Source: an optimization exercise on an open RTL-to-GDS flow (aim: small area and a short achievable clock period). Production flows keep margins and buffers that such runs may drop. Where RTL was checked, it was by simulation tests only, not by an equivalence proof against the original. Not every run is shown, and edits may drop behaviour that the tests do not exercise. The RTL of runs 6 to 9 was laid out without a check of its function.

==> flow/design.v <==
module Adder32Bit(a, b, s);
	input [31:0] a, b;
	output [31:0] s;
	assign s = a + b;
endmodule
module SignExtender(sign, _sign);
	input [9:0] sign;
	output [31:0] _sign;
	assign _sign[9:0] = sign[9:0]; 
	genvar i;
	for(i=10; i<32; i=i+1)
		assign _sign[i] = sign[9];
endmodule
module fullAdder(cin, x, y, cout, s);
	input cin, x, y;
	output cout, s;
	assign cout = (x&y) | (x&cin) | (y&cin);
	assign s = x^y^cin;
endmodule
module halfAdder(x, y, cout, s);
	input x, y;
	output cout, s;
	assign cout = x & y;
	assign s = x ^ y;
endmodule
module alu_stage(clk, a, b, imm, alu_src, alu_ctl, result, zero);
	input clk;
	input [31:0] a, b;
	input [9:0] imm;
	input alu_src;
	input [2:0] alu_ctl;
	output [31:0] result;
	output zero;
	wire [31:0] se = {{22{imm[9]}}, imm};
	wire is_add = alu_ctl == 3'b000;
	wire is_sub = alu_ctl == 3'b001;
	wire is_neg = alu_ctl == 3'b010;
	wire is_mul = alu_ctl == 3'b011;
	wire is_and = alu_ctl == 3'b100;
	wire is_or  = alu_ctl == 3'b101;
	wire is_xor = alu_ctl == 3'b110;
	wire is_not = alu_ctl == 3'b111;
	wire [31:0] u = (alu_src & (is_add | is_sub)) ? se : b;
	wire p1 = is_add | is_or, q1 = is_and, r1 = is_xor;
	wire p0 = is_sub, q0 = is_or | is_xor;
	wire [31:0] cr = (u & ({32{p1}} | ({32{q1}} & a) | ({32{r1}} & ~a))) |
		(~u & ({32{p0}} | ({32{q0}} & a)));
	wire [15:0] one, two, inv;
	wire [32:0] bx = {b, 1'b0};
	wire k0 = is_mul ? bx[2] : (is_neg | is_sub);
	genvar i;
	generate
		for (i = 0; i < 16; i = i + 1) begin : enc
			wire b0 = bx[2*i], b1 = bx[2*i+1], b2 = bx[2*i+2];
			if (i == 0) begin : d0
				assign one[i] = is_mul ? (b1 ^ b0) : (is_add | is_sub | is_neg | is_not);
				assign two[i] = is_mul & ((b2 & ~b1 & ~b0) | (~b2 & b1 & b0));
				assign inv[i] = is_mul ? b2 : (is_neg | is_not);
			end else begin : dn
				assign one[i] = is_mul & (b1 ^ b0);
				assign two[i] = is_mul & ((b2 & ~b1 & ~b0) | (~b2 & b1 & b0));
				assign inv[i] = is_mul & b2;
			end
		end
	endgenerate
	reg [31:0] a_q, cr_q;
	reg [15:0] one_q, two_q, inv_q;
	reg k0_q;
	always@(posedge clk) begin
		a_q <= a;
		cr_q <= cr;
		one_q <= one;
		two_q <= two;
		inv_q <= inv;
		k0_q <= k0;
	end
	wire [31:0] pp0 = ((({32{one_q[0]}} & a_q[31:0]) | ({32{two_q[0]}} & {a_q[30:0], 1'b0})) ^ {32{inv_q[0]}});
	wire [29:0] pp1 = ((({30{one_q[1]}} & a_q[29:0]) | ({30{two_q[1]}} & {a_q[28:0], 1'b0})) ^ {30{inv_q[1]}});
	wire [27:0] pp2 = ((({28{one_q[2]}} & a_q[27:0]) | ({28{two_q[2]}} & {a_q[26:0], 1'b0})) ^ {28{inv_q[2]}});
	wire [25:0] pp3 = ((({26{one_q[3]}} & a_q[25:0]) | ({26{two_q[3]}} & {a_q[24:0], 1'b0})) ^ {26{inv_q[3]}});
	wire [23:0] pp4 = ((({24{one_q[4]}} & a_q[23:0]) | ({24{two_q[4]}} & {a_q[22:0], 1'b0})) ^ {24{inv_q[4]}});
	wire [21:0] pp5 = ((({22{one_q[5]}} & a_q[21:0]) | ({22{two_q[5]}} & {a_q[20:0], 1'b0})) ^ {22{inv_q[5]}});
	wire [19:0] pp6 = ((({20{one_q[6]}} & a_q[19:0]) | ({20{two_q[6]}} & {a_q[18:0], 1'b0})) ^ {20{inv_q[6]}});
	wire [17:0] pp7 = ((({18{one_q[7]}} & a_q[17:0]) | ({18{two_q[7]}} & {a_q[16:0], 1'b0})) ^ {18{inv_q[7]}});
	wire [15:0] pp8 = ((({16{one_q[8]}} & a_q[15:0]) | ({16{two_q[8]}} & {a_q[14:0], 1'b0})) ^ {16{inv_q[8]}});
	wire [13:0] pp9 = ((({14{one_q[9]}} & a_q[13:0]) | ({14{two_q[9]}} & {a_q[12:0], 1'b0})) ^ {14{inv_q[9]}});
	wire [11:0] pp10 = ((({12{one_q[10]}} & a_q[11:0]) | ({12{two_q[10]}} & {a_q[10:0], 1'b0})) ^ {12{inv_q[10]}});
	wire [9:0] pp11 = ((({10{one_q[11]}} & a_q[9:0]) | ({10{two_q[11]}} & {a_q[8:0], 1'b0})) ^ {10{inv_q[11]}});
	wire [7:0] pp12 = ((({8{one_q[12]}} & a_q[7:0]) | ({8{two_q[12]}} & {a_q[6:0], 1'b0})) ^ {8{inv_q[12]}});
	wire [5:0] pp13 = ((({6{one_q[13]}} & a_q[5:0]) | ({6{two_q[13]}} & {a_q[4:0], 1'b0})) ^ {6{inv_q[13]}});
	wire [3:0] pp14 = ((({4{one_q[14]}} & a_q[3:0]) | ({4{two_q[14]}} & {a_q[2:0], 1'b0})) ^ {4{inv_q[14]}});
	wire [1:0] pp15 = ((({2{one_q[15]}} & a_q[1:0]) | ({2{two_q[15]}} & {a_q[0:0], 1'b0})) ^ {2{inv_q[15]}});
	wire s0, t0, s1, t1, s2, t2, s3, t3, s4, t4, s5, t5, s6, t6, s7, t7;
	wire s8, t8, s9, t9, s10, t10, s11, t11, s12, t12, s13, t13, s14, t14, s15, t15;
	wire s16, t16, s17, t17, s18, t18, s19, t19, s20, t20, s21, t21, s22, t22, s23, t23;
	wire s24, t24, s25, s26, s27, s28, s29, s30, t30, s31, t31, s32, t32, s33, t33, s34;
	wire t34, s35, t35, s36, t36, s37, t37, s38, t38, s39, t39, s40, t40, s41, t41, s42;
	wire t42, s43, t43, s44, t44, s45, t45, s46, t46, s47, t47, s48, t48, s49, t49, s50;
	wire t50, s51, t51, s52, t52, s53, t53, s54, t54, s55, t55, s56, t56, s57, t57, s58;
	wire t58, s59, t59, s60, t60, s61, t61, s62, t62, s63, t63, s64, t64, s65, t65, s66;
	wire t66, s67, t67, s68, t68, s69, t69, s70, t70, s71, t71, s72, t72, s73, t73, s74;
	wire t74, s75, t75, s76, t76, s77, t77, s78, t78, s79, t79, s80, t80, s81, t81, s82;
	wire t82, s83, t83, s84, t84, s85, t85, s86, s87, s88, s89, s90, t90, s91, t91, s92;
	wire t92, s93, t93, s94, t94, s95, t95, s96, t96, s97, t97, s98, t98, s99, t99, s100;
	wire t100, s101, t101, s102, t102, s103, t103, s104, t104, s105, t105, s106, t106, s107, t107, s108;
	wire t108, s109, t109, s110, t110, s111, t111, s112, t112, s113, t113, s114, t114, s115, t115, s116;
	wire t116, s117, t117, s118, t118, s119, t119, s120, t120, s121, t121, s122, t122, s123, t123, s124;
	wire t124, s125, t125, s126, t126, s127, t127, s128, t128, s129, t129, s130, t130, s131, t131, s132;
	wire t132, s133, t133, s134, t134, s135, t135, s136, t136, s137, t137, s138, t138, s139, t139, s140;
	wire t140, s141, t141, s142, t142, s143, t143, s144, t144, s145, t145, s146, t146, s147, t147, s148;
	wire t148, s149, t149, s150, t150, s151, t151, s152, t152, s153, s154, s155, s156, t156, s157, t157;
	wire s158, t158, s159, t159, s160, t160, s161, t161, s162, t162, s163, t163, s164, t164, s165, t165;
	wire s166, t166, s167, t167, s168, t168, s169, t169, s170, t170, s171, t171, s172, t172, s173, t173;
	wire s174, t174, s175, t175, s176, t176, s177, t177, s178, t178, s179, t179, s180, t180, s181, t181;
	wire s182, t182, s183, t183, s184, t184, s185, t185, s186, t186, s187, t187, s188, t188, s189, t189;
	wire s190, t190, s191, t191, s192, t192, s193, t193, s194, t194, s195, t195, s196, t196, s197, t197;
	wire s198, t198, s199, t199, s200, t200, s201, t201, s202, t202, s203, t203, s204, t204, s205, t205;
	wire s206, t206, s207, t207, s208, s209, s210, t210, s211, t211, s212, t212, s213, t213, s214, t214;
	wire s215, t215, s216, t216, s217, t217, s218, t218, s219, t219, s220, t220, s221, t221, s222, t222;
	wire s223, t223, s224, t224, s225, t225, s226, t226, s227, t227, s228, t228, s229, t229, s230, t230;
	wire s231, t231, s232, t232, s233, t233, s234, t234, s235, t235, s236, t236, s237, t237, s238, t238;
	wire s239, s240, t240, s241, t241, s242, t242, s243, t243, s244, t244, s245, t245, s246, t246, s247;
	wire t247, s248, t248, s249, t249, s250, t250, s251, t251, s252, t252, s253, t253, s254, t254, s255;
	wire t255, s256, t256, s257, t257, s258, t258, s259, t259, s260, t260, s261, t261, s262, t262, s263;
	wire t263, s264, t264, s265, t265, s266, t266, s267, t267, s268, t268, s269, t269, s270, t270, s271;
	halfAdder ha0(inv_q[11], cr_q[22], t0, s0);
	halfAdder ha1(cr_q[23], pp0[23], t1, s1);
	fullAdder fa2(pp0[24], inv_q[12], cr_q[24], t2, s2);
	halfAdder ha3(pp1[22], pp2[20], t3, s3);
	fullAdder fa4(pp1[23], cr_q[25], pp0[25], t4, s4);
	halfAdder ha5(pp2[21], pp3[19], t5, s5);
	fullAdder fa6(pp0[26], inv_q[13], cr_q[26], t6, s6);
	fullAdder fa7(pp3[20], pp1[24], pp2[22], t7, s7);
	halfAdder ha8(pp4[18], pp5[16], t8, s8);
	fullAdder fa9(pp1[25], cr_q[27], pp0[27], t9, s9);
	fullAdder fa10(pp4[19], pp2[23], pp3[21], t10, s10);
	halfAdder ha11(pp5[17], pp6[15], t11, s11);
	fullAdder fa12(pp0[28], inv_q[14], cr_q[28], t12, s12);
	fullAdder fa13(pp3[22], pp1[26], pp2[24], t13, s13);
	fullAdder fa14(pp6[16], pp4[20], pp5[18], t14, s14);
	halfAdder ha15(pp7[14], pp8[12], t15, s15);
	fullAdder fa16(pp1[27], cr_q[29], pp0[29], t16, s16);
	fullAdder fa17(pp4[21], pp2[25], pp3[23], t17, s17);
	fullAdder fa18(pp7[15], pp5[19], pp6[17], t18, s18);
	halfAdder ha19(pp8[13], pp9[11], t19, s19);
	fullAdder fa20(pp0[30], inv_q[15], cr_q[30], t20, s20);
	fullAdder fa21(pp3[24], pp1[28], pp2[26], t21, s21);
	fullAdder fa22(pp6[18], pp4[22], pp5[20], t22, s22);
	fullAdder fa23(pp9[12], pp7[16], pp8[14], t23, s23);
	halfAdder ha24(pp10[10], pp11[8], t24, s24);
	assign s25 = cr_q[31] ^ pp0[31] ^ pp1[29];
	assign s26 = pp2[27] ^ pp3[25] ^ pp4[23];
	assign s27 = pp5[21] ^ pp6[19] ^ pp7[17];
	assign s28 = pp8[15] ^ pp9[13] ^ pp10[11];
	assign s29 = pp11[9] ^ pp12[7];
	halfAdder ha30(inv_q[7], cr_q[14], t30, s30);
	halfAdder ha31(cr_q[15], pp0[15], t31, s31);
	fullAdder fa32(pp0[16], inv_q[8], cr_q[16], t32, s32);
	halfAdder ha33(pp1[14], pp2[12], t33, s33);
	fullAdder fa34(pp1[15], cr_q[17], pp0[17], t34, s34);
	halfAdder ha35(pp2[13], pp3[11], t35, s35);
	fullAdder fa36(pp0[18], inv_q[9], cr_q[18], t36, s36);
	fullAdder fa37(pp3[12], pp1[16], pp2[14], t37, s37);
	halfAdder ha38(pp4[10], pp5[8], t38, s38);
	fullAdder fa39(pp1[17], cr_q[19], pp0[19], t39, s39);
	fullAdder fa40(pp4[11], pp2[15], pp3[13], t40, s40);
	halfAdder ha41(pp5[9], pp6[7], t41, s41);
	fullAdder fa42(pp0[20], inv_q[10], cr_q[20], t42, s42);
	fullAdder fa43(pp3[14], pp1[18], pp2[16], t43, s43);
	fullAdder fa44(pp6[8], pp4[12], pp5[10], t44, s44);
	halfAdder ha45(pp7[6], pp8[4], t45, s45);
	fullAdder fa46(pp1[19], cr_q[21], pp0[21], t46, s46);
	fullAdder fa47(pp4[13], pp2[17], pp3[15], t47, s47);
	fullAdder fa48(pp7[7], pp5[11], pp6[9], t48, s48);
	halfAdder ha49(pp8[5], pp9[3], t49, s49);
	fullAdder fa50(pp1[20], s0, pp0[22], t50, s50);
	fullAdder fa51(pp4[14], pp2[18], pp3[16], t51, s51);
	fullAdder fa52(pp7[8], pp5[12], pp6[10], t52, s52);
	fullAdder fa53(pp10[2], pp8[6], pp9[4], t53, s53);
	fullAdder fa54(pp2[19], t0, pp1[21], t54, s54);
	fullAdder fa55(pp5[13], pp3[17], pp4[15], t55, s55);
	fullAdder fa56(pp8[7], pp6[11], pp7[9], t56, s56);
	fullAdder fa57(pp11[1], pp9[5], pp10[3], t57, s57);
	fullAdder fa58(pp5[14], pp3[18], pp4[16], t58, s58);
	fullAdder fa59(pp8[8], pp6[12], pp7[10], t59, s59);
	fullAdder fa60(pp11[2], pp9[6], pp10[4], t60, s60);
	fullAdder fa61(s2, pp12[0], t1, t61, s61);
	fullAdder fa62(pp6[13], pp4[17], pp5[15], t62, s62);
	fullAdder fa63(pp9[7], pp7[11], pp8[9], t63, s63);
	fullAdder fa64(pp12[1], pp10[5], pp11[3], t64, s64);
	fullAdder fa65(s4, t2, t3, t65, s65);
	fullAdder fa66(pp8[10], pp6[14], pp7[12], t66, s66);
	fullAdder fa67(pp11[4], pp9[8], pp10[6], t67, s67);
	fullAdder fa68(t4, pp12[2], pp13[0], t68, s68);
	fullAdder fa69(s7, t5, s6, t69, s69);
	fullAdder fa70(pp9[9], pp7[13], pp8[11], t70, s70);
	fullAdder fa71(pp12[3], pp10[7], pp11[5], t71, s71);
	fullAdder fa72(t7, pp13[1], t6, t72, s72);
	fullAdder fa73(s10, t8, s9, t73, s73);
	fullAdder fa74(pp11[6], pp9[10], pp10[8], t74, s74);
	fullAdder fa75(pp14[0], pp12[4], pp13[2], t75, s75);
	fullAdder fa76(t11, t9, t10, t76, s76);
	fullAdder fa77(s14, s12, s13, t77, s77);
	fullAdder fa78(pp12[5], pp10[9], pp11[7], t78, s78);
	fullAdder fa79(t12, pp13[3], pp14[1], t79, s79);
	fullAdder fa80(t15, t13, t14, t80, s80);
	fullAdder fa81(s18, s16, s17, t81, s81);
	fullAdder fa82(pp14[2], pp12[6], pp13[4], t82, s82);
	fullAdder fa83(t17, pp15[0], t16, t83, s83);
	fullAdder fa84(s20, t18, t19, t84, s84);
	fullAdder fa85(s23, s21, s22, t85, s85);
	assign s86 = pp13[5] ^ pp14[3] ^ pp15[1];
	assign s87 = t20 ^ t21 ^ t22;
	assign s88 = t23 ^ t24 ^ s25;
	assign s89 = s26 ^ s27 ^ s28;
	halfAdder ha90(inv_q[4], cr_q[8], t90, s90);
	halfAdder ha91(cr_q[9], pp0[9], t91, s91);
	fullAdder fa92(pp0[10], inv_q[5], cr_q[10], t92, s92);
	halfAdder ha93(pp1[8], pp2[6], t93, s93);
	fullAdder fa94(pp1[9], cr_q[11], pp0[11], t94, s94);
	halfAdder ha95(pp2[7], pp3[5], t95, s95);
	fullAdder fa96(pp0[12], inv_q[6], cr_q[12], t96, s96);
	fullAdder fa97(pp3[6], pp1[10], pp2[8], t97, s97);
	halfAdder ha98(pp4[4], pp5[2], t98, s98);
	fullAdder fa99(pp1[11], cr_q[13], pp0[13], t99, s99);
	fullAdder fa100(pp4[5], pp2[9], pp3[7], t100, s100);
	halfAdder ha101(pp5[3], pp6[1], t101, s101);
	fullAdder fa102(pp1[12], s30, pp0[14], t102, s102);
	fullAdder fa103(pp4[6], pp2[10], pp3[8], t103, s103);
	fullAdder fa104(pp7[0], pp5[4], pp6[2], t104, s104);
	fullAdder fa105(pp2[11], t30, pp1[13], t105, s105);
	fullAdder fa106(pp5[5], pp3[9], pp4[7], t106, s106);
	fullAdder fa107(s31, pp6[3], pp7[1], t107, s107);
	fullAdder fa108(pp5[6], pp3[10], pp4[8], t108, s108);
	fullAdder fa109(pp8[0], pp6[4], pp7[2], t109, s109);
	fullAdder fa110(s33, t31, s32, t110, s110);
	fullAdder fa111(pp6[5], pp4[9], pp5[7], t111, s111);
	fullAdder fa112(t32, pp7[3], pp8[1], t112, s112);
	fullAdder fa113(s35, t33, s34, t113, s113);
	fullAdder fa114(pp8[2], pp6[6], pp7[4], t114, s114);
	fullAdder fa115(t35, pp9[0], t34, t115, s115);
	fullAdder fa116(s38, s36, s37, t116, s116);
	fullAdder fa117(pp9[1], pp7[5], pp8[3], t117, s117);
	fullAdder fa118(t38, t36, t37, t118, s118);
	fullAdder fa119(s41, s39, s40, t119, s119);
	fullAdder fa120(t39, pp9[2], pp10[0], t120, s120);
	fullAdder fa121(s42, t40, t41, t121, s121);
	fullAdder fa122(s45, s43, s44, t122, s122);
	fullAdder fa123(t43, pp10[1], t42, t123, s123);
	fullAdder fa124(s46, t44, t45, t124, s124);
	fullAdder fa125(s49, s47, s48, t125, s125);
	fullAdder fa126(t47, pp11[0], t46, t126, s126);
	fullAdder fa127(s50, t48, t49, t127, s127);
	fullAdder fa128(s53, s51, s52, t128, s128);
	fullAdder fa129(t52, t50, t51, t129, s129);
	fullAdder fa130(s55, t53, s54, t130, s130);
	fullAdder fa131(s1, s56, s57, t131, s131);
	fullAdder fa132(t56, t54, t55, t132, s132);
	fullAdder fa133(s59, t57, s58, t133, s133);
	fullAdder fa134(s61, s60, s3, t134, s134);
	fullAdder fa135(t60, t58, t59, t135, s135);
	fullAdder fa136(s64, s62, s63, t136, s136);
	fullAdder fa137(s65, s5, t61, t137, s137);
	fullAdder fa138(t64, t62, t63, t138, s138);
	fullAdder fa139(s8, s66, s67, t139, s139);
	fullAdder fa140(s69, s68, t65, t140, s140);
	fullAdder fa141(s70, t66, t67, t141, s141);
	fullAdder fa142(t68, s71, s11, t142, s142);
	fullAdder fa143(s73, s72, t69, t143, s143);
	fullAdder fa144(s74, t70, t71, t144, s144);
	fullAdder fa145(t72, s75, s15, t145, s145);
	fullAdder fa146(s77, s76, t73, t146, s146);
	fullAdder fa147(s78, t74, t75, t147, s147);
	fullAdder fa148(s79, s19, t76, t148, s148);
	fullAdder fa149(s81, s80, t77, t149, s149);
	fullAdder fa150(s24, t78, s82, t150, s150);
	fullAdder fa151(s83, t79, t80, t151, s151);
	fullAdder fa152(s85, t81, s84, t152, s152);
	assign s153 = t82 ^ s86 ^ s29;
	assign s154 = t83 ^ s87 ^ t84;
	assign s155 = t85 ^ s88 ^ s89;
	halfAdder ha156(inv_q[2], cr_q[4], t156, s156);
	halfAdder ha157(cr_q[5], pp0[5], t157, s157);
	fullAdder fa158(pp0[6], inv_q[3], cr_q[6], t158, s158);
	halfAdder ha159(pp1[4], pp2[2], t159, s159);
	fullAdder fa160(pp1[5], cr_q[7], pp0[7], t160, s160);
	halfAdder ha161(pp2[3], pp3[1], t161, s161);
	fullAdder fa162(pp1[6], s90, pp0[8], t162, s162);
	fullAdder fa163(pp4[0], pp2[4], pp3[2], t163, s163);
	fullAdder fa164(pp2[5], t90, pp1[7], t164, s164);
	fullAdder fa165(s91, pp3[3], pp4[1], t165, s165);
	fullAdder fa166(pp5[0], pp3[4], pp4[2], t166, s166);
	fullAdder fa167(s93, t91, s92, t167, s167);
	fullAdder fa168(t92, pp4[3], pp5[1], t168, s168);
	fullAdder fa169(s95, t93, s94, t169, s169);
	fullAdder fa170(t95, pp6[0], t94, t170, s170);
	fullAdder fa171(s98, s96, s97, t171, s171);
	fullAdder fa172(t98, t96, t97, t172, s172);
	fullAdder fa173(s101, s99, s100, t173, s173);
	fullAdder fa174(t101, t99, t100, t174, s174);
	fullAdder fa175(s104, s102, s103, t175, s175);
	fullAdder fa176(t104, t102, t103, t176, s176);
	fullAdder fa177(s107, s105, s106, t177, s177);
	fullAdder fa178(s108, t105, t106, t178, s178);
	fullAdder fa179(s110, s109, t107, t179, s179);
	fullAdder fa180(s111, t108, t109, t180, s180);
	fullAdder fa181(s113, s112, t110, t181, s181);
	fullAdder fa182(t112, t111, s114, t182, s182);
	fullAdder fa183(s116, s115, t113, t183, s183);
	fullAdder fa184(t115, t114, s117, t184, s184);
	fullAdder fa185(s119, s118, t116, t185, s185);
	fullAdder fa186(s120, t117, t118, t186, s186);
	fullAdder fa187(s122, t119, s121, t187, s187);
	fullAdder fa188(t121, t120, s123, t188, s188);
	fullAdder fa189(s125, t122, s124, t189, s189);
	fullAdder fa190(t124, t123, s126, t190, s190);
	fullAdder fa191(s128, t125, s127, t191, s191);
	fullAdder fa192(t127, t126, s129, t192, s192);
	fullAdder fa193(s131, t128, s130, t193, s193);
	fullAdder fa194(t130, t129, s132, t194, s194);
	fullAdder fa195(s134, t131, s133, t195, s195);
	fullAdder fa196(t133, t132, s135, t196, s196);
	fullAdder fa197(s137, s136, t134, t197, s197);
	fullAdder fa198(t136, t135, s138, t198, s198);
	fullAdder fa199(s140, s139, t137, t199, s199);
	fullAdder fa200(s141, t138, t139, t200, s200);
	fullAdder fa201(s143, s142, t140, t201, s201);
	fullAdder fa202(t142, t141, s144, t202, s202);
	fullAdder fa203(s146, s145, t143, t203, s203);
	fullAdder fa204(t145, t144, s147, t204, s204);
	fullAdder fa205(s149, t146, s148, t205, s205);
	fullAdder fa206(t148, t147, s150, t206, s206);
	fullAdder fa207(s152, t149, s151, t207, s207);
	assign s208 = t150 ^ s153 ^ t151;
	assign s209 = t152 ^ s154 ^ s155;
	halfAdder ha210(inv_q[1], cr_q[2], t210, s210);
	halfAdder ha211(cr_q[3], pp0[3], t211, s211);
	fullAdder fa212(pp1[2], s156, pp0[4], t212, s212);
	fullAdder fa213(pp2[1], t156, pp1[3], t213, s213);
	fullAdder fa214(s158, pp3[0], t157, t214, s214);
	fullAdder fa215(s160, t158, t159, t215, s215);
	fullAdder fa216(s162, t160, t161, t216, s216);
	fullAdder fa217(s164, t162, t163, t217, s217);
	fullAdder fa218(t165, t164, s166, t218, s218);
	fullAdder fa219(t167, t166, s168, t219, s219);
	fullAdder fa220(t169, t168, s170, t220, s220);
	fullAdder fa221(t171, t170, s172, t221, s221);
	fullAdder fa222(t173, t172, s174, t222, s222);
	fullAdder fa223(t175, t174, s176, t223, s223);
	fullAdder fa224(t177, t176, s178, t224, s224);
	fullAdder fa225(t179, t178, s180, t225, s225);
	fullAdder fa226(t181, t180, s182, t226, s226);
	fullAdder fa227(t183, t182, s184, t227, s227);
	fullAdder fa228(s186, t184, t185, t228, s228);
	fullAdder fa229(s188, t186, t187, t229, s229);
	fullAdder fa230(s190, t188, t189, t230, s230);
	fullAdder fa231(s192, t190, t191, t231, s231);
	fullAdder fa232(s194, t192, t193, t232, s232);
	fullAdder fa233(t195, t194, s196, t233, s233);
	fullAdder fa234(t197, t196, s198, t234, s234);
	fullAdder fa235(t199, t198, s200, t235, s235);
	fullAdder fa236(t201, t200, s202, t236, s236);
	fullAdder fa237(t203, t202, s204, t237, s237);
	fullAdder fa238(t205, t204, s206, t238, s238);
	assign s239 = t206 ^ s208 ^ t207;
	halfAdder ha240(k0_q, cr_q[0], t240, s240);
	halfAdder ha241(cr_q[1], pp0[1], t241, s241);
	fullAdder fa242(pp1[0], s210, pp0[2], t242, s242);
	fullAdder fa243(s211, t210, pp1[1], t243, s243);
	fullAdder fa244(s212, pp2[0], t211, t244, s244);
	fullAdder fa245(s157, t212, s213, t245, s245);
	fullAdder fa246(s214, t213, s159, t246, s246);
	fullAdder fa247(s215, s161, t214, t247, s247);
	fullAdder fa248(s216, s163, t215, t248, s248);
	fullAdder fa249(s165, t216, s217, t249, s249);
	fullAdder fa250(s218, t217, s167, t250, s250);
	fullAdder fa251(s219, s169, t218, t251, s251);
	fullAdder fa252(s220, s171, t219, t252, s252);
	fullAdder fa253(s221, s173, t220, t253, s253);
	fullAdder fa254(s222, s175, t221, t254, s254);
	fullAdder fa255(s177, t222, s223, t255, s255);
	fullAdder fa256(s224, t223, s179, t256, s256);
	fullAdder fa257(s225, s181, t224, t257, s257);
	fullAdder fa258(s226, s183, t225, t258, s258);
	fullAdder fa259(s227, s185, t226, t259, s259);
	fullAdder fa260(s228, s187, t227, t260, s260);
	fullAdder fa261(s229, s189, t228, t261, s261);
	fullAdder fa262(s230, s191, t229, t262, s262);
	fullAdder fa263(s231, s193, t230, t263, s263);
	fullAdder fa264(s195, t231, s232, t264, s264);
	fullAdder fa265(s233, t232, s197, t265, s265);
	fullAdder fa266(s234, s199, t233, t266, s266);
	fullAdder fa267(s235, s201, t234, t267, s267);
	fullAdder fa268(s236, s203, t235, t268, s268);
	fullAdder fa269(s237, s205, t236, t269, s269);
	fullAdder fa270(s238, s207, t237, t270, s270);
	assign s271 = s209 ^ t238 ^ s239;
	wire [31:0] x = {t270, t269, t268, t267, t266, t265, t264, t263, t262, t261, t260, t259, t258, t257, t256, t255, t254, t253, t252, t251, t250, t249, t248, t247, t246, t245, t244, t243, t242, t241, t240, s240};
	wire [31:0] y = {s271, s270, s269, s268, s267, s266, s265, s264, s263, s262, s261, s260, s259, s258, s257, s256, s255, s254, s253, s252, s251, s250, s249, s248, s247, s246, s245, s244, s243, s242, s241, pp0[0]};
	wire [20:0] lo = x[19:0] + y[19:0];
	reg [19:0] lo_q;
	reg c_q;
	reg [11:0] xh_q, yh_q;
	always@(posedge clk) begin
		lo_q <= lo[19:0];
		c_q <= lo[20];
		xh_q <= x[31:20];
		yh_q <= y[31:20];
	end
	wire [12:0] hs = {xh_q, 1'b1} + {yh_q, c_q};
	wire [11:0] hi = hs[12:1];
	assign result = {hi, lo_q};
	wire [11:0] hx = xh_q ^ yh_q;
	wire [11:0] hc = {xh_q[10:0] | yh_q[10:0], c_q};
	assign zero = (lo_q == 20'b0) & (hx == hc);
endmodule
==> flow/flow/run.sh <==
#!/bin/bash
# The standard layout, with faster port buffers than the default choice.
set -euo pipefail
bash standard.sh BUFFER_PORTS_ARGS="-buffer_cell sky130_fd_sc_hd__buf_4" finish > standard.log 2>&1
==> flow/standard.sh <==
#!/bin/bash
# synth_recipe.tcl (not shown) runs the flow's synth.tcl, then flattens the netlist and writes it again
# the make line also repeats each setting of config.mk as NAME=value (left out here)
make -C /OpenROAD-flow-scripts/flow DESIGN_CONFIG=/design/flow/config.mk WORK_HOME=/design/flow/orfs CLKGATE_MAP_FILE= SYNTH_SCRIPT=/design/flow/synth_recipe.tcl "${@:-finish}"
==> flow/config.mk <==
export PLATFORM = sky130hd
export DESIGN_NAME = alu_stage
export DESIGN_NICKNAME = alu_stage
export VERILOG_FILES = /design/flow/design.v
export SDC_FILE = /design/flow/constraint.sdc
export NUM_CORES = 4
export LEC_CHECK = 0
export ABC_AREA = 1
export CAP_MARGIN = 20
export CORE_MARGIN = 2
export CORE_UTILIZATION = 40
export SLEW_MARGIN = 70
export SYNTH_HIERARCHICAL = 1
export SYNTH_MINIMUM_KEEP_SIZE = 0
==> flow/constraint.sdc <==
create_clock -name core_clock -period 15.0 [get_ports {clk}]
set_input_delay 3.0000 -clock core_clock [delete_from_list [all_inputs] [get_ports {clk}]]
set_output_delay 3.0000 -clock core_clock [all_outputs]
set_load 0.01 [all_outputs]
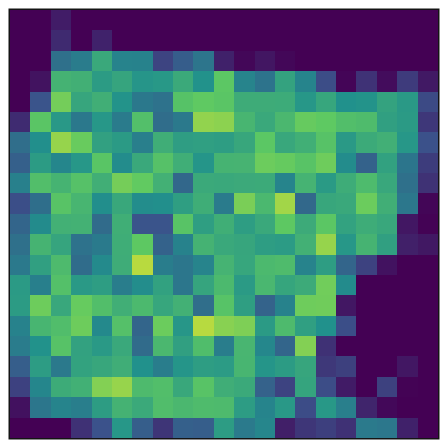
Fig. 1. Local utilization (run 1).
The die is cut into 21 by 21 equal tiles; dark purple is low, yellow is high, 0 to 100% covered.
emptiest ninth of the die: south-east
nearly empty tiles: 20%
mean over tiles: 41%
Core Region: 42100 sq um
initial core utilization: 0.407
Core Util, Final: 0.453

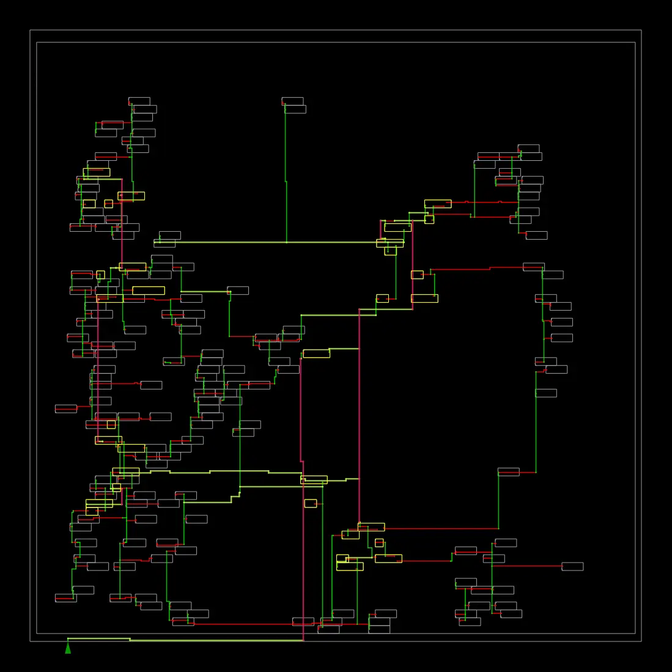
Fig. 2. Clock nets (run 1).
Final Skew: 0.0181 ns
Num Clock Sinks: 158
clock buffers: 17

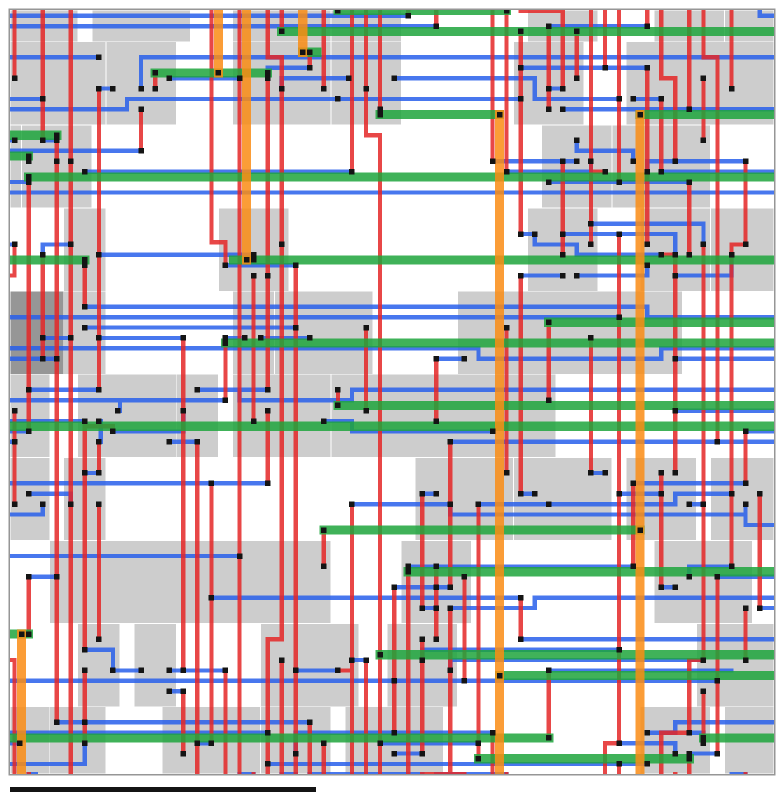
Fig. 3. Layout detail (run 1).
Bar = 10 um. Window x 93 to 118, y 93 to 118 um. Cells in grey, sequential cells in the stronger grey; small squares are vias.
legend:
  blue:
    layer: M1
  orange:
    layer: M4
  green:
    layer: M3
  red:
    layer: M2
cells with their middle in the window: 41
sequential cells in the window: 0
most frequent: o22ai_1 (13), xor2_1 (12), nand2_1 (5)

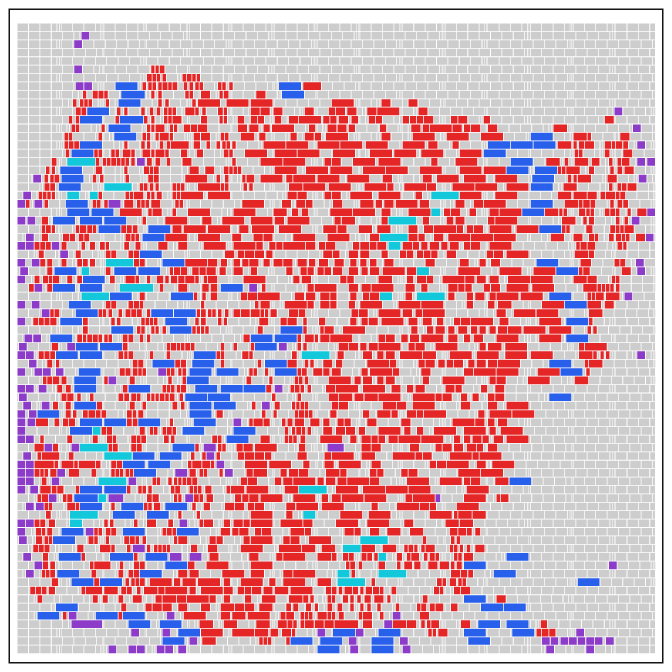
Fig. 4. Cell classes on the final placement (run 1).
Fill, decap, tap and diode cells in grey.
legend:
  cyan:
    class: clock drivers and dummy loads
    cells: 32
    share_of_their_area: 3.2%
  red:
    class: remaining logic cells
    cells: 1699
    share_of_their_area: 73%
  blue:
    class: registers
    cells: 158
    share_of_their_area: 17%
  purple:
    class: remaining buffers and delay cells
    cells: 141
    share_of_their_area: 6.0%

==> flow_summary_export.csv, run 1 <==
group,metric,value,unit
route,avgViaCountPerCell,5.82,
cells_and_area,design.seq.count,158,
synthesis,synth-main-ff-cell,"dfxtp_1",
cts,clk_pin_slew,0.08,ns
synthesis,synth_top_family_by_area,"adder cells",
worst_setup_path,arrival,2.33,ns
floorplanning,nWellTaps,539,
sta,setup_ws,9.67,ns
placed_design,gp_congestion,0.923,
cells_and_area,layout.nets,2396,
status,status,"finished clean",
route,route.detailed.drc,0,
cells_and_area,multi_input_comb_cells,1527,
cells_and_area,final-clk-cell-share,0.0313,
worst_setup_path,slowest_stage,"o21bai_1",
floorplanning,row_count,75,
cts,cts_buffers,17,
worst_setup_path,cp_cell_sequence,"inv_1 -> ha_1 -> inv_1 -> o21bai_1 -> a21oi_1 -> o21ai_0 -> xor2_1 -> buf_4",
placed_design,hpwl,42300,um
grt,grt_pass1_vias,14900,
floorplanning,dieArea,44500,sq um
sta,finalSetupViolCount,0,
worst_setup_path,rr_startpoint,"one_q[0]",
worst_setup_path,required,12.00,ns
synthesis,synth_fa_ha_area_frac,0.319,
cells_and_area,multi_input_area_share,0.673,
sta,max_freq,188,MHz
worst_setup_path,worstReg2RegEnd,"c_q",
cells_and_area,fin_area,19100,sq um
sta,tightest_slew,0.458,ns
floorplanning,die_w,211,um
cells_and_area,stdcell_count,2570,
worst_setup_path,worstSetupPathType,"reg -> out",
worst_setup_path,cp-endpoint,"result[28]",
floorplanning,dieHeight,211,um
worst_setup_path,r2r_cells,16,
synthesis,yosys.area_share.simple,0.101,
cts,post_cts_buffers,0,
-- run 1: Yosys cell counts, drive strengths merged, types with 9 or more instances --
master,instances
fa,227
o21ai,93
nor2,71
a21oi,126
nor4,9
clkinv,12
o22ai,241
clkbuf,67
dfxtp,158
xor2,279
inv,160
nand3,41
buf,63
xnor2,18
a31oi,21
ha,73
nand2,287
-- run 1: per-module statistics from Yosys, one instance, submodules excluded --
module	area [sq um]	cells inside
alu_stage	12200	1731
halfAdder	12.5	1
fullAdder	20.0	1
-- run 1: cells by family (layout without fill, tap and decap cells) --
family                     count (synthesis)  after routing
buffers and inverters                    302            345
DFF                                      158            158
other                                      0              1
adders and majority gates                300            300
xor gates and xnor gates                 297            297
and+or+nand+nor                          425            425
muxes                                      2              2
AOI/OAI and AO/OA                        503            503
-- run 1: worst min-delay path by stage --
| stage | slack [ns] | depth (start not counted) | end |
|---|---|---|---|
| after global routing | 0.64 | 2 | lo_q[0] |
| after floorplan | 0.54 | 2 | lo_q[0] |
| final | 0.62 | 2 | lo_q[0] |
| after global placement | 0.61 | 2 | lo_q[0] |
| after detailed placement | 0.60 | 2 | lo_q[0] |
| after CTS | 0.62 | 2 | lo_q[0] |
-- run 1: sequential cells by signal, summed over array words and instances (netlist names) --
| register | count |
|---|---|
| a_q | 32 |
| cr_q | 32 |
| xh_q | 12 |
| c_q | 1 |
| inv_q | 16 |
| yh_q | 12 |
| two_q | 16 |
| one_q | 16 |
| lo_q | 20 |
| k0_q | 1 |
-- run 1: cells in the final DEF, fill, tap and decap left out, types with 2 or more instances in the layout --
cell          n
a2111oi_2     3
o22ai_1     241
nor4_1        6
fa_1        227
dfxtp_2       4
buf_6         6
clkinv_2      6
a21oi_2       2
nand2_4       2
inv_1       129
mux2i_1       2
o2111ai_1     2
nor2_2        2
nand3b_1      5
clkinv_1      7
nor3_1        3
nand2_1     285
clkinvlp_4    5
inv_4        14
a21o_1        7
a21oi_1     124
xnor2_1      17
o21ai_1      12
buf_4       131
nand4_1       7
o21bai_1      4
nor2_1       69
inv_2        16
xor2_1      278
clkbuf_16    17
ha_1         73
dfxtp_1     154
nand3_1      40
o21ai_0      80
a31oi_1      20
inv_8         7
nor4_2        2
-- run 1: per-layer routing --
layer	vias up	GRT usage	wire length (um)
met2	901	0.395	24400
met5	-	0	0
met3	138	0.0595	6050
met4	0	0.113	2470
li1	6723	-	-
met1	7183	0.365	24500
==> run 2, diff against run 1 <==
==> flow/run.sh (new file) <==
#!/bin/bash
# synth_recipe.tcl (not shown) runs the flow's synth.tcl, then flattens the netlist and writes it again
# the make line also repeats each setting of config.mk as NAME=value (left out here)
make -C /OpenROAD-flow-scripts/flow DESIGN_CONFIG=/design/flow/config.mk WORK_HOME=/design/flow/orfs CLKGATE_MAP_FILE= SYNTH_SCRIPT=/design/flow/synth_recipe.tcl finish
removed: flow/flow/run.sh
removed: flow/standard.sh
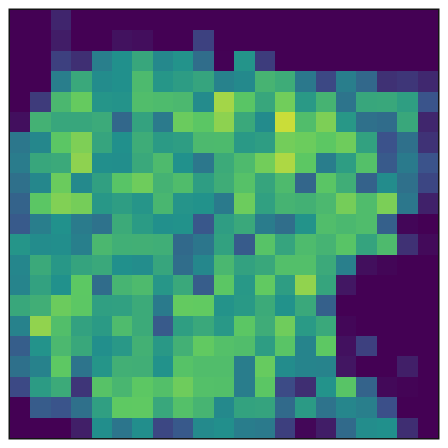
Fig. 5. Local utilization (run 2).
The die is cut into 21 by 21 equal tiles; dark purple is low, yellow is high, 0 to 100% covered.
Core Util, Final: 0.460

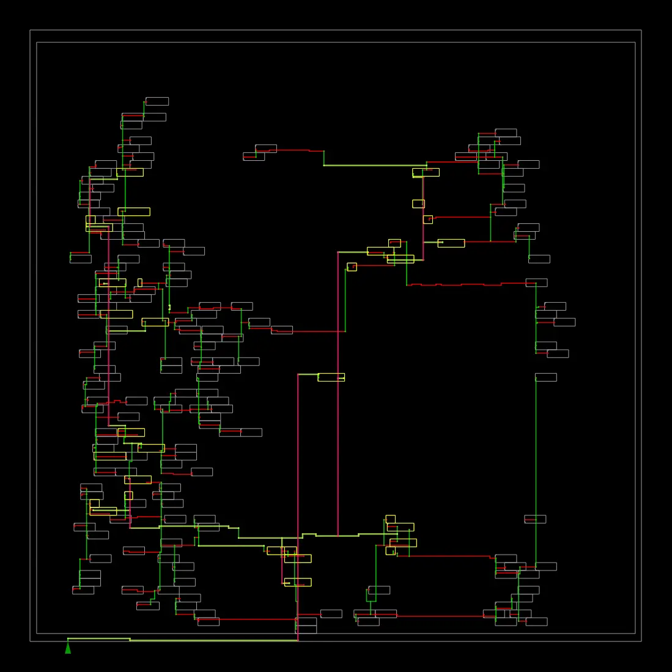
Fig. 6. Clock nets (run 2).
Final Skew: 0.0130 ns
Seq Cell Count: 158
clock buffers: 18
Worst-Skew Late Latency: 0.46 ns

==> flow_summary_export.csv, run 2 <==
group,metric,value,unit
status,status,"finished clean",
sta,max_freq,174,MHz
sta,tightest_slew,0.452,ns
floorplanning,row_count,75,
run,cap_violations,0,
worst_setup_path,worstReg2RegEnd,"c_q",
placed_design,pre_cts_slack,9.72,ns
sta,min_period_over_period,0.384,
floorplanning,dieHeight,211,um
route,ant_nets,0,
grt,grt_start_max_net_pins,35,
floorplanning,die_w,211,um
cts,post_cts_buffers,0,
worst_setup_path,cp_cell_sequence,"inv_1 -> ha_1 -> inv_1 -> o21bai_1 -> a21oi_1 -> o21ai_0 -> xor2_1 -> clkdlybuf4s50_1",
route,drt-initial-drc-count,1509,
grt,antenna_found_initial,1,
worst_setup_path,r2r_setup_slack,9.85,ns
cells_and_area,num_antenna_cells,0,
sta,setup_ws,9.24,ns
synthesis,seq_area_frac_synth,0.185,
synthesis,synth_most_common_cell,"nand2_1",
cells_and_area,layout_common_cells,"nand2_1 (285), xor2_1 (278), o22ai_1 (241)",
route,vias,15000,
sta,fin_setup_tns,0,ns
sta,period_minus_slack,5.76,ns
cts,cts_num_sinks,158,
route,route.detailed.drc,0,
worst_setup_path,critPathLaunch,"xh_q[1]",
cells_and_area,fin_area,19400,sq um
cells_and_area,layout.nets,2398,
cells_and_area,drive_gt1_frac,0.0591,
worst_setup_path,worstSetupPathType,"reg -> out",
synthesis,ys_seq_elements,158,
sta,grt_setup_unrepaired,"no",
synthesis,synthTopCellsByCount,"nand2_1 (285), xor2_1 (279), o22ai_1 (241), fa_1 (227), dfxtp_1 (158)",
worst_setup_path,crit_path_max_incr_delay,0.55,ns
worst_setup_path,required,12.00,ns
grt,grt_pass1_vias,14900,
synthesis,synth_top_area_cell,"fa_1",
synthesis,syn_inst,1987,
worst_setup_path,endpoint_kind,"output port",
sta,max_slew_margin,0.699,
floorplanning,ios,112,
worst_setup_path,path_max_fanout,4,
grt,grt_first_pass_wirelength,87800,um
synthesis,synth-main-ff-cell,"dfxtp_1",
route,firstDrtPassIters,8,
synthesis,ys_types,43,
route,avgViaCountPerCell,5.82,
synthesis,synthArstFlopShare,0,
floorplanning,core,42100,sq um
sta,finalSetupViolCount,0,
cts,cts_tree,"done",
placed_design,portBuffers,111,
worst_hold_path,hp-class,"reg -> reg",
worst_hold_path,hold_depth,2,
grt,grtUsageTotal,0.260,
worst_setup_path,worst_path_most_repeated_cell,"inv_1",
placed_design,hpwl,42200,um
worst_setup_path,critPathTopFamily,"compound AO/OA/AOI/OAI gates",
synthesis,synth_edf_count,0,
cells_and_area,fillers,4005,
placed_design,gp_congestion,0.932,
synthesis,yosys.area.top_type_share,0.265,
worst_setup_path,start_kind,"flip-flop",
cells_and_area,largestRegisters,"a_q: 32 flops, cr_q: 32 flops, lo_q: 20 flops",
cells_and_area,syn_to_final_growth,13.1,%
cells_and_area,final_common_cell,"nand2_1",
worst_hold_path,holdPathEnd,"lo_q[0]",
synthesis,yosys-top-cells-area,"fa_1 (27%), dfxtp_1 (18%), xor2_1 (14%)",
cts,post_cts_resized,0,
cts,clk_pin_slew,0.07,ns
sta,final_hold_viol_count,0,
worst_setup_path,rr_startpoint,"one_q[0]",
sta,slew_violations,0,
route,routed_wl,56800,um
worst_setup_path,r2r_cells,16,
cts,ctsLongestPathBuffers,2,
worst_setup_path,arrival,2.76,ns
floorplanning,initial_core_util,0.407,
sta,holdWs,0.641,ns
floorplanning,dieArea,44500,sq um
route,wl_per_cell,22.1,um
worst_setup_path,critical_path_depth,8,
synthesis,syn_nets,2366,
synthesis,yosys_warnings,7,
cells_and_area,stdcell_count,2571,
synthesis,netlist_area,17100,sq um
cts,cts_buffers,17,
cts,clock_tree.root_cell,"clkbuf_16",
worst_setup_path,slowest_stage,"clkdlybuf4s50_1",
==> run 2: per-module statistics from Yosys, one instance, submodules excluded <==
module / copies in the design / flip-flops and latches
halfAdder: 31 / 0
fullAdder: 225 / 0
alu_stage: 1 / 158
==> run 2: kinds of logic after synthesis <==
kind of cell	after synthesis	synth area share
AOI/OAI and AO/OA	503	0.172
xor gates and xnor gates	297	0.152
adders and majority gates	300	0.319
buffers and inverters	302	0.0709
DFF	158	0.185
muxes	2	0.00117
and+or+nand+nor	425	0.101
==> run 2: worst reg2reg max path: cells and delay by family, from the launching register on <==
kind                     cells  cell delay (ns)
buffers and inverters        2             0.42
adder cells (fa/ha/maj)      6             2.82
AND/OR/NAND/NOR              4             0.71
flip-flops                   1             0.44
XOR/XNOR                     1             0.24
AO/OA/AOI/OAI                3             0.43
==> run 2: cell type report <==
cell class | instances | area, sq um | share of cell area
timing repair buffer | 143 | 1410 | 0.0728
tap | 539 | 674 | 0.0348
inverter | 172 | 681 | 0.0351
multi-input combinational | 1527 | 12800 | 0.661
sequential | 158 | 3170 | 0.164
clock buffer | 18 | 429 | 0.0221
clock inverter | 14 | 200 | 0.0103
==> run 2: per-layer routing <==
layer  GRT usage  vias to the layer above  share of wire
met1       0.368                     7233           0.43
met2       0.392                      878           0.43
met3      0.0446                      122          0.095
met5           0                        -              0
li1            -                     6725              -
met4       0.116                        0          0.041
==> run 2: worst max path at each step <==
stage	endpoint
6_report	result[28]
2_1_floorplan	result[29]
5_1_grt	result[29]
3_5_place_dp	result[28]
3_3_place_gp	cr_q[11]
4_1_cts	result[28]
Fig. 7: run 2, layout detail
Bar = 10 um. Window x 93 to 118, y 93 to 118 um. Cells in grey, sequential cells in the stronger grey; small squares are vias.
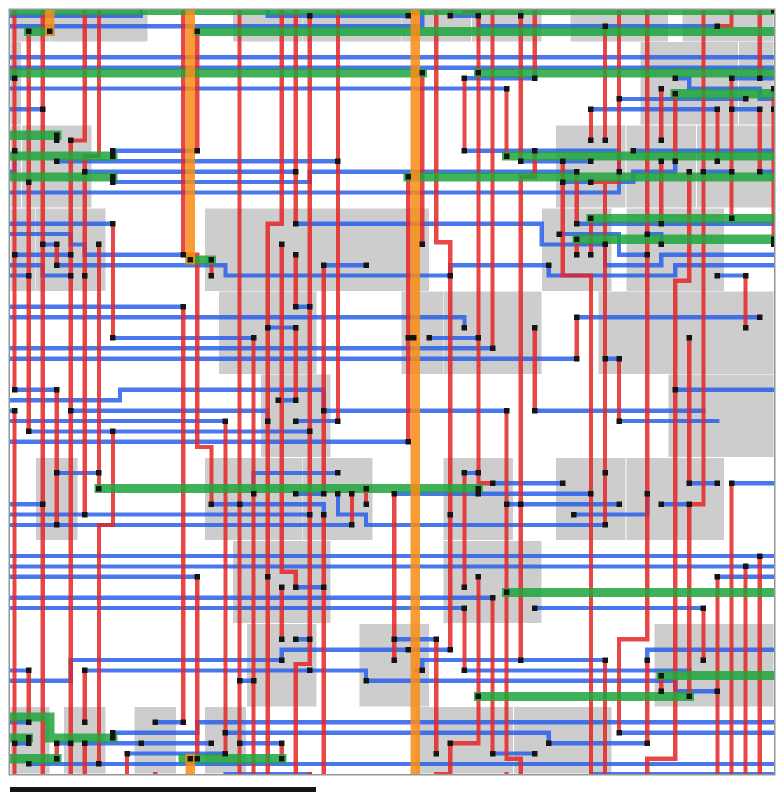

==> run 3, diff against run 2 <==
--- a/flow/config.mk
+++ b/flow/config.mk
@@ -10,5 +10,5 @@
 export CORE_MARGIN = 2
 export CORE_UTILIZATION = 40
-export SLEW_MARGIN = 70
+export SLEW_MARGIN = 20
 export SYNTH_HIERARCHICAL = 1
 export SYNTH_MINIMUM_KEEP_SIZE = 0
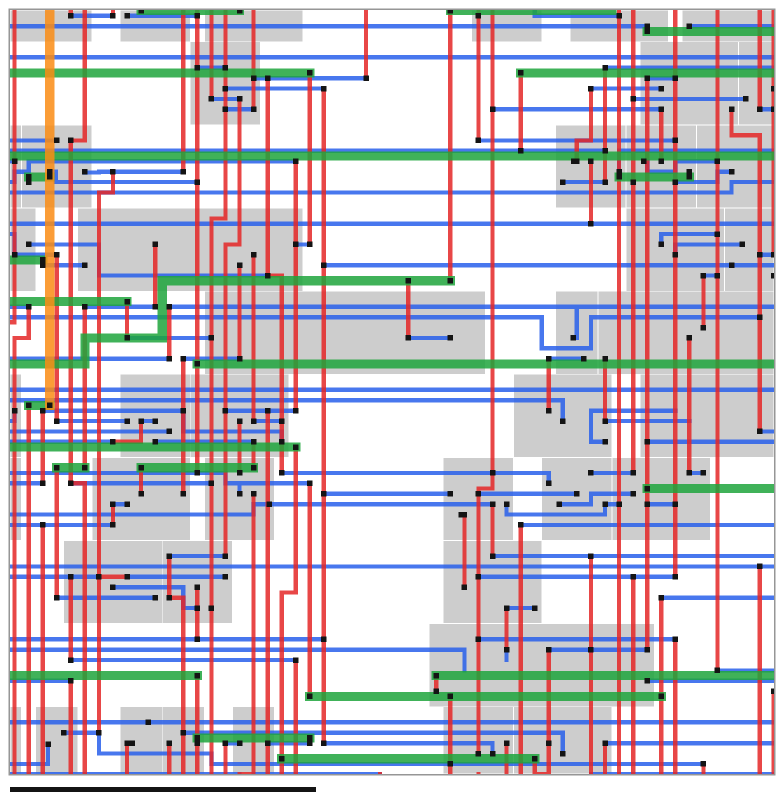
Fig. 8. Layout detail (run 3).
Bar = 10 um. Window x 93 to 118, y 93 to 118 um. Cells in grey, sequential cells in the stronger grey; small squares are vias.

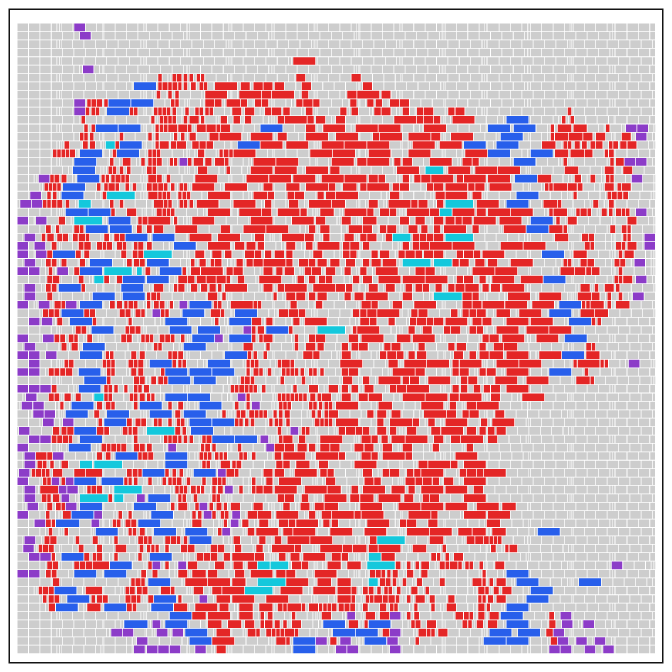
Fig. 9. Cell classes on the final placement (run 3).
Fill, decap, tap and diode cells in grey.
legend:
  purple:
    class: remaining buffers and delay cells
    cells: 141
    share_of_their_area: 7.2%
  cyan:
    class: clock drivers and dummy loads
    cells: 32
    share_of_their_area: 3.2%
  red:
    class: remaining logic cells
    cells: 1699
    share_of_their_area: 72%
  blue:
    class: registers
    cells: 158
    share_of_their_area: 17%
Core Util, Final: 0.455
FP Rows: 75

==> flow_summary_export.csv, run 3 <==
group,metric,value,unit
floorplanning,ios,112,
worst_setup_path,start_kind,"primary input",
synthesis,synth_most_common_cell,"nand2_1",
worst_setup_path,worstSetupPathType,"in -> reg",
sta,finalSetupViolCount,0,
cts,post_cts_buffers,0,
floorplanning,initial_core_util,0.407,
route,drt-initial-drc-count,1587,
synthesis,synth-main-ff-cell,"dfxtp_1",
placed_design,pre_cts_slack,8.74,ns
status,status,"finished clean",
cells_and_area,layout.nets,2396,
grt,antenna_found_initial,2,
placed_design,portBuffers,111,
synthesis,yosys-top-cells-area,"fa_1 (27%), dfxtp_1 (18%), xor2_1 (14%)",
cts,holdBufCountCts,0,
route,vias,14800,
cts,ctsLongestPathBuffers,2,
sta,setup_ws,9.14,ns
cells_and_area,drive_gt1_frac,0.0419,
floorplanning,core,42100,sq um
cells_and_area,num_antenna_cells,0,
synthesis,ys_seq_elements,158,
grt,grt_pass1_vias,14800,
cts,cts_num_sinks,158,
grt,grtUsageTotal,0.261,
sta,slew_violations,0,
sta,tightest_slew,1.04,ns
synthesis,syn_inst,1987,
floorplanning,dieArea,44500,sq um
synthesis,synth_top_area_cell,"fa_1",
synthesis,ys_types,43,
synthesis,synthTopCellsByCount,"nand2_1 (285), xor2_1 (279), o22ai_1 (241), fa_1 (227), dfxtp_1 (158)",
cells_and_area,final_common_cell,"nand2_1",
synthesis,netlist_area,17100,sq um
synthesis,yosys.area.top_type_share,0.265,
route,wl_per_cell,22.1,um
cts,clk_latency,0.47,ns
route,routed_wl,56700,um
cts,post_cts_resized,0,
synthesis,avgSynthCellArea,8.62,sq um
cts,clock_tree.root_cell,"clkbuf_16",
sta,holdWs,0.645,ns
placed_design,hpwl,42100,um
cts,clk_pin_slew,0.07,ns
cells_and_area,syn_to_final_growth,11.9,%
grt,grt_start_max_net_pins,35,
worst_setup_path,endpoint_kind,"flip-flop",
cells_and_area,largestRegisters,"a_q: 32 flops, cr_q: 32 flops, lo_q: 20 flops",
cells_and_area,layout_common_cells,"nand2_1 (285), xor2_1 (279), o22ai_1 (241)",
cts,cts_buffers,17,
route,route.detailed.drc,0,
route,avgViaCountPerCell,5.75,
synthesis,synthArstFlopShare,0,
worst_setup_path,path_max_fanout,34,
cts,htree_levels,4,
worst_hold_path,hp-class,"reg -> reg",
run,cap_violations,0,
worst_setup_path,arrival,6.20,ns
sta,max_slew_margin,0.305,
sta,max_freq,171,MHz
sta,final_hold_viol_count,0,
floorplanning,die_w,211,um
placed_design,gp_congestion,0.932,
sta,min_period_over_period,0.391,
grt,grt_first_pass_wirelength,88000,um
cts,cts_tree,"done",
synthesis,synth_edf_count,0,
sta,fin_setup_tns,0,ns
sta,fin_skew,0.0228,ns
synthesis,yosys_warnings,7,
sta,period_minus_slack,5.86,ns
synthesis,seq_area_frac_synth,0.185,
route,firstDrtPassIters,6,
worst_setup_path,required,15.34,ns
floorplanning,dieHeight,211,um
route,ant_nets,0,
grt,grt_overflow_total,0,
sta,grt_setup_unrepaired,"no",
synthesis,syn_nets,2366,
==> run 3: modules after synthesis (local to each module, per instance) <==
module / flops+latches / cells inside / copies in the design / area [sq um]
alu_stage: 158 / 1731 / 1 / 12200
fullAdder: 0 / 1 / 225 / 20.0
halfAdder: 0 / 1 / 31 / 12.5
==> run 3: stage by stage <==
| step | instance area (sq um) | cells |
|---|---|---|
| floorplan | 17100 | 1987 |
| global placement | 18600 | 2537 |
| detailed placement | 18600 | 2537 |
| CTS | 19200 | 2569 |
| global route | 19200 | 2569 |
| finish | 19200 | 2569 |
==> run 3: worst max-delay path, stage by stage <==
cell and delay (ns):
clkdlybuf4s50_1 0.56, inv_2 0.17, nand3_1 0.64, inv_1 0.84, nand2_2 0.56, o21ai_0 0.29, o21ai_1 0.12
==> run 3: routing by layer <==
metal | track usage | routed length (um) | share of wire
met5 | 0 | 12 | 0.00021
met4 | 0.114 | 2340 | 0.041
met3 | 0.0437 | 4640 | 0.082
met2 | 0.395 | 24600 | 0.43
met1 | 0.367 | 25100 | 0.44
==> run 3: logic make-up (layout without fill, tap and decap cells) <==
logic type | count (synthesis) | after routing | synth area share
xor gates and xnor gates | 297 | 297 | 0.152
buffers and inverters | 302 | 345 | 0.0709
muxes | 2 | 2 | 0.00117
AOI/OAI and AO/OA | 503 | 503 | 0.172
and+or+nand+nor | 425 | 425 | 0.101
adders and majority gates | 300 | 300 | 0.319
DFF | 158 | 158 | 0.185
==> run 3: path summary, 6_finish.rpt <==
path / startpoint / endpoint / slack, ns / cells after the start
setup / recovery: alu_ctl[2] / cr_q[23] / 9.14 / 7
hold / removal: k0_q / lo_q[0] / 0.65 / 2
setup reg to reg: one_q[0] / c_q / 9.67 / 16
hold reg to reg: k0_q / lo_q[0] / 0.65 / 2
==> run 3: layout make-up <==
type / count / area (sq um)
clock buffer: 17 / 425
clock inverter: 15 / 170
fill: 4074 / 23000
inverter: 172 / 646
multi-input combinational: 1527 / 12800
sequential: 158 / 3170
tap: 539 / 674
timing repair buffer: 141 / 1340
==> run 4, diff against run 3 <==
==> flow/flow/run.sh (new file) <==
#!/bin/bash
# The standard layout with faster port buffers and early gate sizing by load.
set -euo pipefail
bash standard.sh BUFFER_PORTS_ARGS="-buffer_cell sky130_fd_sc_hd__buf_4" EARLY_SIZING_CAP_RATIO=4 finish > standard.log 2>&1
==> flow/standard.sh (new file) <==
#!/bin/bash
# synth_recipe.tcl (not shown) runs the flow's synth.tcl, then flattens the netlist and writes it again
# the make line also repeats each setting of config.mk as NAME=value (left out here)
make -C /OpenROAD-flow-scripts/flow DESIGN_CONFIG=/design/flow/config.mk WORK_HOME=/design/flow/orfs CLKGATE_MAP_FILE= SYNTH_SCRIPT=/design/flow/synth_recipe.tcl "${@:-finish}"
--- a/flow/config.mk
+++ b/flow/config.mk
@@ -10,5 +10,5 @@
 export CORE_MARGIN = 2
 export CORE_UTILIZATION = 40
-export SLEW_MARGIN = 20
+export SLEW_MARGIN = 70
 export SYNTH_HIERARCHICAL = 1
 export SYNTH_MINIMUM_KEEP_SIZE = 0
removed: flow/run.sh
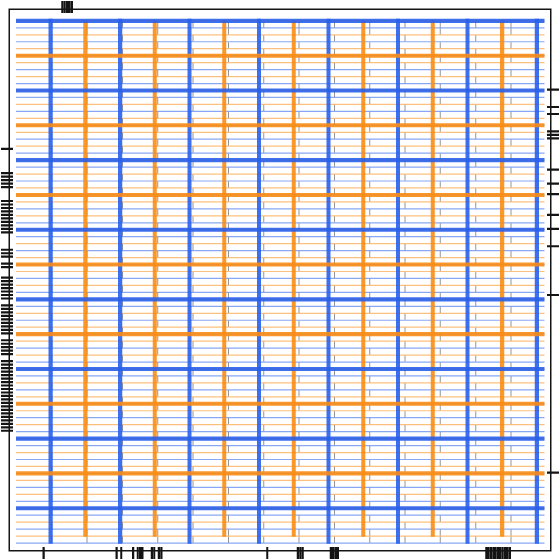
Fig. 10. Power grid (run 4).
Pins as bars on the die edge. Tap cells in grey.
legend:
  orange:
    net: VDD
  blue:
    net: VSS
met4 straps: 15
rows: 75
met5 straps: 15

==> flow_summary_export.csv, run 4 <==
group,metric,value,unit
synthesis,seq_area_frac_synth,0.185,
route,drt-initial-drc-count,1638,
cts,cts_tree,"done",
grt,grt_first_pass_wirelength,88300,um
worst_setup_path,endpoint_kind,"output port",
grt,grtUsageTotal,0.263,
cts,post_cts_buffers,0,
synthesis,synthTopCellsByCount,"nand2_1 (285), xor2_1 (279), o22ai_1 (241), fa_1 (227), dfxtp_1 (158)",
synthesis,ys_seq_elements,158,
route,wl_per_cell,22.4,um
floorplanning,dieArea,44500,sq um
worst_setup_path,rr_startpoint,"one_q[0]",
status,status,"finished clean",
sta,final_hold_viol_count,0,
synthesis,yosys-top-cells-area,"fa_1 (27%), dfxtp_1 (18%), xor2_1 (14%)",
cells_and_area,largestRegisters,"a_q: 32 flops, cr_q: 32 flops, lo_q: 20 flops",
worst_setup_path,r2r_cells,16,
route,wl_met2,24400,um
worst_setup_path,critPathLaunch,"xh_q[1]",
cts,cts_buffers,17,
sta,grt_setup_unrepaired,"no",
cts,htree_levels,4,
sta,min_period_over_period,0.355,
worst_setup_path,worstSetupPathType,"reg -> out",
cells_and_area,stdcell_count,2570,
sta,tightest_slew,0.458,ns
placed_design,dpl.cell_count,2537,
run,cap_violations,0,
worst_hold_path,hold_path_startpoint,"k0_q",
placed_design,hpwl,42300,um
worst_setup_path,path_max_fanout,4,
worst_setup_path,required,12.00,ns
cts,clock_tree.root_cell,"clkbuf_16",
sta,setup_ws,9.67,ns
cells_and_area,syn_to_final_growth,11.3,%
cells_and_area,layout_common_cells,"nand2_1 (285), xor2_1 (278), o22ai_1 (241)",
floorplanning,ios,112,
-- run 4: cell counts after synthesis --
No cell type changed its count.
-- run 4: worst max-delay path: cells and delay by family, from the launching register on --
kind,cells,cell delay [ns]
AOI/OAI and AO/OA,3,0.76
adders and majority gates,1,0.34
xor gates and xnor gates,1,0.17
buffers and inverters,3,0.28
DFF,1,0.35
-- run 4: path summary, 6_finish.rpt --
check | slack [ns] | endpoint
worst max-delay path | 9.67 | result[28]
worst min-delay path | 0.62 | lo_q[0]
worst max register to register | 9.90 | c_q
worst min register to register | 0.62 | lo_q[0]
-- run 4: per-stage QoR --
step / hold WS, ns / util
3_5_place_dp: 0.601 / 0.438
2_1_floorplan: 0.543 / -
5_1_grt: 0.636 / 0.453
6_report: 0.624 / 0.453
3_3_place_gp: 0.606 / 0.434
4_1_cts: 0.621 / 0.452
-- run 4: cell families after synthesis --
logic type | count (synthesis) | synth area share
buffers and inverters | 302 | 0.0709
DFF | 158 | 0.185
xor gates and xnor gates | 297 | 0.152
and+or+nand+nor | 425 | 0.101
adders and majority gates | 300 | 0.319
AOI/OAI and AO/OA | 503 | 0.172
muxes | 2 | 0.00117
-- run 4: layout make-up --
class,instances,area (sq um)
fillers,4074,23100
multi-input cells,1527,12800
flip-flops and latches,158,3170
repair buffers,141,1110
inverters,172,688
well taps,539,674
clock buffers,17,425
clock inverters,15,171
diodes,1,2.50
-- run 4: metal layers --
layer | GRT usage | up-vias
met5 | 0 | -
met4 | 0.113 | 0
met3 | 0.0595 | 138
met2 | 0.395 | 901
met1 | 0.365 | 7183
li1 | - | 6723
-- run 4: modules after synthesis (local to each module, per instance) --
module	copies in the design	cells	flip-flops and latches
fullAdder	225	1	0
alu_stage	1	1731	158
halfAdder	31	1	0
==> run 5, diff against run 4 <==
==> flow/flow/run.sh (replaced) <==
#!/bin/bash
# The standard layout with faster port buffers and gain-based buffering of
# high-fanout nets before the placement repair.
set -euo pipefail
bash standard.sh BUFFER_PORTS_ARGS="-buffer_cell sky130_fd_sc_hd__buf_4" PRE_RESIZE_TCL="$PWD/flow/pre_resize.tcl" finish > standard.log 2>&1
==> flow/flow/pre_resize.tcl (new file) <==
# Gain-based buffering of high-fanout nets.
repair_design -buffer_gain 4.0 -verbose
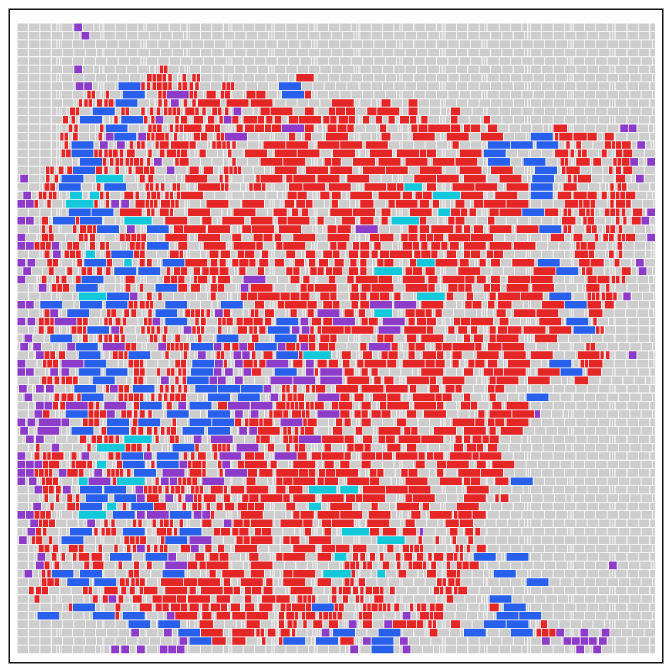
Fig. 11. Cell classes on the final placement (run 5).
Fill, decap, tap and diode cells in grey.
legend:
  purple:
    class: remaining buffers and delay cells
    cells: 227
    share_of_their_area: 11%
  blue:
    class: registers
    cells: 158
    share_of_their_area: 16%
  cyan:
    class: clock drivers and dummy loads
    cells: 32
    share_of_their_area: 3.0%
  red:
    class: remaining logic cells
    cells: 1699
    share_of_their_area: 69%
sequential cell area share: 0.156
Core Util, Final: 0.480

==> flow_summary_export.csv, run 5 <==
group,metric,value,unit
status,status,"finished clean",
sta,period_minus_slack,5.42,ns
worst_setup_path,r2r_cells,17,
placed_design,gp_congestion,0.923,
sta,grt_setup_unrepaired,"no",
cts,cts_buffers,17,
worst_setup_path,required,12.00,ns
synthesis,syn_inst,1987,
cts,clk_latency,0.47,ns
route,routed_wl,60500,um
route,ant_nets,0,
route,avgViaCountPerCell,5.83,
placed_design,portBuffers,111,
cells_and_area,num_antenna_cells,0,
floorplanning,ios,112,
synthesis,yosys.area_share.xor_xnor,0.152,
cts,cts_num_sinks,158,
synthesis,synthTopCellsByCount,"nand2_1 (285), xor2_1 (279), o22ai_1 (241), fa_1 (227), dfxtp_1 (158)",
synthesis,synth-compound-area-share,0.172,
worst_hold_path,hp-class,"reg -> reg",
route,route.detailed.drc,0,
route,wl_per_cell,22.8,um
synthesis,netlist_area,17100,sq um
cells_and_area,final_common_cell,"nand2_1",
run,cap_violations,0,
floorplanning,dieArea,44500,sq um
sta,min_period_over_period,0.362,
cells_and_area,drive_gt1_frac,0.149,
placed_design,post_dp_cell_area,19600,sq um
worst_setup_path,crit_path_max_incr_delay,0.38,ns
sta,fin_setup_tns,0,ns
sta,setup_ws,9.58,ns
synthesis,synth_most_common_cell,"nand2_1",
worst_setup_path,endpoint_kind,"output port",
worst_setup_path,cp_cell_sequence,"inv_1 -> ha_1 -> nand2_1 -> nand2_1 -> a31oi_1 -> inv_1 -> a21o_1 -> a31oi_1 -> xor2_1 -> buf_4",
synthesis,seq_area_frac_synth,0.185,
grt,antenna_found_initial,0,
synthesis,yosys.area_share.simple,0.101,
cts,post_cts_resized,0,
synthesis,synthArstFlopShare,0,
synthesis,syn_nets,2366,
route,firstDrtPassIters,6,
floorplanning,row_count,75,
sta,finalSetupViolCount,0,
cells_and_area,largestRegisters,"a_q: 32 flops, cr_q: 32 flops, lo_q: 20 flops",
floorplanning,initial_core_util,0.407,
worst_setup_path,worstSetupPathType,"reg -> out",
synthesis,synth_fa_ha_area_frac,0.319,
cts,ctsLongestPathBuffers,2,
grt,grt_start_max_net_pins,35,
sta,final_hold_viol_count,0,
synthesis,yosys_warnings,7,
worst_setup_path,start_kind,"flip-flop",
worst_setup_path,slowest_stage,"ha_1",
sta,fin_skew,0.0226,ns
cts,htree_levels,4,
cts,post_cts_buffers,0,
worst_setup_path,arrival,2.42,ns
floorplanning,dieHeight,211,um
cts,clk_pin_slew,0.08,ns
synthesis,synth_top_area_cell,"fa_1",
synthesis,yosys.area.top_type_share,0.265,
floorplanning,die_w,211,um
cts,holdBufCountCts,0,
placed_design,hpwl,45200,um
synthesis,synth-main-ff-cell,"dfxtp_1",
placed_design,dpl.cell_count,2623,
sta,slew_violations,0,
grt,grt_overflow_total,0,
grt,grt_pass1_vias,15500,
synthesis,ys_seq_elements,158,
grt,grt_first_pass_wirelength,92200,um
cts,clock_tree.root_cell,"clkbuf_16",
cts,cts_tree,"done",
cells_and_area,fin_area,20200,sq um
grt,grtUsageTotal,0.276,
synthesis,synth_edf_count,0,
synthesis,muxShareOfSynthArea,0.00117,
cells_and_area,layout_common_cells,"nand2_1 (281), xor2_1 (277), o22ai_1 (241)",
route,vias,15500,
floorplanning,core,42100,sq um
synthesis,yosys-top-cells-area,"fa_1 (27%), dfxtp_1 (18%), xor2_1 (14%)",
synthesis,ys_types,43,
cells_and_area,syn_to_final_growth,18.0,%
sta,max_slew_margin,0.721,
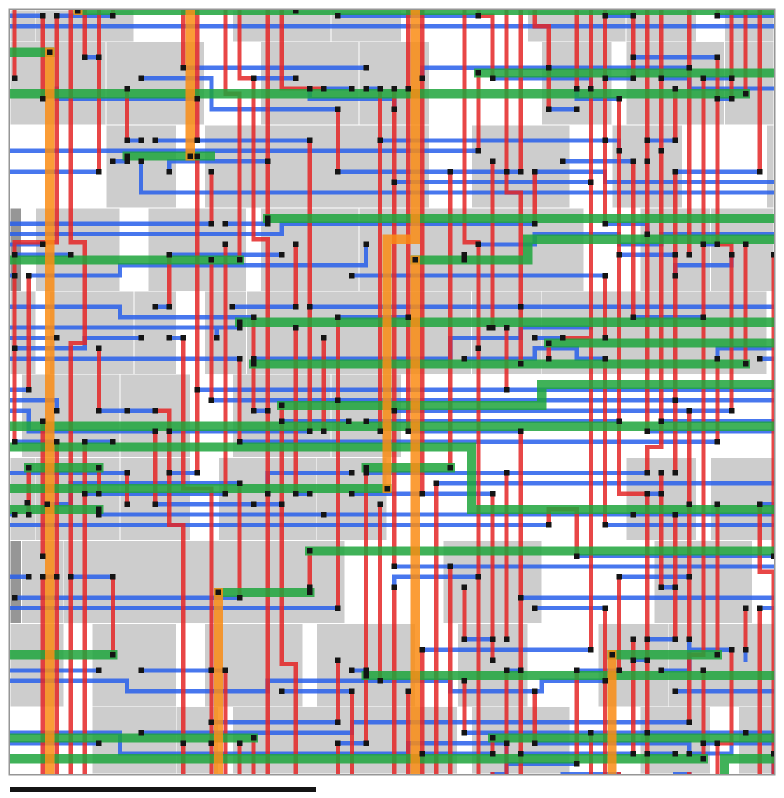
Fig. 12. Layout detail (run 5).
Bar = 10 um. Window x 93 to 118, y 93 to 118 um. Cells in grey, sequential cells in the stronger grey; small squares are vias.
legend:
  orange:
    layer: M4
  green:
    layer: M3
  red:
    layer: M2
  blue:
    layer: M1
cells with their middle in the window: 47
most frequent: o22ai_1 (13), xor2_1 (12), buf_4 (5)
sequential cells in the window: 0

==> run 5: cell counts after synthesis <==
No cell type changed its count.
==> run 5: cell type report <==
| cell class | count | area (sq um) |
|---|---|---|
| sequential | 158 | 3160 |
| fill | 3975 | 21900 |
| tap | 539 | 674 |
| timing repair buffer | 227 | 2210 |
| clock inverter | 15 | 169 |
| inverter | 172 | 816 |
| clock buffer | 17 | 425 |
| multi-input combinational | 1527 | 12800 |
==> run 5: stage by stage <==
stage                util  hold WS, ns
global route        0.480        0.651
CTS                 0.480        0.639
finish              0.480        0.638
global placement    0.434        0.606
detailed placement  0.466        0.614
floorplan               -        0.543
==> run 5: worst paths after layout <==
kind / startpoint / end / slack, ns
hold reg to reg: k0_q / lo_q[0] / 0.64
setup / recovery: xh_q[2] / result[29] / 9.58
hold / removal: k0_q / lo_q[0] / 0.64
setup reg to reg: one_q[0] / lo_q[19] / 9.83
==> run 5: per-layer routing <==
| metal | up-vias | global-route usage | share of wire |
|---|---|---|---|
| met5 | - | 0 | 0 |
| met4 | 0 | 0.128 | 0.046 |
| met3 | 154 | 0.0685 | 0.11 |
| met2 | 971 | 0.411 | 0.43 |
| met1 | 7465 | 0.376 | 0.42 |
| li1 | 6900 | - | - |
==> run 5: logic make-up (layout without fill, tap and decap cells) <==
kind of cell	Yosys count	count (layout)
compound gates	503	503
simple gates	425	425
buf+inv	302	431
fa+ha+maj	300	300
xor+xnor	297	297
flops	158	158
mux	2	2
==> run 5: worst max-delay path, delay by kind of cell, from the launching register on <==
kind	cells	cell delay, ns
AOI/OAI and AO/OA	3	0.62
DFF	1	0.34
adders and majority gates	1	0.38
xor gates and xnor gates	1	0.16
and+or+nand+nor	2	0.15
buffers and inverters	3	0.34
==> run 5: Yosys stat by module (local to each module, per instance) <==
module     cell area, sq um  times used
halfAdder              12.5          31
alu_stage             12200           1
fullAdder              20.0         225
Fig. 13: run 5, clock nets
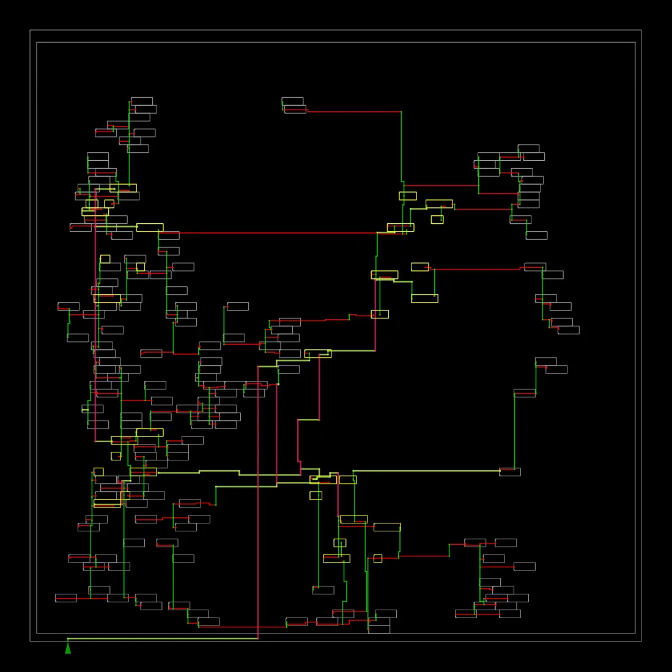

==> run 6, diff against run 5 <==
--- a/flow/design.v
+++ b/flow/design.v
@@ -398,19 +398,19 @@
 	wire [31:0] x = {t270, t269, t268, t267, t266, t265, t264, t263, t262, t261, t260, t259, t258, t257, t256, t255, t254, t253, t252, t251, t250, t249, t248, t247, t246, t245, t244, t243, t242, t241, t240, s240};
 	wire [31:0] y = {s271, s270, s269, s268, s267, s266, s265, s264, s263, s262, s261, s260, s259, s258, s257, s256, s255, s254, s253, s252, s251, s250, s249, s248, s247, s246, s245, s244, s243, s242, s241, pp0[0]};
-	wire [20:0] lo = x[19:0] + y[19:0];
-	reg [19:0] lo_q;
+	wire [24:0] lo = x[23:0] + y[23:0];
+	reg [23:0] lo_q;
 	reg c_q;
-	reg [11:0] xh_q, yh_q;
+	reg [7:0] xh_q, yh_q;
 	always@(posedge clk) begin
-		lo_q <= lo[19:0];
-		c_q <= lo[20];
-		xh_q <= x[31:20];
-		yh_q <= y[31:20];
+		lo_q <= lo[23:0];
+		c_q <= lo[24];
+		xh_q <= x[31:24];
+		yh_q <= y[31:24];
 	end
-	wire [12:0] hs = {xh_q, 1'b1} + {yh_q, c_q};
-	wire [11:0] hi = hs[12:1];
+	wire [8:0] hs = {xh_q, 1'b1} + {yh_q, c_q};
+	wire [7:0] hi = hs[8:1];
 	assign result = {hi, lo_q};
-	wire [11:0] hx = xh_q ^ yh_q;
-	wire [11:0] hc = {xh_q[10:0] | yh_q[10:0], c_q};
-	assign zero = (lo_q == 20'b0) & (hx == hc);
+	wire [7:0] hx = xh_q ^ yh_q;
+	wire [7:0] hc = {xh_q[6:0] | yh_q[6:0], c_q};
+	assign zero = (lo_q == 24'b0) & (hx == hc);
 endmodule
==> flow/run.sh (new file) <==
#!/bin/bash
# synth_recipe.tcl (not shown) runs the flow's synth.tcl, then flattens the netlist and writes it again
# the make line also repeats each setting of config.mk as NAME=value (left out here)
make -C /OpenROAD-flow-scripts/flow DESIGN_CONFIG=/design/flow/config.mk WORK_HOME=/design/flow/orfs CLKGATE_MAP_FILE= SYNTH_SCRIPT=/design/flow/synth_recipe.tcl finish
removed: flow/flow/run.sh
removed: flow/flow/pre_resize.tcl
removed: flow/standard.sh
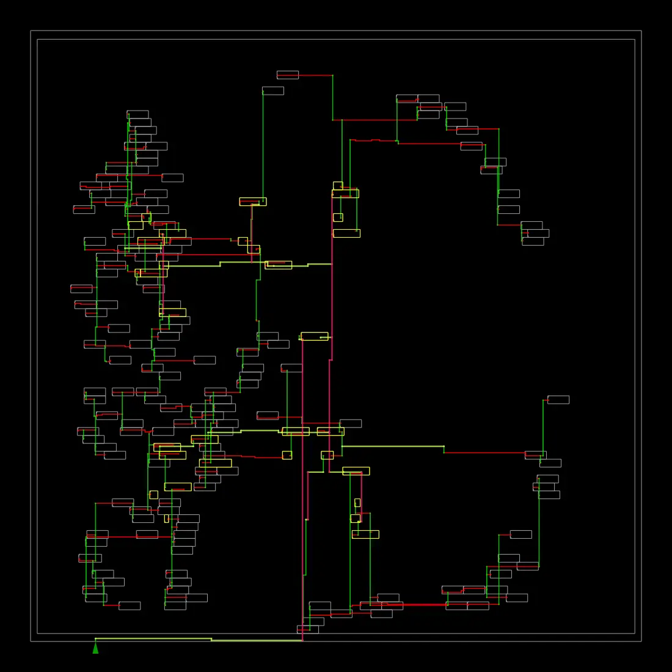
Fig. 14. Clock nets (run 6).
Inserted Clock Buffers: 17
Seq Cell Count: 154
clock buffers: 19

==> flow_summary_export.csv, run 6 <==
group,metric,value,unit
grt,antenna_found_initial,1,
route,routed_wl,55900,um
worst_setup_path,endpoint_kind,"output port",
cts,cts_num_sinks,154,
worst_hold_path,hp-class,"reg -> reg",
worst_setup_path,worstSetupPathType,"reg -> out",
synthesis,yosys-top-cells-area,"fa_1 (27%), dfxtp_1 (18%), xor2_1 (14%)",
grt,grt_start_max_net_pins,35,
cells_and_area,largestRegisters,"a_q: 32 flops, cr_q: 32 flops, lo_q: 24 flops",
cells_and_area,num_antenna_cells,0,
route,wl_per_cell,22.2,um
synthesis,yosys.area.top_type_share,0.268,
grt,grt_first_pass_wirelength,86500,um
grt,grt_pass1_vias,14500,
cts,holdBufCountCts,0,
cells_and_area,multi_input_area,12700,sq um
floorplanning,ios,112,
synthesis,synth_edf_count,0,
synthesis,avgSynthCellArea,8.75,sq um
route,ant_nets,0,
synthesis,synthArstFlopShare,0,
floorplanning,die_w,210,um
worst_setup_path,slowest_stage,"clkdlybuf4s50_1",
worst_setup_path,crit_path_max_incr_delay,0.55,ns
worst_setup_path,required,12.00,ns
cts,ctsLongestPathBuffers,2,
synthesis,seq_area_frac_synth,0.182,
sta,fin_setup_tns,0,ns
synthesis,ys_types,43,
synthesis,syn_nets,2310,
cells_and_area,layout_common_cells,"xor2_1 (276), nand2_1 (255), o22ai_1 (242)",
cells_and_area,syn_to_final_growth,12.4,%
cts,cts_tree,"done",
worst_setup_path,cp_cell_sequence,"fa_1 -> nand3_1 -> nand3_1 -> nand2_1 -> nand2_1 -> nand2_1 -> a21boi_0 -> nor2_1 -> nor2_1 -> nor2_1 -> xor2_1 -> clkdlybuf4s50_1",
sta,tightest_slew,0.454,ns
sta,min_period_over_period,0.382,
status,status,"finished clean",
cells_and_area,layout.nets,2345,
sta,max_slew_margin,0.697,
sta,grt_setup_unrepaired,"no",
floorplanning,dieHeight,210,um
cells_and_area,fillers,4049,
route,firstDrtPassIters,6,
worst_setup_path,cp_num_buf_inv,1,
cells_and_area,drive_gt1_frac,0.0681,
synthesis,synth_top_area_cell,"fa_1",
floorplanning,row_count,75,
synthesis,ys_seq_elements,154,
floorplanning,dieArea,44000,sq um
sta,slew_violations,0,
worst_setup_path,critPathTopFamily,"simple AND/OR/NAND/NOR gates",
sta,final_hold_viol_count,0,
worst_setup_path,arrival,2.73,ns
sta,finalSetupViolCount,0,
route,vias,14500,
placed_design,portBuffers,111,
placed_design,gp_congestion,0.878,
cts,clk_latency,0.45,ns
sta,max_freq,175,MHz
sta,fin_skew,0.0186,ns
synthesis,syn_inst,1935,
floorplanning,initial_core_util,0.404,
cells_and_area,seq_area,3090,sq um
placed_design,hpwl,41800,um
synthesis,synth_most_common_cell,"xor2_1",
cts,post_cts_resized,0,
synthesis,netlist_area,16900,sq um
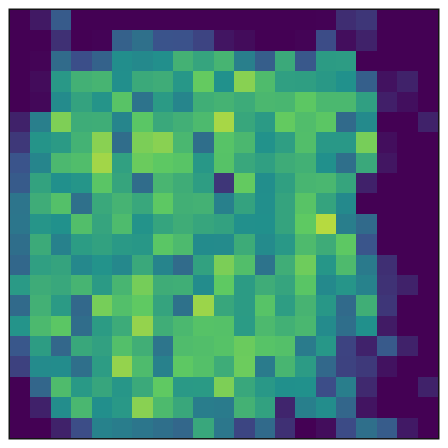
Fig. 15. Local utilization (run 6).
The die is cut into 21 by 21 equal tiles; dark purple is low, yellow is high, 0 to 100% covered.
Core Util, Final: 0.455
Core Region: 41900 sq um

-- run 6: worst paths after layout --
| path | startpoint | endpoint | cells after the start | slack, ns |
|---|---|---|---|---|
| hold / removal | k0_q | lo_q[0] | 2 | 0.81 |
| setup reg to reg | one_q[0] | lo_q[21] | 16 | 9.77 |
| hold reg to reg | k0_q | lo_q[0] | 2 | 0.81 |
| setup / recovery | c_q | result[31] | 12 | 9.27 |
-- run 6: cell families (layout without fill, tap and decap cells) --
| family | Yosys count | in the layout | synth area share |
|---|---|---|---|
| multiplexers | 4 | 4 | 0.00237 |
| XOR/XNOR | 300 | 300 | 0.155 |
| flip-flops | 154 | 154 | 0.182 |
| AND/OR/NAND/NOR | 416 | 416 | 0.103 |
| adder cells (fa/ha/maj) | 296 | 296 | 0.319 |
| AO/OA/AOI/OAI | 483 | 483 | 0.167 |
| buffers and inverters | 282 | 330 | 0.0703 |
-- run 6: area by class of cell --
class | count | area share
Sequential cell | 154 | 0.162
Clock buffer | 19 | 0.0233
Inverter | 154 | 0.0320
Timing Repair Buffer | 144 | 0.0728
Tap cell | 539 | 0.0354
Multi-Input combinational cell | 1499 | 0.668
Clock inverter | 13 | 0.00690
-- run 6: per-layer routing --
| metal | vias to the layer above | track usage | wire, um |
|---|---|---|---|
| met5 | - | 0 | 0 |
| met4 | 0 | 0.117 | 2690 |
| met3 | 139 | 0.0425 | 4980 |
| met2 | 835 | 0.397 | 24500 |
| met1 | 6991 | 0.356 | 23800 |
| li1 | 6556 | - | - |
-- run 6: per-module statistics from Yosys, one instance, submodules excluded --
| module | cells inside | times used |
|---|---|---|
| halfAdder | 1 | 31 |
| alu_stage | 1679 | 1 |
| fullAdder | 1 | 225 |
-- run 6: stage by stage --
step,setup slack (ns),instances,cell area [sq um]
floorplan,10.30,1935,16900
finish,9.27,2522,19000
global placement,9.41,2487,18300
global route,8.92,2522,19000
CTS,9.16,2522,19000
detailed placement,9.65,2490,18500
-- run 6: tightest hold or removal path, cell delays in order (launching register included) --
cell and delay [ns]:
dfxtp_1 0.31, ha_1 0.16, ha_1 0.27
Fig. 16: run 6, cell classes on the final placement
Fill, decap, tap and diode cells in grey.
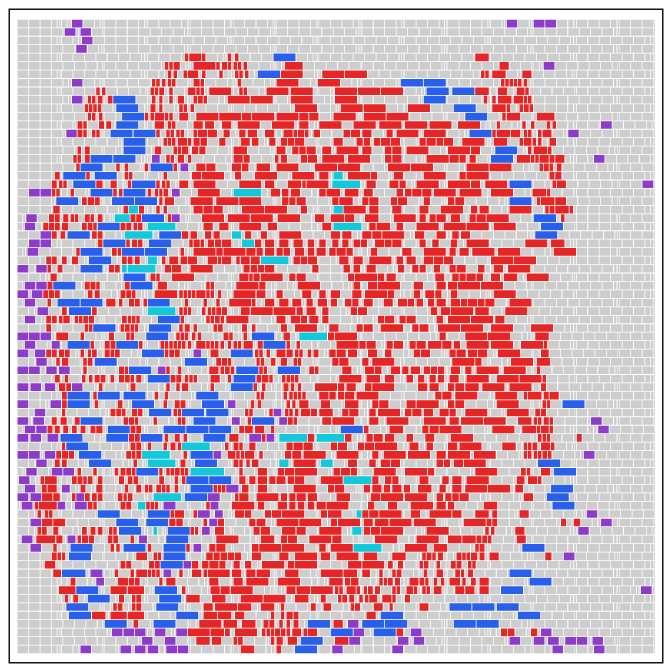

==> run 7: a larger rewrite; changed files in full <==
==> flow/design.v <==
module Adder32Bit(a, b, s);
	input [31:0] a, b;
	output [31:0] s;
	wire [32:0] c;
	assign c[0] = 1'b0;
	genvar i;
	generate
		for(i=0; i<32; i=i+1) begin : fa_chain
			fullAdder fa(c[i], a[i], b[i], c[i+1], s[i]);
		end
	endgenerate
endmodule
module fullAdder(cin, x, y, cout, s);
	input cin, x, y;
	output cout, s;
	assign cout = (x&y) | (x&cin) | (y&cin);
	assign s = x^y^cin;
endmodule
module SignExtender(sign, _sign);
	input [9:0] sign;
	output [31:0] _sign;
	assign _sign[9:0] = sign[9:0]; 
	genvar i;
	for(i=10; i<32; i=i+1)
		assign _sign[i] = sign[9];
endmodule
module ALU(readData1, readData2, sign_extended, aluSrc, aluControl, zero, result);
	input [31:0] readData1, readData2, sign_extended;
	input aluSrc;
	input [2:0] aluControl;
	output zero;
	output [31:0] result;
	reg [31:0] res;
	reg [31:0] temp1, temp2;
	wire [31:0] sum;
	assign result = (aluControl == 3'b000 || aluControl == 3'b001) ? sum : res;
	assign zero = (result == 32'b0);
	always@(*)begin
		temp1 = 32'b0;
		temp2 = 32'b0;
		res = 32'b0;
		case(aluControl)
		3'b000:begin	 
			temp1 = readData1;
			temp2 = aluSrc? sign_extended : readData2;
		end
		3'b001:begin	 
			temp1 = readData1;
			temp2 = aluSrc? -sign_extended : -readData2;
		end
		3'b010:begin	 
			res = -readData1;
		end
		3'b011:begin
			res = readData1*readData2;	 
		end
		3'b100:begin
			res = readData1&readData2;
		end
		3'b101:begin
			res = readData1|readData2;
		end
		3'b110:begin
			res = readData1^readData2;
		end
		3'b111:begin
			res = ~readData1;
		end
		endcase
	end
	Adder32Bit adder(temp1, temp2, sum);
endmodule
module alu_stage(clk, a, b, imm, alu_src, alu_ctl, result, zero);
	input clk;
	input [31:0] a, b;
	input [9:0] imm;
	input alu_src;
	input [2:0] alu_ctl;
	output reg [31:0] result;
	output reg zero;
	reg [31:0] a_q, b_q;
	reg [9:0] imm_q;
	reg src_q;
	reg [2:0] ctl_q;
	wire [31:0] imm_ext;
	wire [31:0] alu_result;
	wire alu_zero;
	always@(posedge clk) begin
		a_q <= a;
		b_q <= b;
		imm_q <= imm;
		src_q <= alu_src;
		ctl_q <= alu_ctl;
		result <= alu_result;
		zero <= alu_zero;
	end
	SignExtender se(imm_q, imm_ext);
	ALU alu(a_q, b_q, imm_ext, src_q, ctl_q, alu_zero, alu_result);
endmodule
==> flow/config.mk <==
export PLATFORM = sky130hd
export DESIGN_NAME = alu_stage
export DESIGN_NICKNAME = alu_stage
export VERILOG_FILES = /design/flow/design.v
export SDC_FILE = /design/flow/constraint.sdc
export NUM_CORES = 4
export LEC_CHECK = 0
export CAP_MARGIN = 20
export CORE_MARGIN = 2
export CORE_UTILIZATION = 40
export SLEW_MARGIN = 20
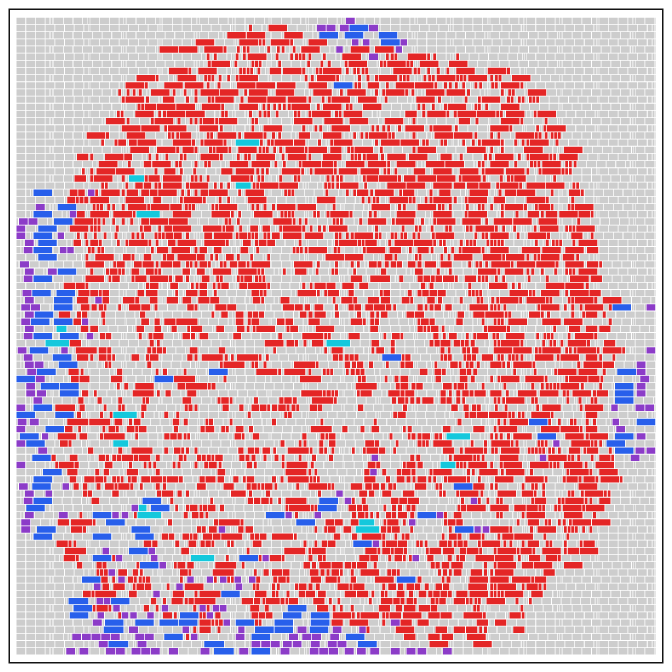
Fig. 17. Cell classes on the final placement (run 7).
Fill, decap, tap and diode cells in grey.
Core Util, Final: 0.445
FP Rows: 89
Design Area, Final: 26200 sq um
sequential cell area share: 0.0852

==> flow_summary_export.csv, run 7 <==
group,metric,value,unit
route,firstDrtPassIters,6,
synthesis,synth_most_common_cell,"inv_1",
worst_setup_path,worst_path_most_repeated_cell,"fa_2",
sta,grt_setup_unrepaired,"no",
floorplanning,dieArea,61300,sq um
sta,finalSetupViolCount,0,
worst_setup_path,worstReg2RegEnd,"zero",
route,wl_per_cell,25.3,um
cells_and_area,seq_area,2230,sq um
cells_and_area,layout.nets,3612,
worst_setup_path,rr_startpoint,"imm_q[0]",
route,vias,20500,
synthesis,yosys_warnings,2,
worst_setup_path,slowest_stage,"mux4_2",
grt,grt_first_pass_wirelength,139000,um
synthesis,seq_area_frac_synth,0.0936,
placed_design,post_dp_cell_area,25800,sq um
floorplanning,core,58800,sq um
cells_and_area,drive_gt1_frac,0.0575,
sta,fin_skew,0.0326,ns
synthesis,syn_nets,3572,
cts,ctsLongestPathBuffers,2,
sta,holdWs,0.743,ns
synthesis,yosys-top-cells-area,"fa_1 (37%), ha_1 (10%), inv_1 (9.4%)",
sta,min_period_over_period,0.973,
cells_and_area,num_antenna_cells,0,
synthesis,ys_types,81,
cells_and_area,stdcell_count,3675,
worst_setup_path,cp_num_buf_inv,2,
grt,grtUsageTotal,0.314,
cts,htree_levels,3,
placed_design,hpwl,71700,um
cts,clk_pin_slew,0.10,ns
synthesis,synth_edf_count,0,
route,drt-initial-drc-count,2059,
cells_and_area,syn_to_final_growth,10.3,%
cells_and_area,fillers,5873,
synthesis,synth_top_area_cell,"fa_1",
synthesis,synthTopCellsByCount,"inv_1 (596), nand2_1 (468), fa_1 (438), nor2_1 (255), ha_1 (198)",
sta,fin_setup_tns,0,ns
placed_design,dpl.cell_count,3659,
worst_setup_path,arrival,14.94,ns
worst_setup_path,endpoint_kind,"flip-flop",
worst_setup_path,critPathTopFamily,"adder cells",
synthesis,synthArstFlopShare,0,
floorplanning,die_w,248,um
sta,period_minus_slack,14.59,ns
sta,tightest_slew,1.20,ns
placed_design,gp_congestion,1.03,
cells_and_area,largestRegisters,"a_q: 32 flops, b_q: 32 flops, result: 32 flops",
synthesis,avgSynthCellArea,8.31,sq um
cells_and_area,layout_common_cells,"inv_1 (596), nand2_1 (466), fa_1 (410)",
grt,antenna_found_initial,4,
worst_setup_path,crit_path_max_incr_delay,0.50,ns
cells_and_area,multi_input_area,18700,sq um
placed_design,portBuffers,111,
synthesis,ys_seq_elements,111,
sta,setup_ws,0.407,ns
worst_setup_path,worstSetupPathType,"reg -> reg",
run,cap_violations,0,
cts,cts_num_sinks,111,
synthesis,synth-main-ff-cell,"dfxtp_1",
route,ant_nets,0,
synthesis,yosys.area.top_type_share,0.370,
grt,grt_overflow_total,0,
worst_setup_path,required,15.34,ns
placed_design,pre_cts_slack,-0.173,ns
route,route.detailed.drc,0,
cts,cts_buffers,9,
cts,clock_tree.root_cell,"clkbuf_16",
worst_setup_path,path_max_fanout,3,
cts,cts_tree,"done",
cts,clk_latency,0.43,ns
worst_hold_path,holdPathEnd,"result[1]",
route,avgViaCountPerCell,5.59,
grt,grt_start_max_net_pins,73,
worst_hold_path,hp-class,"reg -> reg",
worst_hold_path,hold_depth,3,
worst_setup_path,r2r_cells,43,
grt,grt_pass1_vias,21800,
cells_and_area,final_common_cell,"inv_1",
worst_setup_path,r2r_setup_slack,0.41,ns
synthesis,syn_inst,2857,
synthesis,netlist_area,23700,sq um
floorplanning,dieHeight,248,um
sta,max_freq,68.5,MHz
status,status,"finished clean",
floorplanning,initial_core_util,0.404,
worst_setup_path,start_kind,"flip-flop",
sta,final_hold_viol_count,0,
sta,slew_violations,0,
floorplanning,ios,112,
sta,max_slew_margin,0.198,
route,routed_wl,93100,um
worst_hold_path,hold_path_startpoint,"a_q[1]",
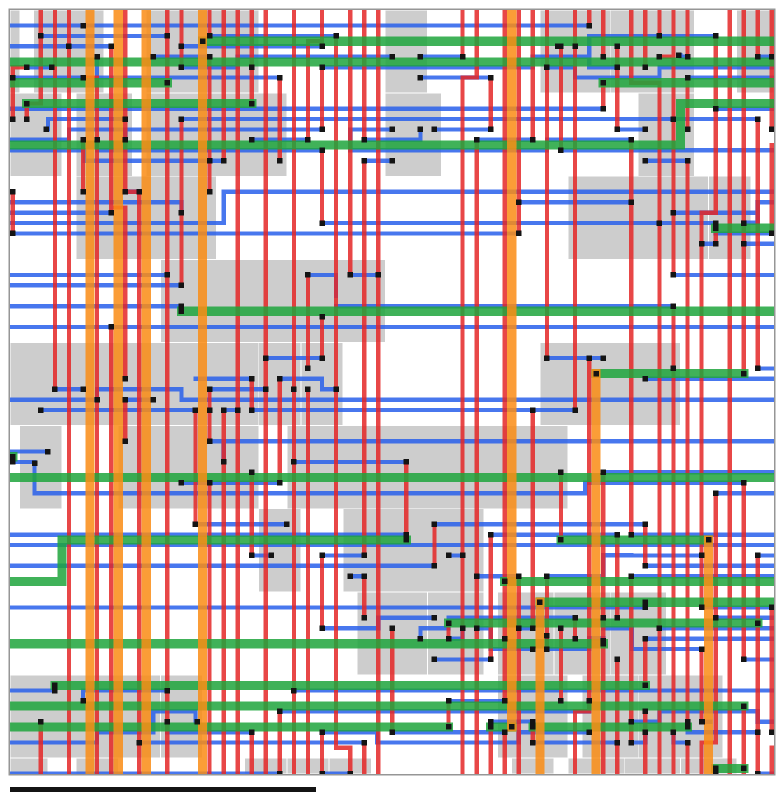
Fig. 18. Layout detail (run 7).
Bar = 10 um. Window x 111 to 136, y 111 to 136 um. Cells in grey, sequential cells in the stronger grey; small squares are vias.

==> run 7: layer usage <==
metal / GRT usage / routed length, um / share of wire
met4: 0.161 / 5260 / 0.056
met3: 0.0662 / 9150 / 0.098
met2: 0.480 / 40700 / 0.44
met5: 0 / 35 / 0.00038
met1: 0.422 / 37900 / 0.41
==> run 7: worst register-to-register path, delay by kind of cell (launching register included) <==
family	cells	cell delay [ns]
AO/OA/AOI/OAI	3	0.54
XOR/XNOR	1	0.17
adder cells (fa/ha/maj)	31	11.63
buffers and inverters	2	0.10
flip-flops	1	0.34
multiplexers	1	0.50
AND/OR/NAND/NOR	5	1.23
==> run 7: worst max-delay path by stage <==
| stage | from | cells after the start | to | slack [ns] |
|---|---|---|---|---|
| 3_5_place_dp | b_q[0] | 43 | zero | -0.17 |
| 2_1_floorplan | b_q[0] | 45 | zero | 0.04 |
| 4_1_cts | b_q[0] | 43 | zero | 0.03 |
| 6_report | imm_q[0] | 43 | zero | 0.41 |
| 3_3_place_gp | imm_q[0] | 43 | zero | -0.06 |
| 5_1_grt | imm_q[0] | 43 | zero | 0.03 |
==> run 7: timing repair <==
action / CTS / global route
hold buffers: 0 / 0
pin swaps: 3 / 11
hold endpoints to repair: 0 / 0
buffers inserted: 0 / 0
endpoints found under the setup margin: 1 / 1
resized for setup: 4 / 2
gates cloned: 0 / 0
==> run 7: area by class of cell <==
cell class,instances,area share
well taps,773,0.0370
inverters,614,0.0881
multi-input cells,1978,0.714
clock buffers,9,0.00861
repair buffers,183,0.0631
flip-flops and latches,111,0.0852
clock inverters,7,0.00387
==> run 7: kinds of logic after synthesis <==
group,after synthesis,share of synthesized area
compound gates,318,0.0883
xor+xnor,122,0.0456
fa+ha+maj,636,0.474
buf+inv,768,0.123
flops,111,0.0936
mux,39,0.0219
simple gates,863,0.153
Fig. 19: run 7, clock nets
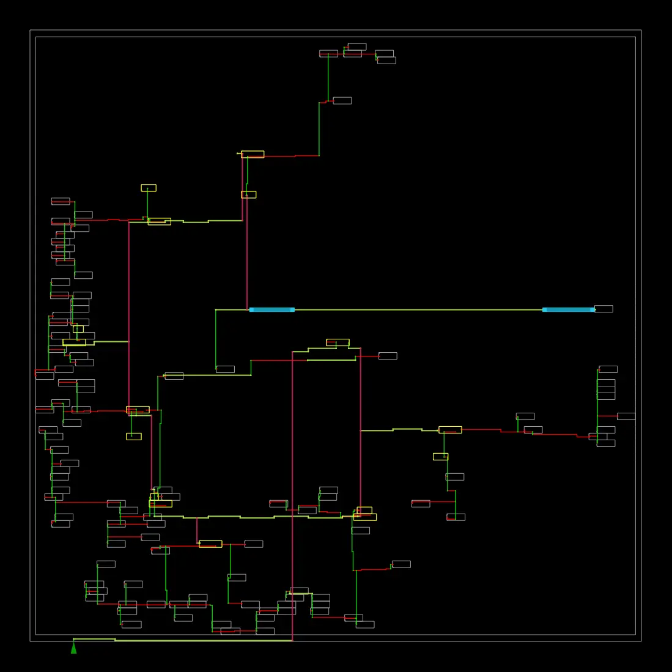

==> run 8: too many edits to list; what changed since run 7 <==
flow/design.v: 99 -> 668 lines; modules unchanged: 1
  Adder32Bit: edited, 12 -> 5 lines
  ALUEncode: new, 38 lines
  ALU: edited, 46 -> 587 lines
  alu_stage: edited, 27 -> 30 lines
  removed: fullAdder
==> module ALUEncode as of run 8 <==
module ALUEncode(readData1, readData2, sign_extended, aluSrc, aluControl, one, two, inv, k0, cr);
	input [31:0] readData1, readData2, sign_extended;
	input aluSrc;
	input [2:0] aluControl;
	output [15:0] one, two, inv;
	output k0;
	output [31:0] cr;
	wire [31:0] a = readData1;
	wire [31:0] b = readData2;
	wire [31:0] op2 = aluSrc ? sign_extended : readData2;
	wire is_add = aluControl == 3'b000;
	wire is_sub = aluControl == 3'b001;
	wire is_neg = aluControl == 3'b010;
	wire is_mul = aluControl == 3'b011;
	wire is_and = aluControl == 3'b100;
	wire is_or  = aluControl == 3'b101;
	wire is_xor = aluControl == 3'b110;
	wire is_not = aluControl == 3'b111;
	assign cr = ({32{is_add}} & op2) | ({32{is_sub}} & ~op2) |
		({32{is_and}} & (a & b)) | ({32{is_or}} & (a | b)) | ({32{is_xor}} & (a ^ b));
	wire [32:0] bx = {b, 1'b0};
	assign k0 = is_mul ? bx[2] : (is_neg | is_sub);
	genvar i;
	generate
		for (i = 0; i < 16; i = i + 1) begin : enc
			wire b0 = bx[2*i], b1 = bx[2*i+1], b2 = bx[2*i+2];
			if (i == 0) begin : d0
				assign one[i] = is_mul ? (b1 ^ b0) : (is_add | is_sub | is_neg | is_not);
				assign two[i] = is_mul & ((b2 & ~b1 & ~b0) | (~b2 & b1 & b0));
				assign inv[i] = is_mul ? b2 : (is_neg | is_not);
			end else begin : dn
				assign one[i] = is_mul & (b1 ^ b0);
				assign two[i] = is_mul & ((b2 & ~b1 & ~b0) | (~b2 & b1 & b0));
				assign inv[i] = is_mul & b2;
			end
		end
	endgenerate
endmodule
==> module Adder32Bit as of run 8 <==
module Adder32Bit(a, b, s);
	input [31:0] a, b;
	output [31:0] s;
	assign s = a + b;
endmodule
==> module alu_stage as of run 8 <==
module alu_stage(clk, a, b, imm, alu_src, alu_ctl, result, zero);
	input clk;
	input [31:0] a, b;
	input [9:0] imm;
	input alu_src;
	input [2:0] alu_ctl;
	output reg [31:0] result;
	output zero;
	wire [31:0] imm_ext;
	wire [15:0] one, two, inv;
	wire k0;
	wire [31:0] cr;
	wire [31:0] alu_result;
	reg [31:0] a_q, cr_q;
	reg [15:0] one_q, two_q, inv_q;
	reg k0_q;
	SignExtender se(imm, imm_ext);
	ALUEncode enc(a, b, imm_ext, alu_src, alu_ctl, one, two, inv, k0, cr);
	always@(posedge clk) begin
		a_q <= a;
		cr_q <= cr;
		one_q <= one;
		two_q <= two;
		inv_q <= inv;
		k0_q <= k0;
		result <= alu_result;
	end
	assign zero = (result == 32'b0);
	ALU alu(a_q, one_q, two_q, inv_q, k0_q, cr_q, alu_result);
endmodule
--- a/flow/config.mk
+++ b/flow/config.mk
@@ -6,4 +6,5 @@
 export NUM_CORES = 4
 export LEC_CHECK = 0
+export ABC_AREA = 1
 export CAP_MARGIN = 20
 export CORE_MARGIN = 2
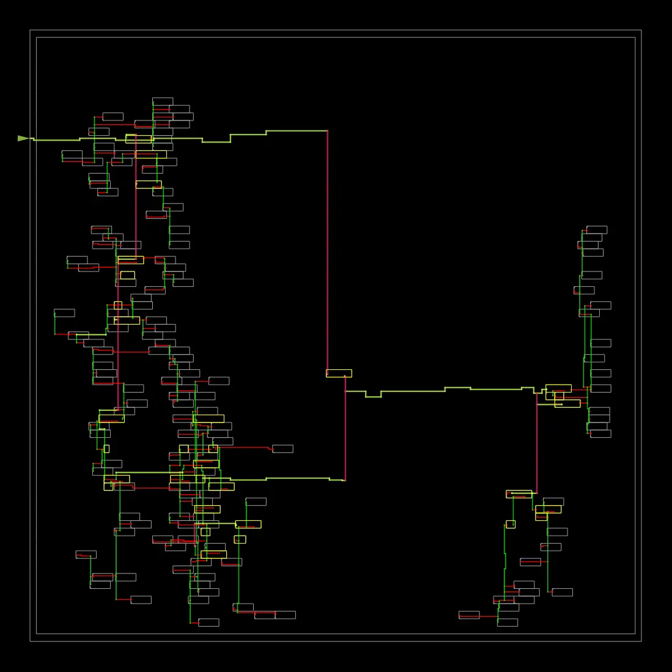
Fig. 20. Clock nets (run 8).
clock buffers: 18
Final Skew: 0.0171 ns
Seq Cell Count: 145
Num Clock Sinks: 145

==> flow_summary_export.csv, run 8 <==
group,metric,value,unit
status,status,"finished clean",
synthesis,yosys.area.top_type_share,0.242,
placed_design,pre_cts_slack,8.82,ns
grt,grt_first_pass_wirelength,95800,um
worst_setup_path,critPathLaunch,"inv_q[4]",
sta,finalSetupViolCount,0,
grt,grtUsageTotal,0.263,
grt,grt_overflow_total,0,
cts,clk_pin_slew,0.07,ns
sta,setup_ws,8.71,ns
worst_hold_path,hold_path_startpoint,"k0_q",
cts,holdBufCountCts,0,
synthesis,synthArstFlopShare,0,
synthesis,yosys_warnings,1,
cells_and_area,syn_to_final_growth,11.2,%
synthesis,netlist_area,18700,sq um
synthesis,synth_most_common_cell,"inv_1",
worst_hold_path,hp-class,"reg -> reg",
synthesis,syn_inst,2290,
cts,cts_tree,"done",
route,vias,16400,
sta,max_slew_margin,0.287,
floorplanning,row_count,79,
sta,min_period_over_period,0.419,
synthesis,syn_nets,2721,
sta,max_freq,159,MHz
route,firstDrtPassIters,6,
floorplanning,initial_core_util,0.404,
sta,holdWs,0.615,ns
route,drt-initial-drc-count,1541,
cells_and_area,fin_area,20800,sq um
cts,cts_buffers,17,
sta,fin_setup_tns,0,ns
worst_setup_path,worstSetupPathType,"reg -> reg",
worst_setup_path,arrival,6.67,ns
cells_and_area,layout.nets,2753,
route,ant_nets,0,
route,avgViaCountPerCell,5.56,
sta,tightest_slew,1.07,ns
grt,grt_pass1_vias,16400,
cells_and_area,seq_area,2900,sq um
route,route.detailed.drc,0,
worst_setup_path,path_max_fanout,17,
cells_and_area,largestRegisters,"a_q: 32 flops, cr_q: 32 flops, result: 32 flops",
route,routed_wl,63100,um
route,wl_per_cell,21.4,um
grt,antenna_found_initial,0,
synthesis,yosys-top-cells-area,"fa_1 (24%), dfxtp_1 (16%), xor2_1 (13%)",
floorplanning,dieHeight,220,um
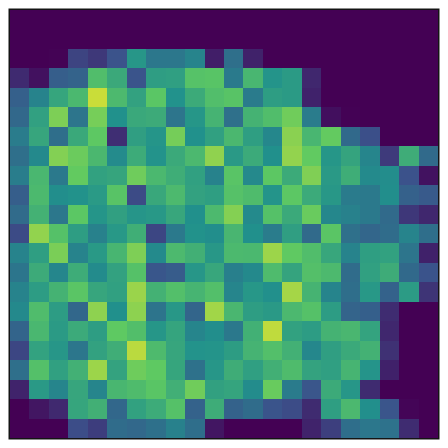
Fig. 21. Local utilization (run 8).
The die is cut into 22 by 22 equal tiles; dark purple is low, yellow is high, 0 to 100% covered.
mean over tiles: 41%
emptiest ninth of the die: north-east
fullest tile: 92%
tiles over 75% full: 7.0%
nearly empty tiles: 20%

## run 8: per-stage QoR
step	util	instances
after floorplan	-	2290
after global placement	0.436	2910
after detailed placement	0.436	2910
after CTS	0.449	2942
after global routing	0.449	2942
final	0.449	2943
## run 8: routing by layer
layer	share of wire	track usage
met5	0.00089	0.00909
met4	0.049	0.127
met3	0.093	0.0546
met2	0.44	0.405
met1	0.42	0.351
## run 8: worst max-delay path: stages, from the launching register on
cell and delay (ns):
dfxtp_1 0.94, inv_1 0.61, xor2_1 0.32, fa_1 0.60, fa_1 0.44, fa_1 0.49
inv_1 0.05, fa_1 0.35, inv_1 0.08, fa_1 0.43, fa_1 0.57, inv_1 0.06
ha_1 0.36, inv_1 0.08, nor3_1 0.24, nand2_1 0.08, inv_1 0.07, nand3_1 0.06
o211ai_1 0.21, xor2_1 0.15
## run 8: layout make-up
type,count,area share
tap,607,0.0365
multi-input combinational,1570,0.651
clock buffer,18,0.0211
antenna,1,0.000120
timing repair buffer,130,0.0603
inverter,458,0.0831
clock inverter,14,0.00794
sequential,145,0.140
## run 8: kinds of logic after synthesis
family                     share of synthesized area
buffers and inverters                          0.121
DFF                                            0.155
adders and majority gates                      0.326
AOI/OAI and AO/OA                              0.158
and+or+nand+nor                                0.101
xor gates and xnor gates                       0.139
## run 8: worst paths after layout
check                           depth (start not counted)  slack (ns)    endpoint
worst max-delay path                                   19        8.71  result[30]
worst min-delay path                                    2        0.62   result[0]
worst max register to register                         19        8.71  result[30]
worst min register to register                          2        0.62   result[0]
Fig. 22: run 8, cell classes on the final placement
Fill, decap, tap and diode cells in grey.
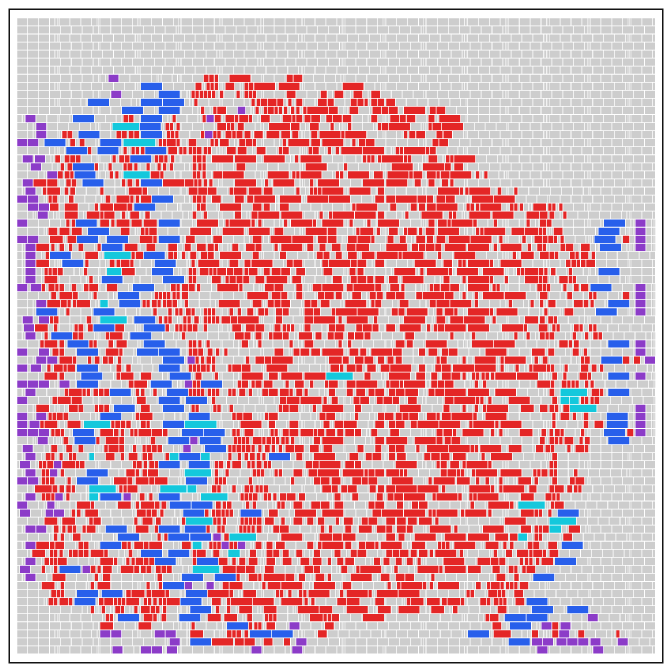

==> run 9, diff against run 8 <==
--- a/flow/config.mk
+++ b/flow/config.mk
@@ -10,3 +10,3 @@
 export CORE_MARGIN = 2
 export CORE_UTILIZATION = 40
-export SLEW_MARGIN = 20
+export SLEW_MARGIN = 85
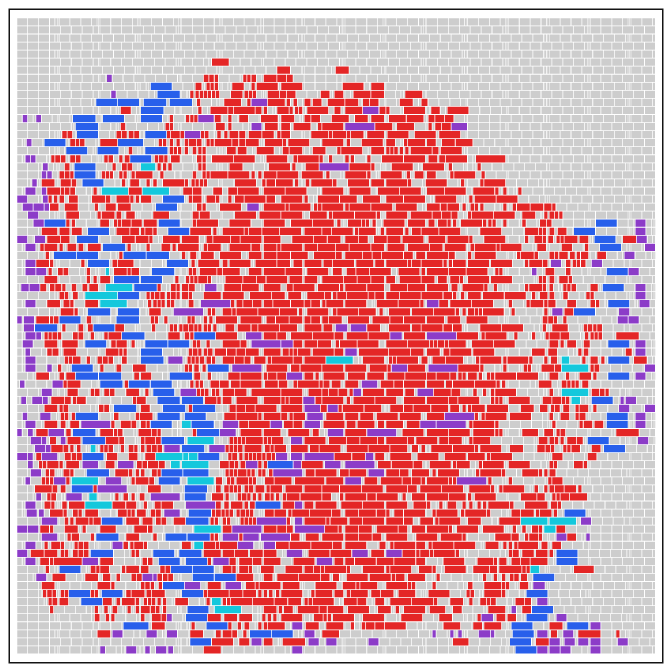
Fig. 23. Cell classes on the final placement (run 9).
Fill, decap, tap and diode cells in grey.
legend:
  cyan:
    class: clock drivers and dummy loads
    cells: 32
    share_of_their_area: 2.3%
  red:
    class: remaining logic cells
    cells: 2028
    share_of_their_area: 75%
  blue:
    class: registers
    cells: 145
    share_of_their_area: 12%
  purple:
    class: remaining buffers and delay cells
    cells: 231
    share_of_their_area: 11%

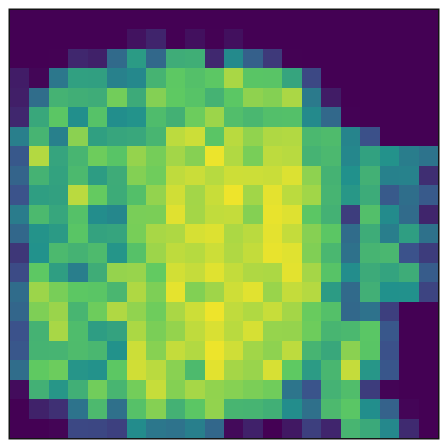
Fig. 24. Local utilization (run 9).
The die is cut into 22 by 22 equal tiles; dark purple is low, yellow is high, 0 to 100% covered.
initial core utilization: 0.404
Core Region: 46400 sq um
Core Util, Final: 0.563

==> flow_summary_export.csv, run 9 <==
group,metric,value,unit
route,route.detailed.drc,0,
grt,grt_overflow_total,0,
cts,cts_tree,"done",
sta,fin_setup_tns,0,ns
cts,htree_levels,4,
sta,period_minus_slack,6.60,ns
cells_and_area,num_antenna_cells,0,
worst_setup_path,slowest_stage,"clkdlybuf4s50_1",
floorplanning,ios,112,
synthesis,synthTopCellsByCount,"inv_1 (426), xor2_1 (282), nand2_1 (276), o22ai_1 (244), fa_1 (226)",
placed_design,post_dp_cell_area,24300,sq um
cts,cts_buffers,17,
synthesis,yosys.area.top_type_share,0.242,
cells_and_area,final_common_cell,"inv_1",
synthesis,netlist_area,18700,sq um
sta,max_slew_margin,0.827,
cts,clk_pin_slew,0.06,ns
route,avgViaCountPerCell,5.74,
floorplanning,row_count,79,
synthesis,syn_inst,2290,
route,routed_wl,69400,um
synthesis,avgSynthCellArea,8.17,sq um
grt,grt_first_pass_wirelength,102000,um
worst_setup_path,path_max_fanout,2,
sta,min_period_over_period,0.440,
synthesis,ys_seq_elements,145,
cells_and_area,layout_common_cells,"inv_1 (387), nand2_1 (270), fa_1 (226)",
route,wl_per_cell,22.8,um
synthesis,synth_most_common_cell,"inv_1",
synthesis,synthArstFlopShare,0,
cells_and_area,stdcell_count,3043,
synthesis,synth_edf_count,0,
worst_setup_path,required,12.00,ns
sta,holdWs,0.626,ns
placed_design,pre_cts_slack,8.81,ns
cts,post_cts_buffers,0,
worst_hold_path,hold_path_startpoint,"cr_q[0]",
grt,grt_pass1_vias,17800,
placed_design,portBuffers,111,
cts,clk_latency,0.44,ns
cells_and_area,fillers,3750,
worst_setup_path,arrival,3.60,ns
worst_hold_path,hp-class,"reg -> reg",
sta,final_hold_viol_count,0,
worst_hold_path,hold_depth,2,
cells_and_area,largestRegisters,"a_q: 32 flops, cr_q: 32 flops, result: 32 flops",
route,firstDrtPassIters,7,
placed_design,gp_congestion,0.931,
placed_design,dpl.cell_count,3004,
route,ant_nets,0,
worst_setup_path,start_kind,"flip-flop",
grt,antenna_found_initial,0,
cts,post_cts_resized,0,
synthesis,ys_types,46,
worst_setup_path,r2r_cells,22,
cts,cts_num_sinks,145,
cells_and_area,layout.nets,2854,
worst_hold_path,holdPathEnd,"result[0]",
sta,fin_skew,0.0104,ns
floorplanning,dieHeight,220,um
cells_and_area,syn_to_final_growth,39.4,%
synthesis,yosys-top-cells-area,"fa_1 (24%), dfxtp_1 (16%), xor2_1 (13%)",
sta,max_freq,151,MHz
worst_setup_path,r2r_setup_slack,9.04,ns
worst_setup_path,worstReg2RegEnd,"result[29]",
sta,tightest_slew,0.259,ns
worst_setup_path,endpoint_kind,"output port",
route,vias,17500,
synthesis,synth-main-ff-cell,"dfxtp_1",
cts,ctsLongestPathBuffers,2,
sta,finalSetupViolCount,0,
status,status,"finished clean",
placed_design,hpwl,54000,um
grt,grt_start_max_net_pins,31,
cells_and_area,fin_area,26100,sq um
floorplanning,die_w,220,um
cts,clock_tree.root_cell,"clkbuf_16",
run,cap_violations,0,
worst_setup_path,cp_cell_sequence,"nor4_4 -> clkdlybuf4s50_1 -> clkdlybuf4s50_1 -> clkdlybuf4s50_1 -> buf_1 -> buf_1 -> buf_1 -> buf_1 -> nand4_1 -> nor2_1 -> clkdlybuf4s50_1",
cts,holdBufCountCts,0,
sta,grt_setup_unrepaired,"no",
grt,grtUsageTotal,0.279,
worst_setup_path,crit_path_max_incr_delay,0.54,ns
worst_setup_path,rr_startpoint,"two_q[2]",
synthesis,syn_nets,2721,
cells_and_area,drive_gt1_frac,0.291,
synthesis,seq_area_frac_synth,0.155,
floorplanning,dieArea,48500,sq um
worst_setup_path,worstSetupPathType,"reg -> out",
route,drt-initial-drc-count,1753,
sta,setup_ws,8.40,ns
sta,slew_violations,0,
synthesis,yosys_warnings,1,
synthesis,synth_top_area_cell,"fa_1",
-- run 9: cell counts after synthesis --
No cell type changed its count.
-- run 9: cells by family after synthesis --
logic type / Yosys count / share of synthesized area
simple gates: 453 / 0.101
buf+inv: 575 / 0.121
compound gates: 468 / 0.158
flops: 145 / 0.155
xor+xnor: 297 / 0.139
fa+ha+maj: 352 / 0.326
-- run 9: layout make-up --
class | instances | area (sq um) | area share
repair buffers | 231 | 2710 | 0.104
flip-flops and latches | 145 | 2980 | 0.114
multi-input cells | 1570 | 17000 | 0.651
clock buffers | 19 | 443 | 0.0170
inverters | 458 | 2090 | 0.0801
well taps | 607 | 759 | 0.0291
clock inverters | 13 | 128 | 0.00489
-- run 9: how the worst max path moves through the flow --
stage	start	to	cells after the start
2_1_floorplan	one_q[0]	result[26]	21
3_3_place_gp	inv_q[4]	result[30]	19
3_5_place_dp	result[1]	zero	11
4_1_cts	result[1]	zero	11
5_1_grt	result[1]	zero	11
6_report	result[1]	zero	11
-- run 9: metal layers --
metal	GRT usage	routed length, um	vias to the layer above
met5	0	0	-
met4	0.155	4630	0
met3	0.0631	6210	281
met2	0.436	31500	989
met1	0.358	27100	8589
li1	-	-	7599
-- run 9: worst max-delay path: cells and delay by family (launching register included) --
| family | cells | cell delay (ns) |
|---|---|---|
| and+or+nand+nor | 3 | 0.46 |
| DFF | 1 | 0.34 |
| buffers and inverters | 8 | 2.36 |

==> screenshots <==
Power grid.
Pins as bars on the die edge. Tap cells in grey.
(a)
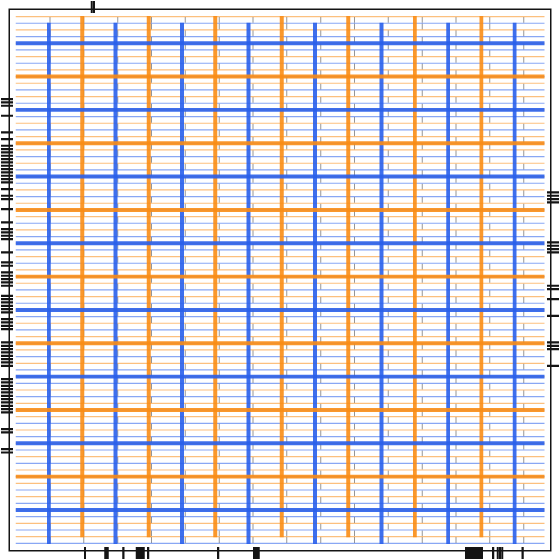
(b)
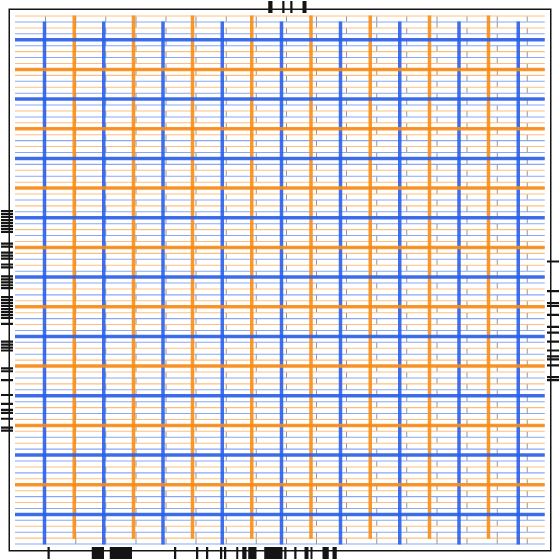
(c)
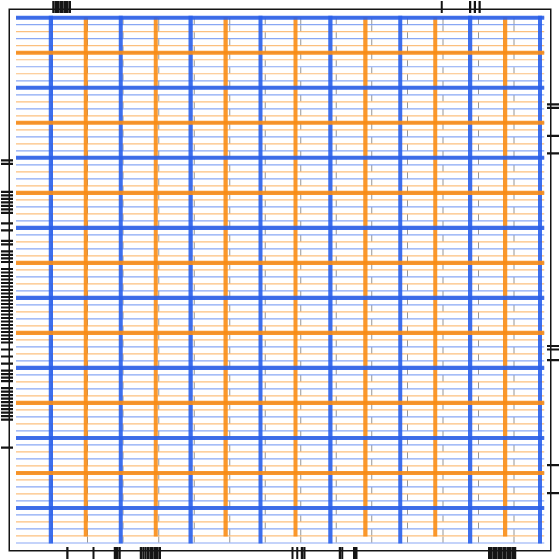
Of these, largest die: (b)
For run 9, see (a).
For run 7, see (b).
For run 6, see (c).

Key to (a):
legend:
  orange:
    net: VDD
  blue:
    net: VSS
tap cells: 607
met4 straps: 15
signal pins: 112


==> screenshots <==
Local utilization.
picture 1
The die is cut into 21 by 21 equal tiles; dark purple is low, yellow is high, 0 to 100% covered.
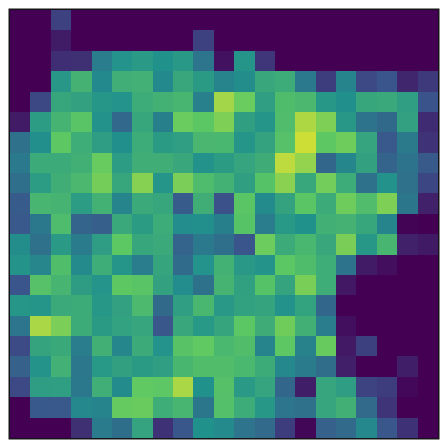
picture 2
The die is cut into 25 by 25 equal tiles; dark purple is low, yellow is high, 0 to 100% covered.
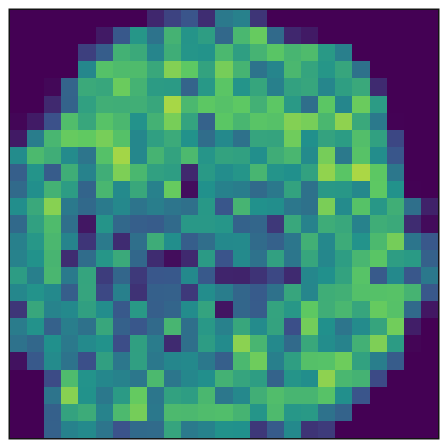
For run 3, see picture 1.
For run 7, see picture 2.

Key to picture 2:
fullest tile: 87%
mean over tiles: 41%
nearly empty tiles: 16%
densest ninth of the die: north
tiles over 75% full: 5.4%

==> static timing again, ports no longer ideal <==
The results above use ideal ports. As a check the final layouts listed here were re-extracted and re-timed, cells and wires unchanged. Step 1, drivers: a clkbuf_16 drives clk and a buf_2 each remaining input, both assumed. Step 2 times the ports against the registers' clock, not the clock port: input delays grow and output delays shrink by t, the midpoint of the rising clock arrivals with the driver on. Three values: ideal ports, drivers, drivers and shift; two values: the first two.
run	t, ns	slack for setup (ns)	worst setup path at the end
run 1	0.501	9.670 / 9.621 / 9.905	register to register
run 2	0.506	9.238 / 9.187 / 9.693	register to output
run 3	0.512	9.141 / 9.175 / 8.663	input to register
run 4	0.501	9.670 / 9.621 / 9.905	register to register
run 5	0.508	9.577 / 9.526 / 9.829	register to register
run 6	0.491	9.272 / 9.221 / 9.712	register to output
run 7	0.475	0.407 / 0.407 / 0.407	register to register
run 8	0.511	8.709 / 8.709 / 8.709	register to register
run 9	0.498	8.398 / 8.339 / 8.838	register to output
After both steps setup and hold are still met in every run listed. For run 3, which loses most, drivers alone change the setup slack by +0.034 ns; drivers and shift together by -0.478 ns.
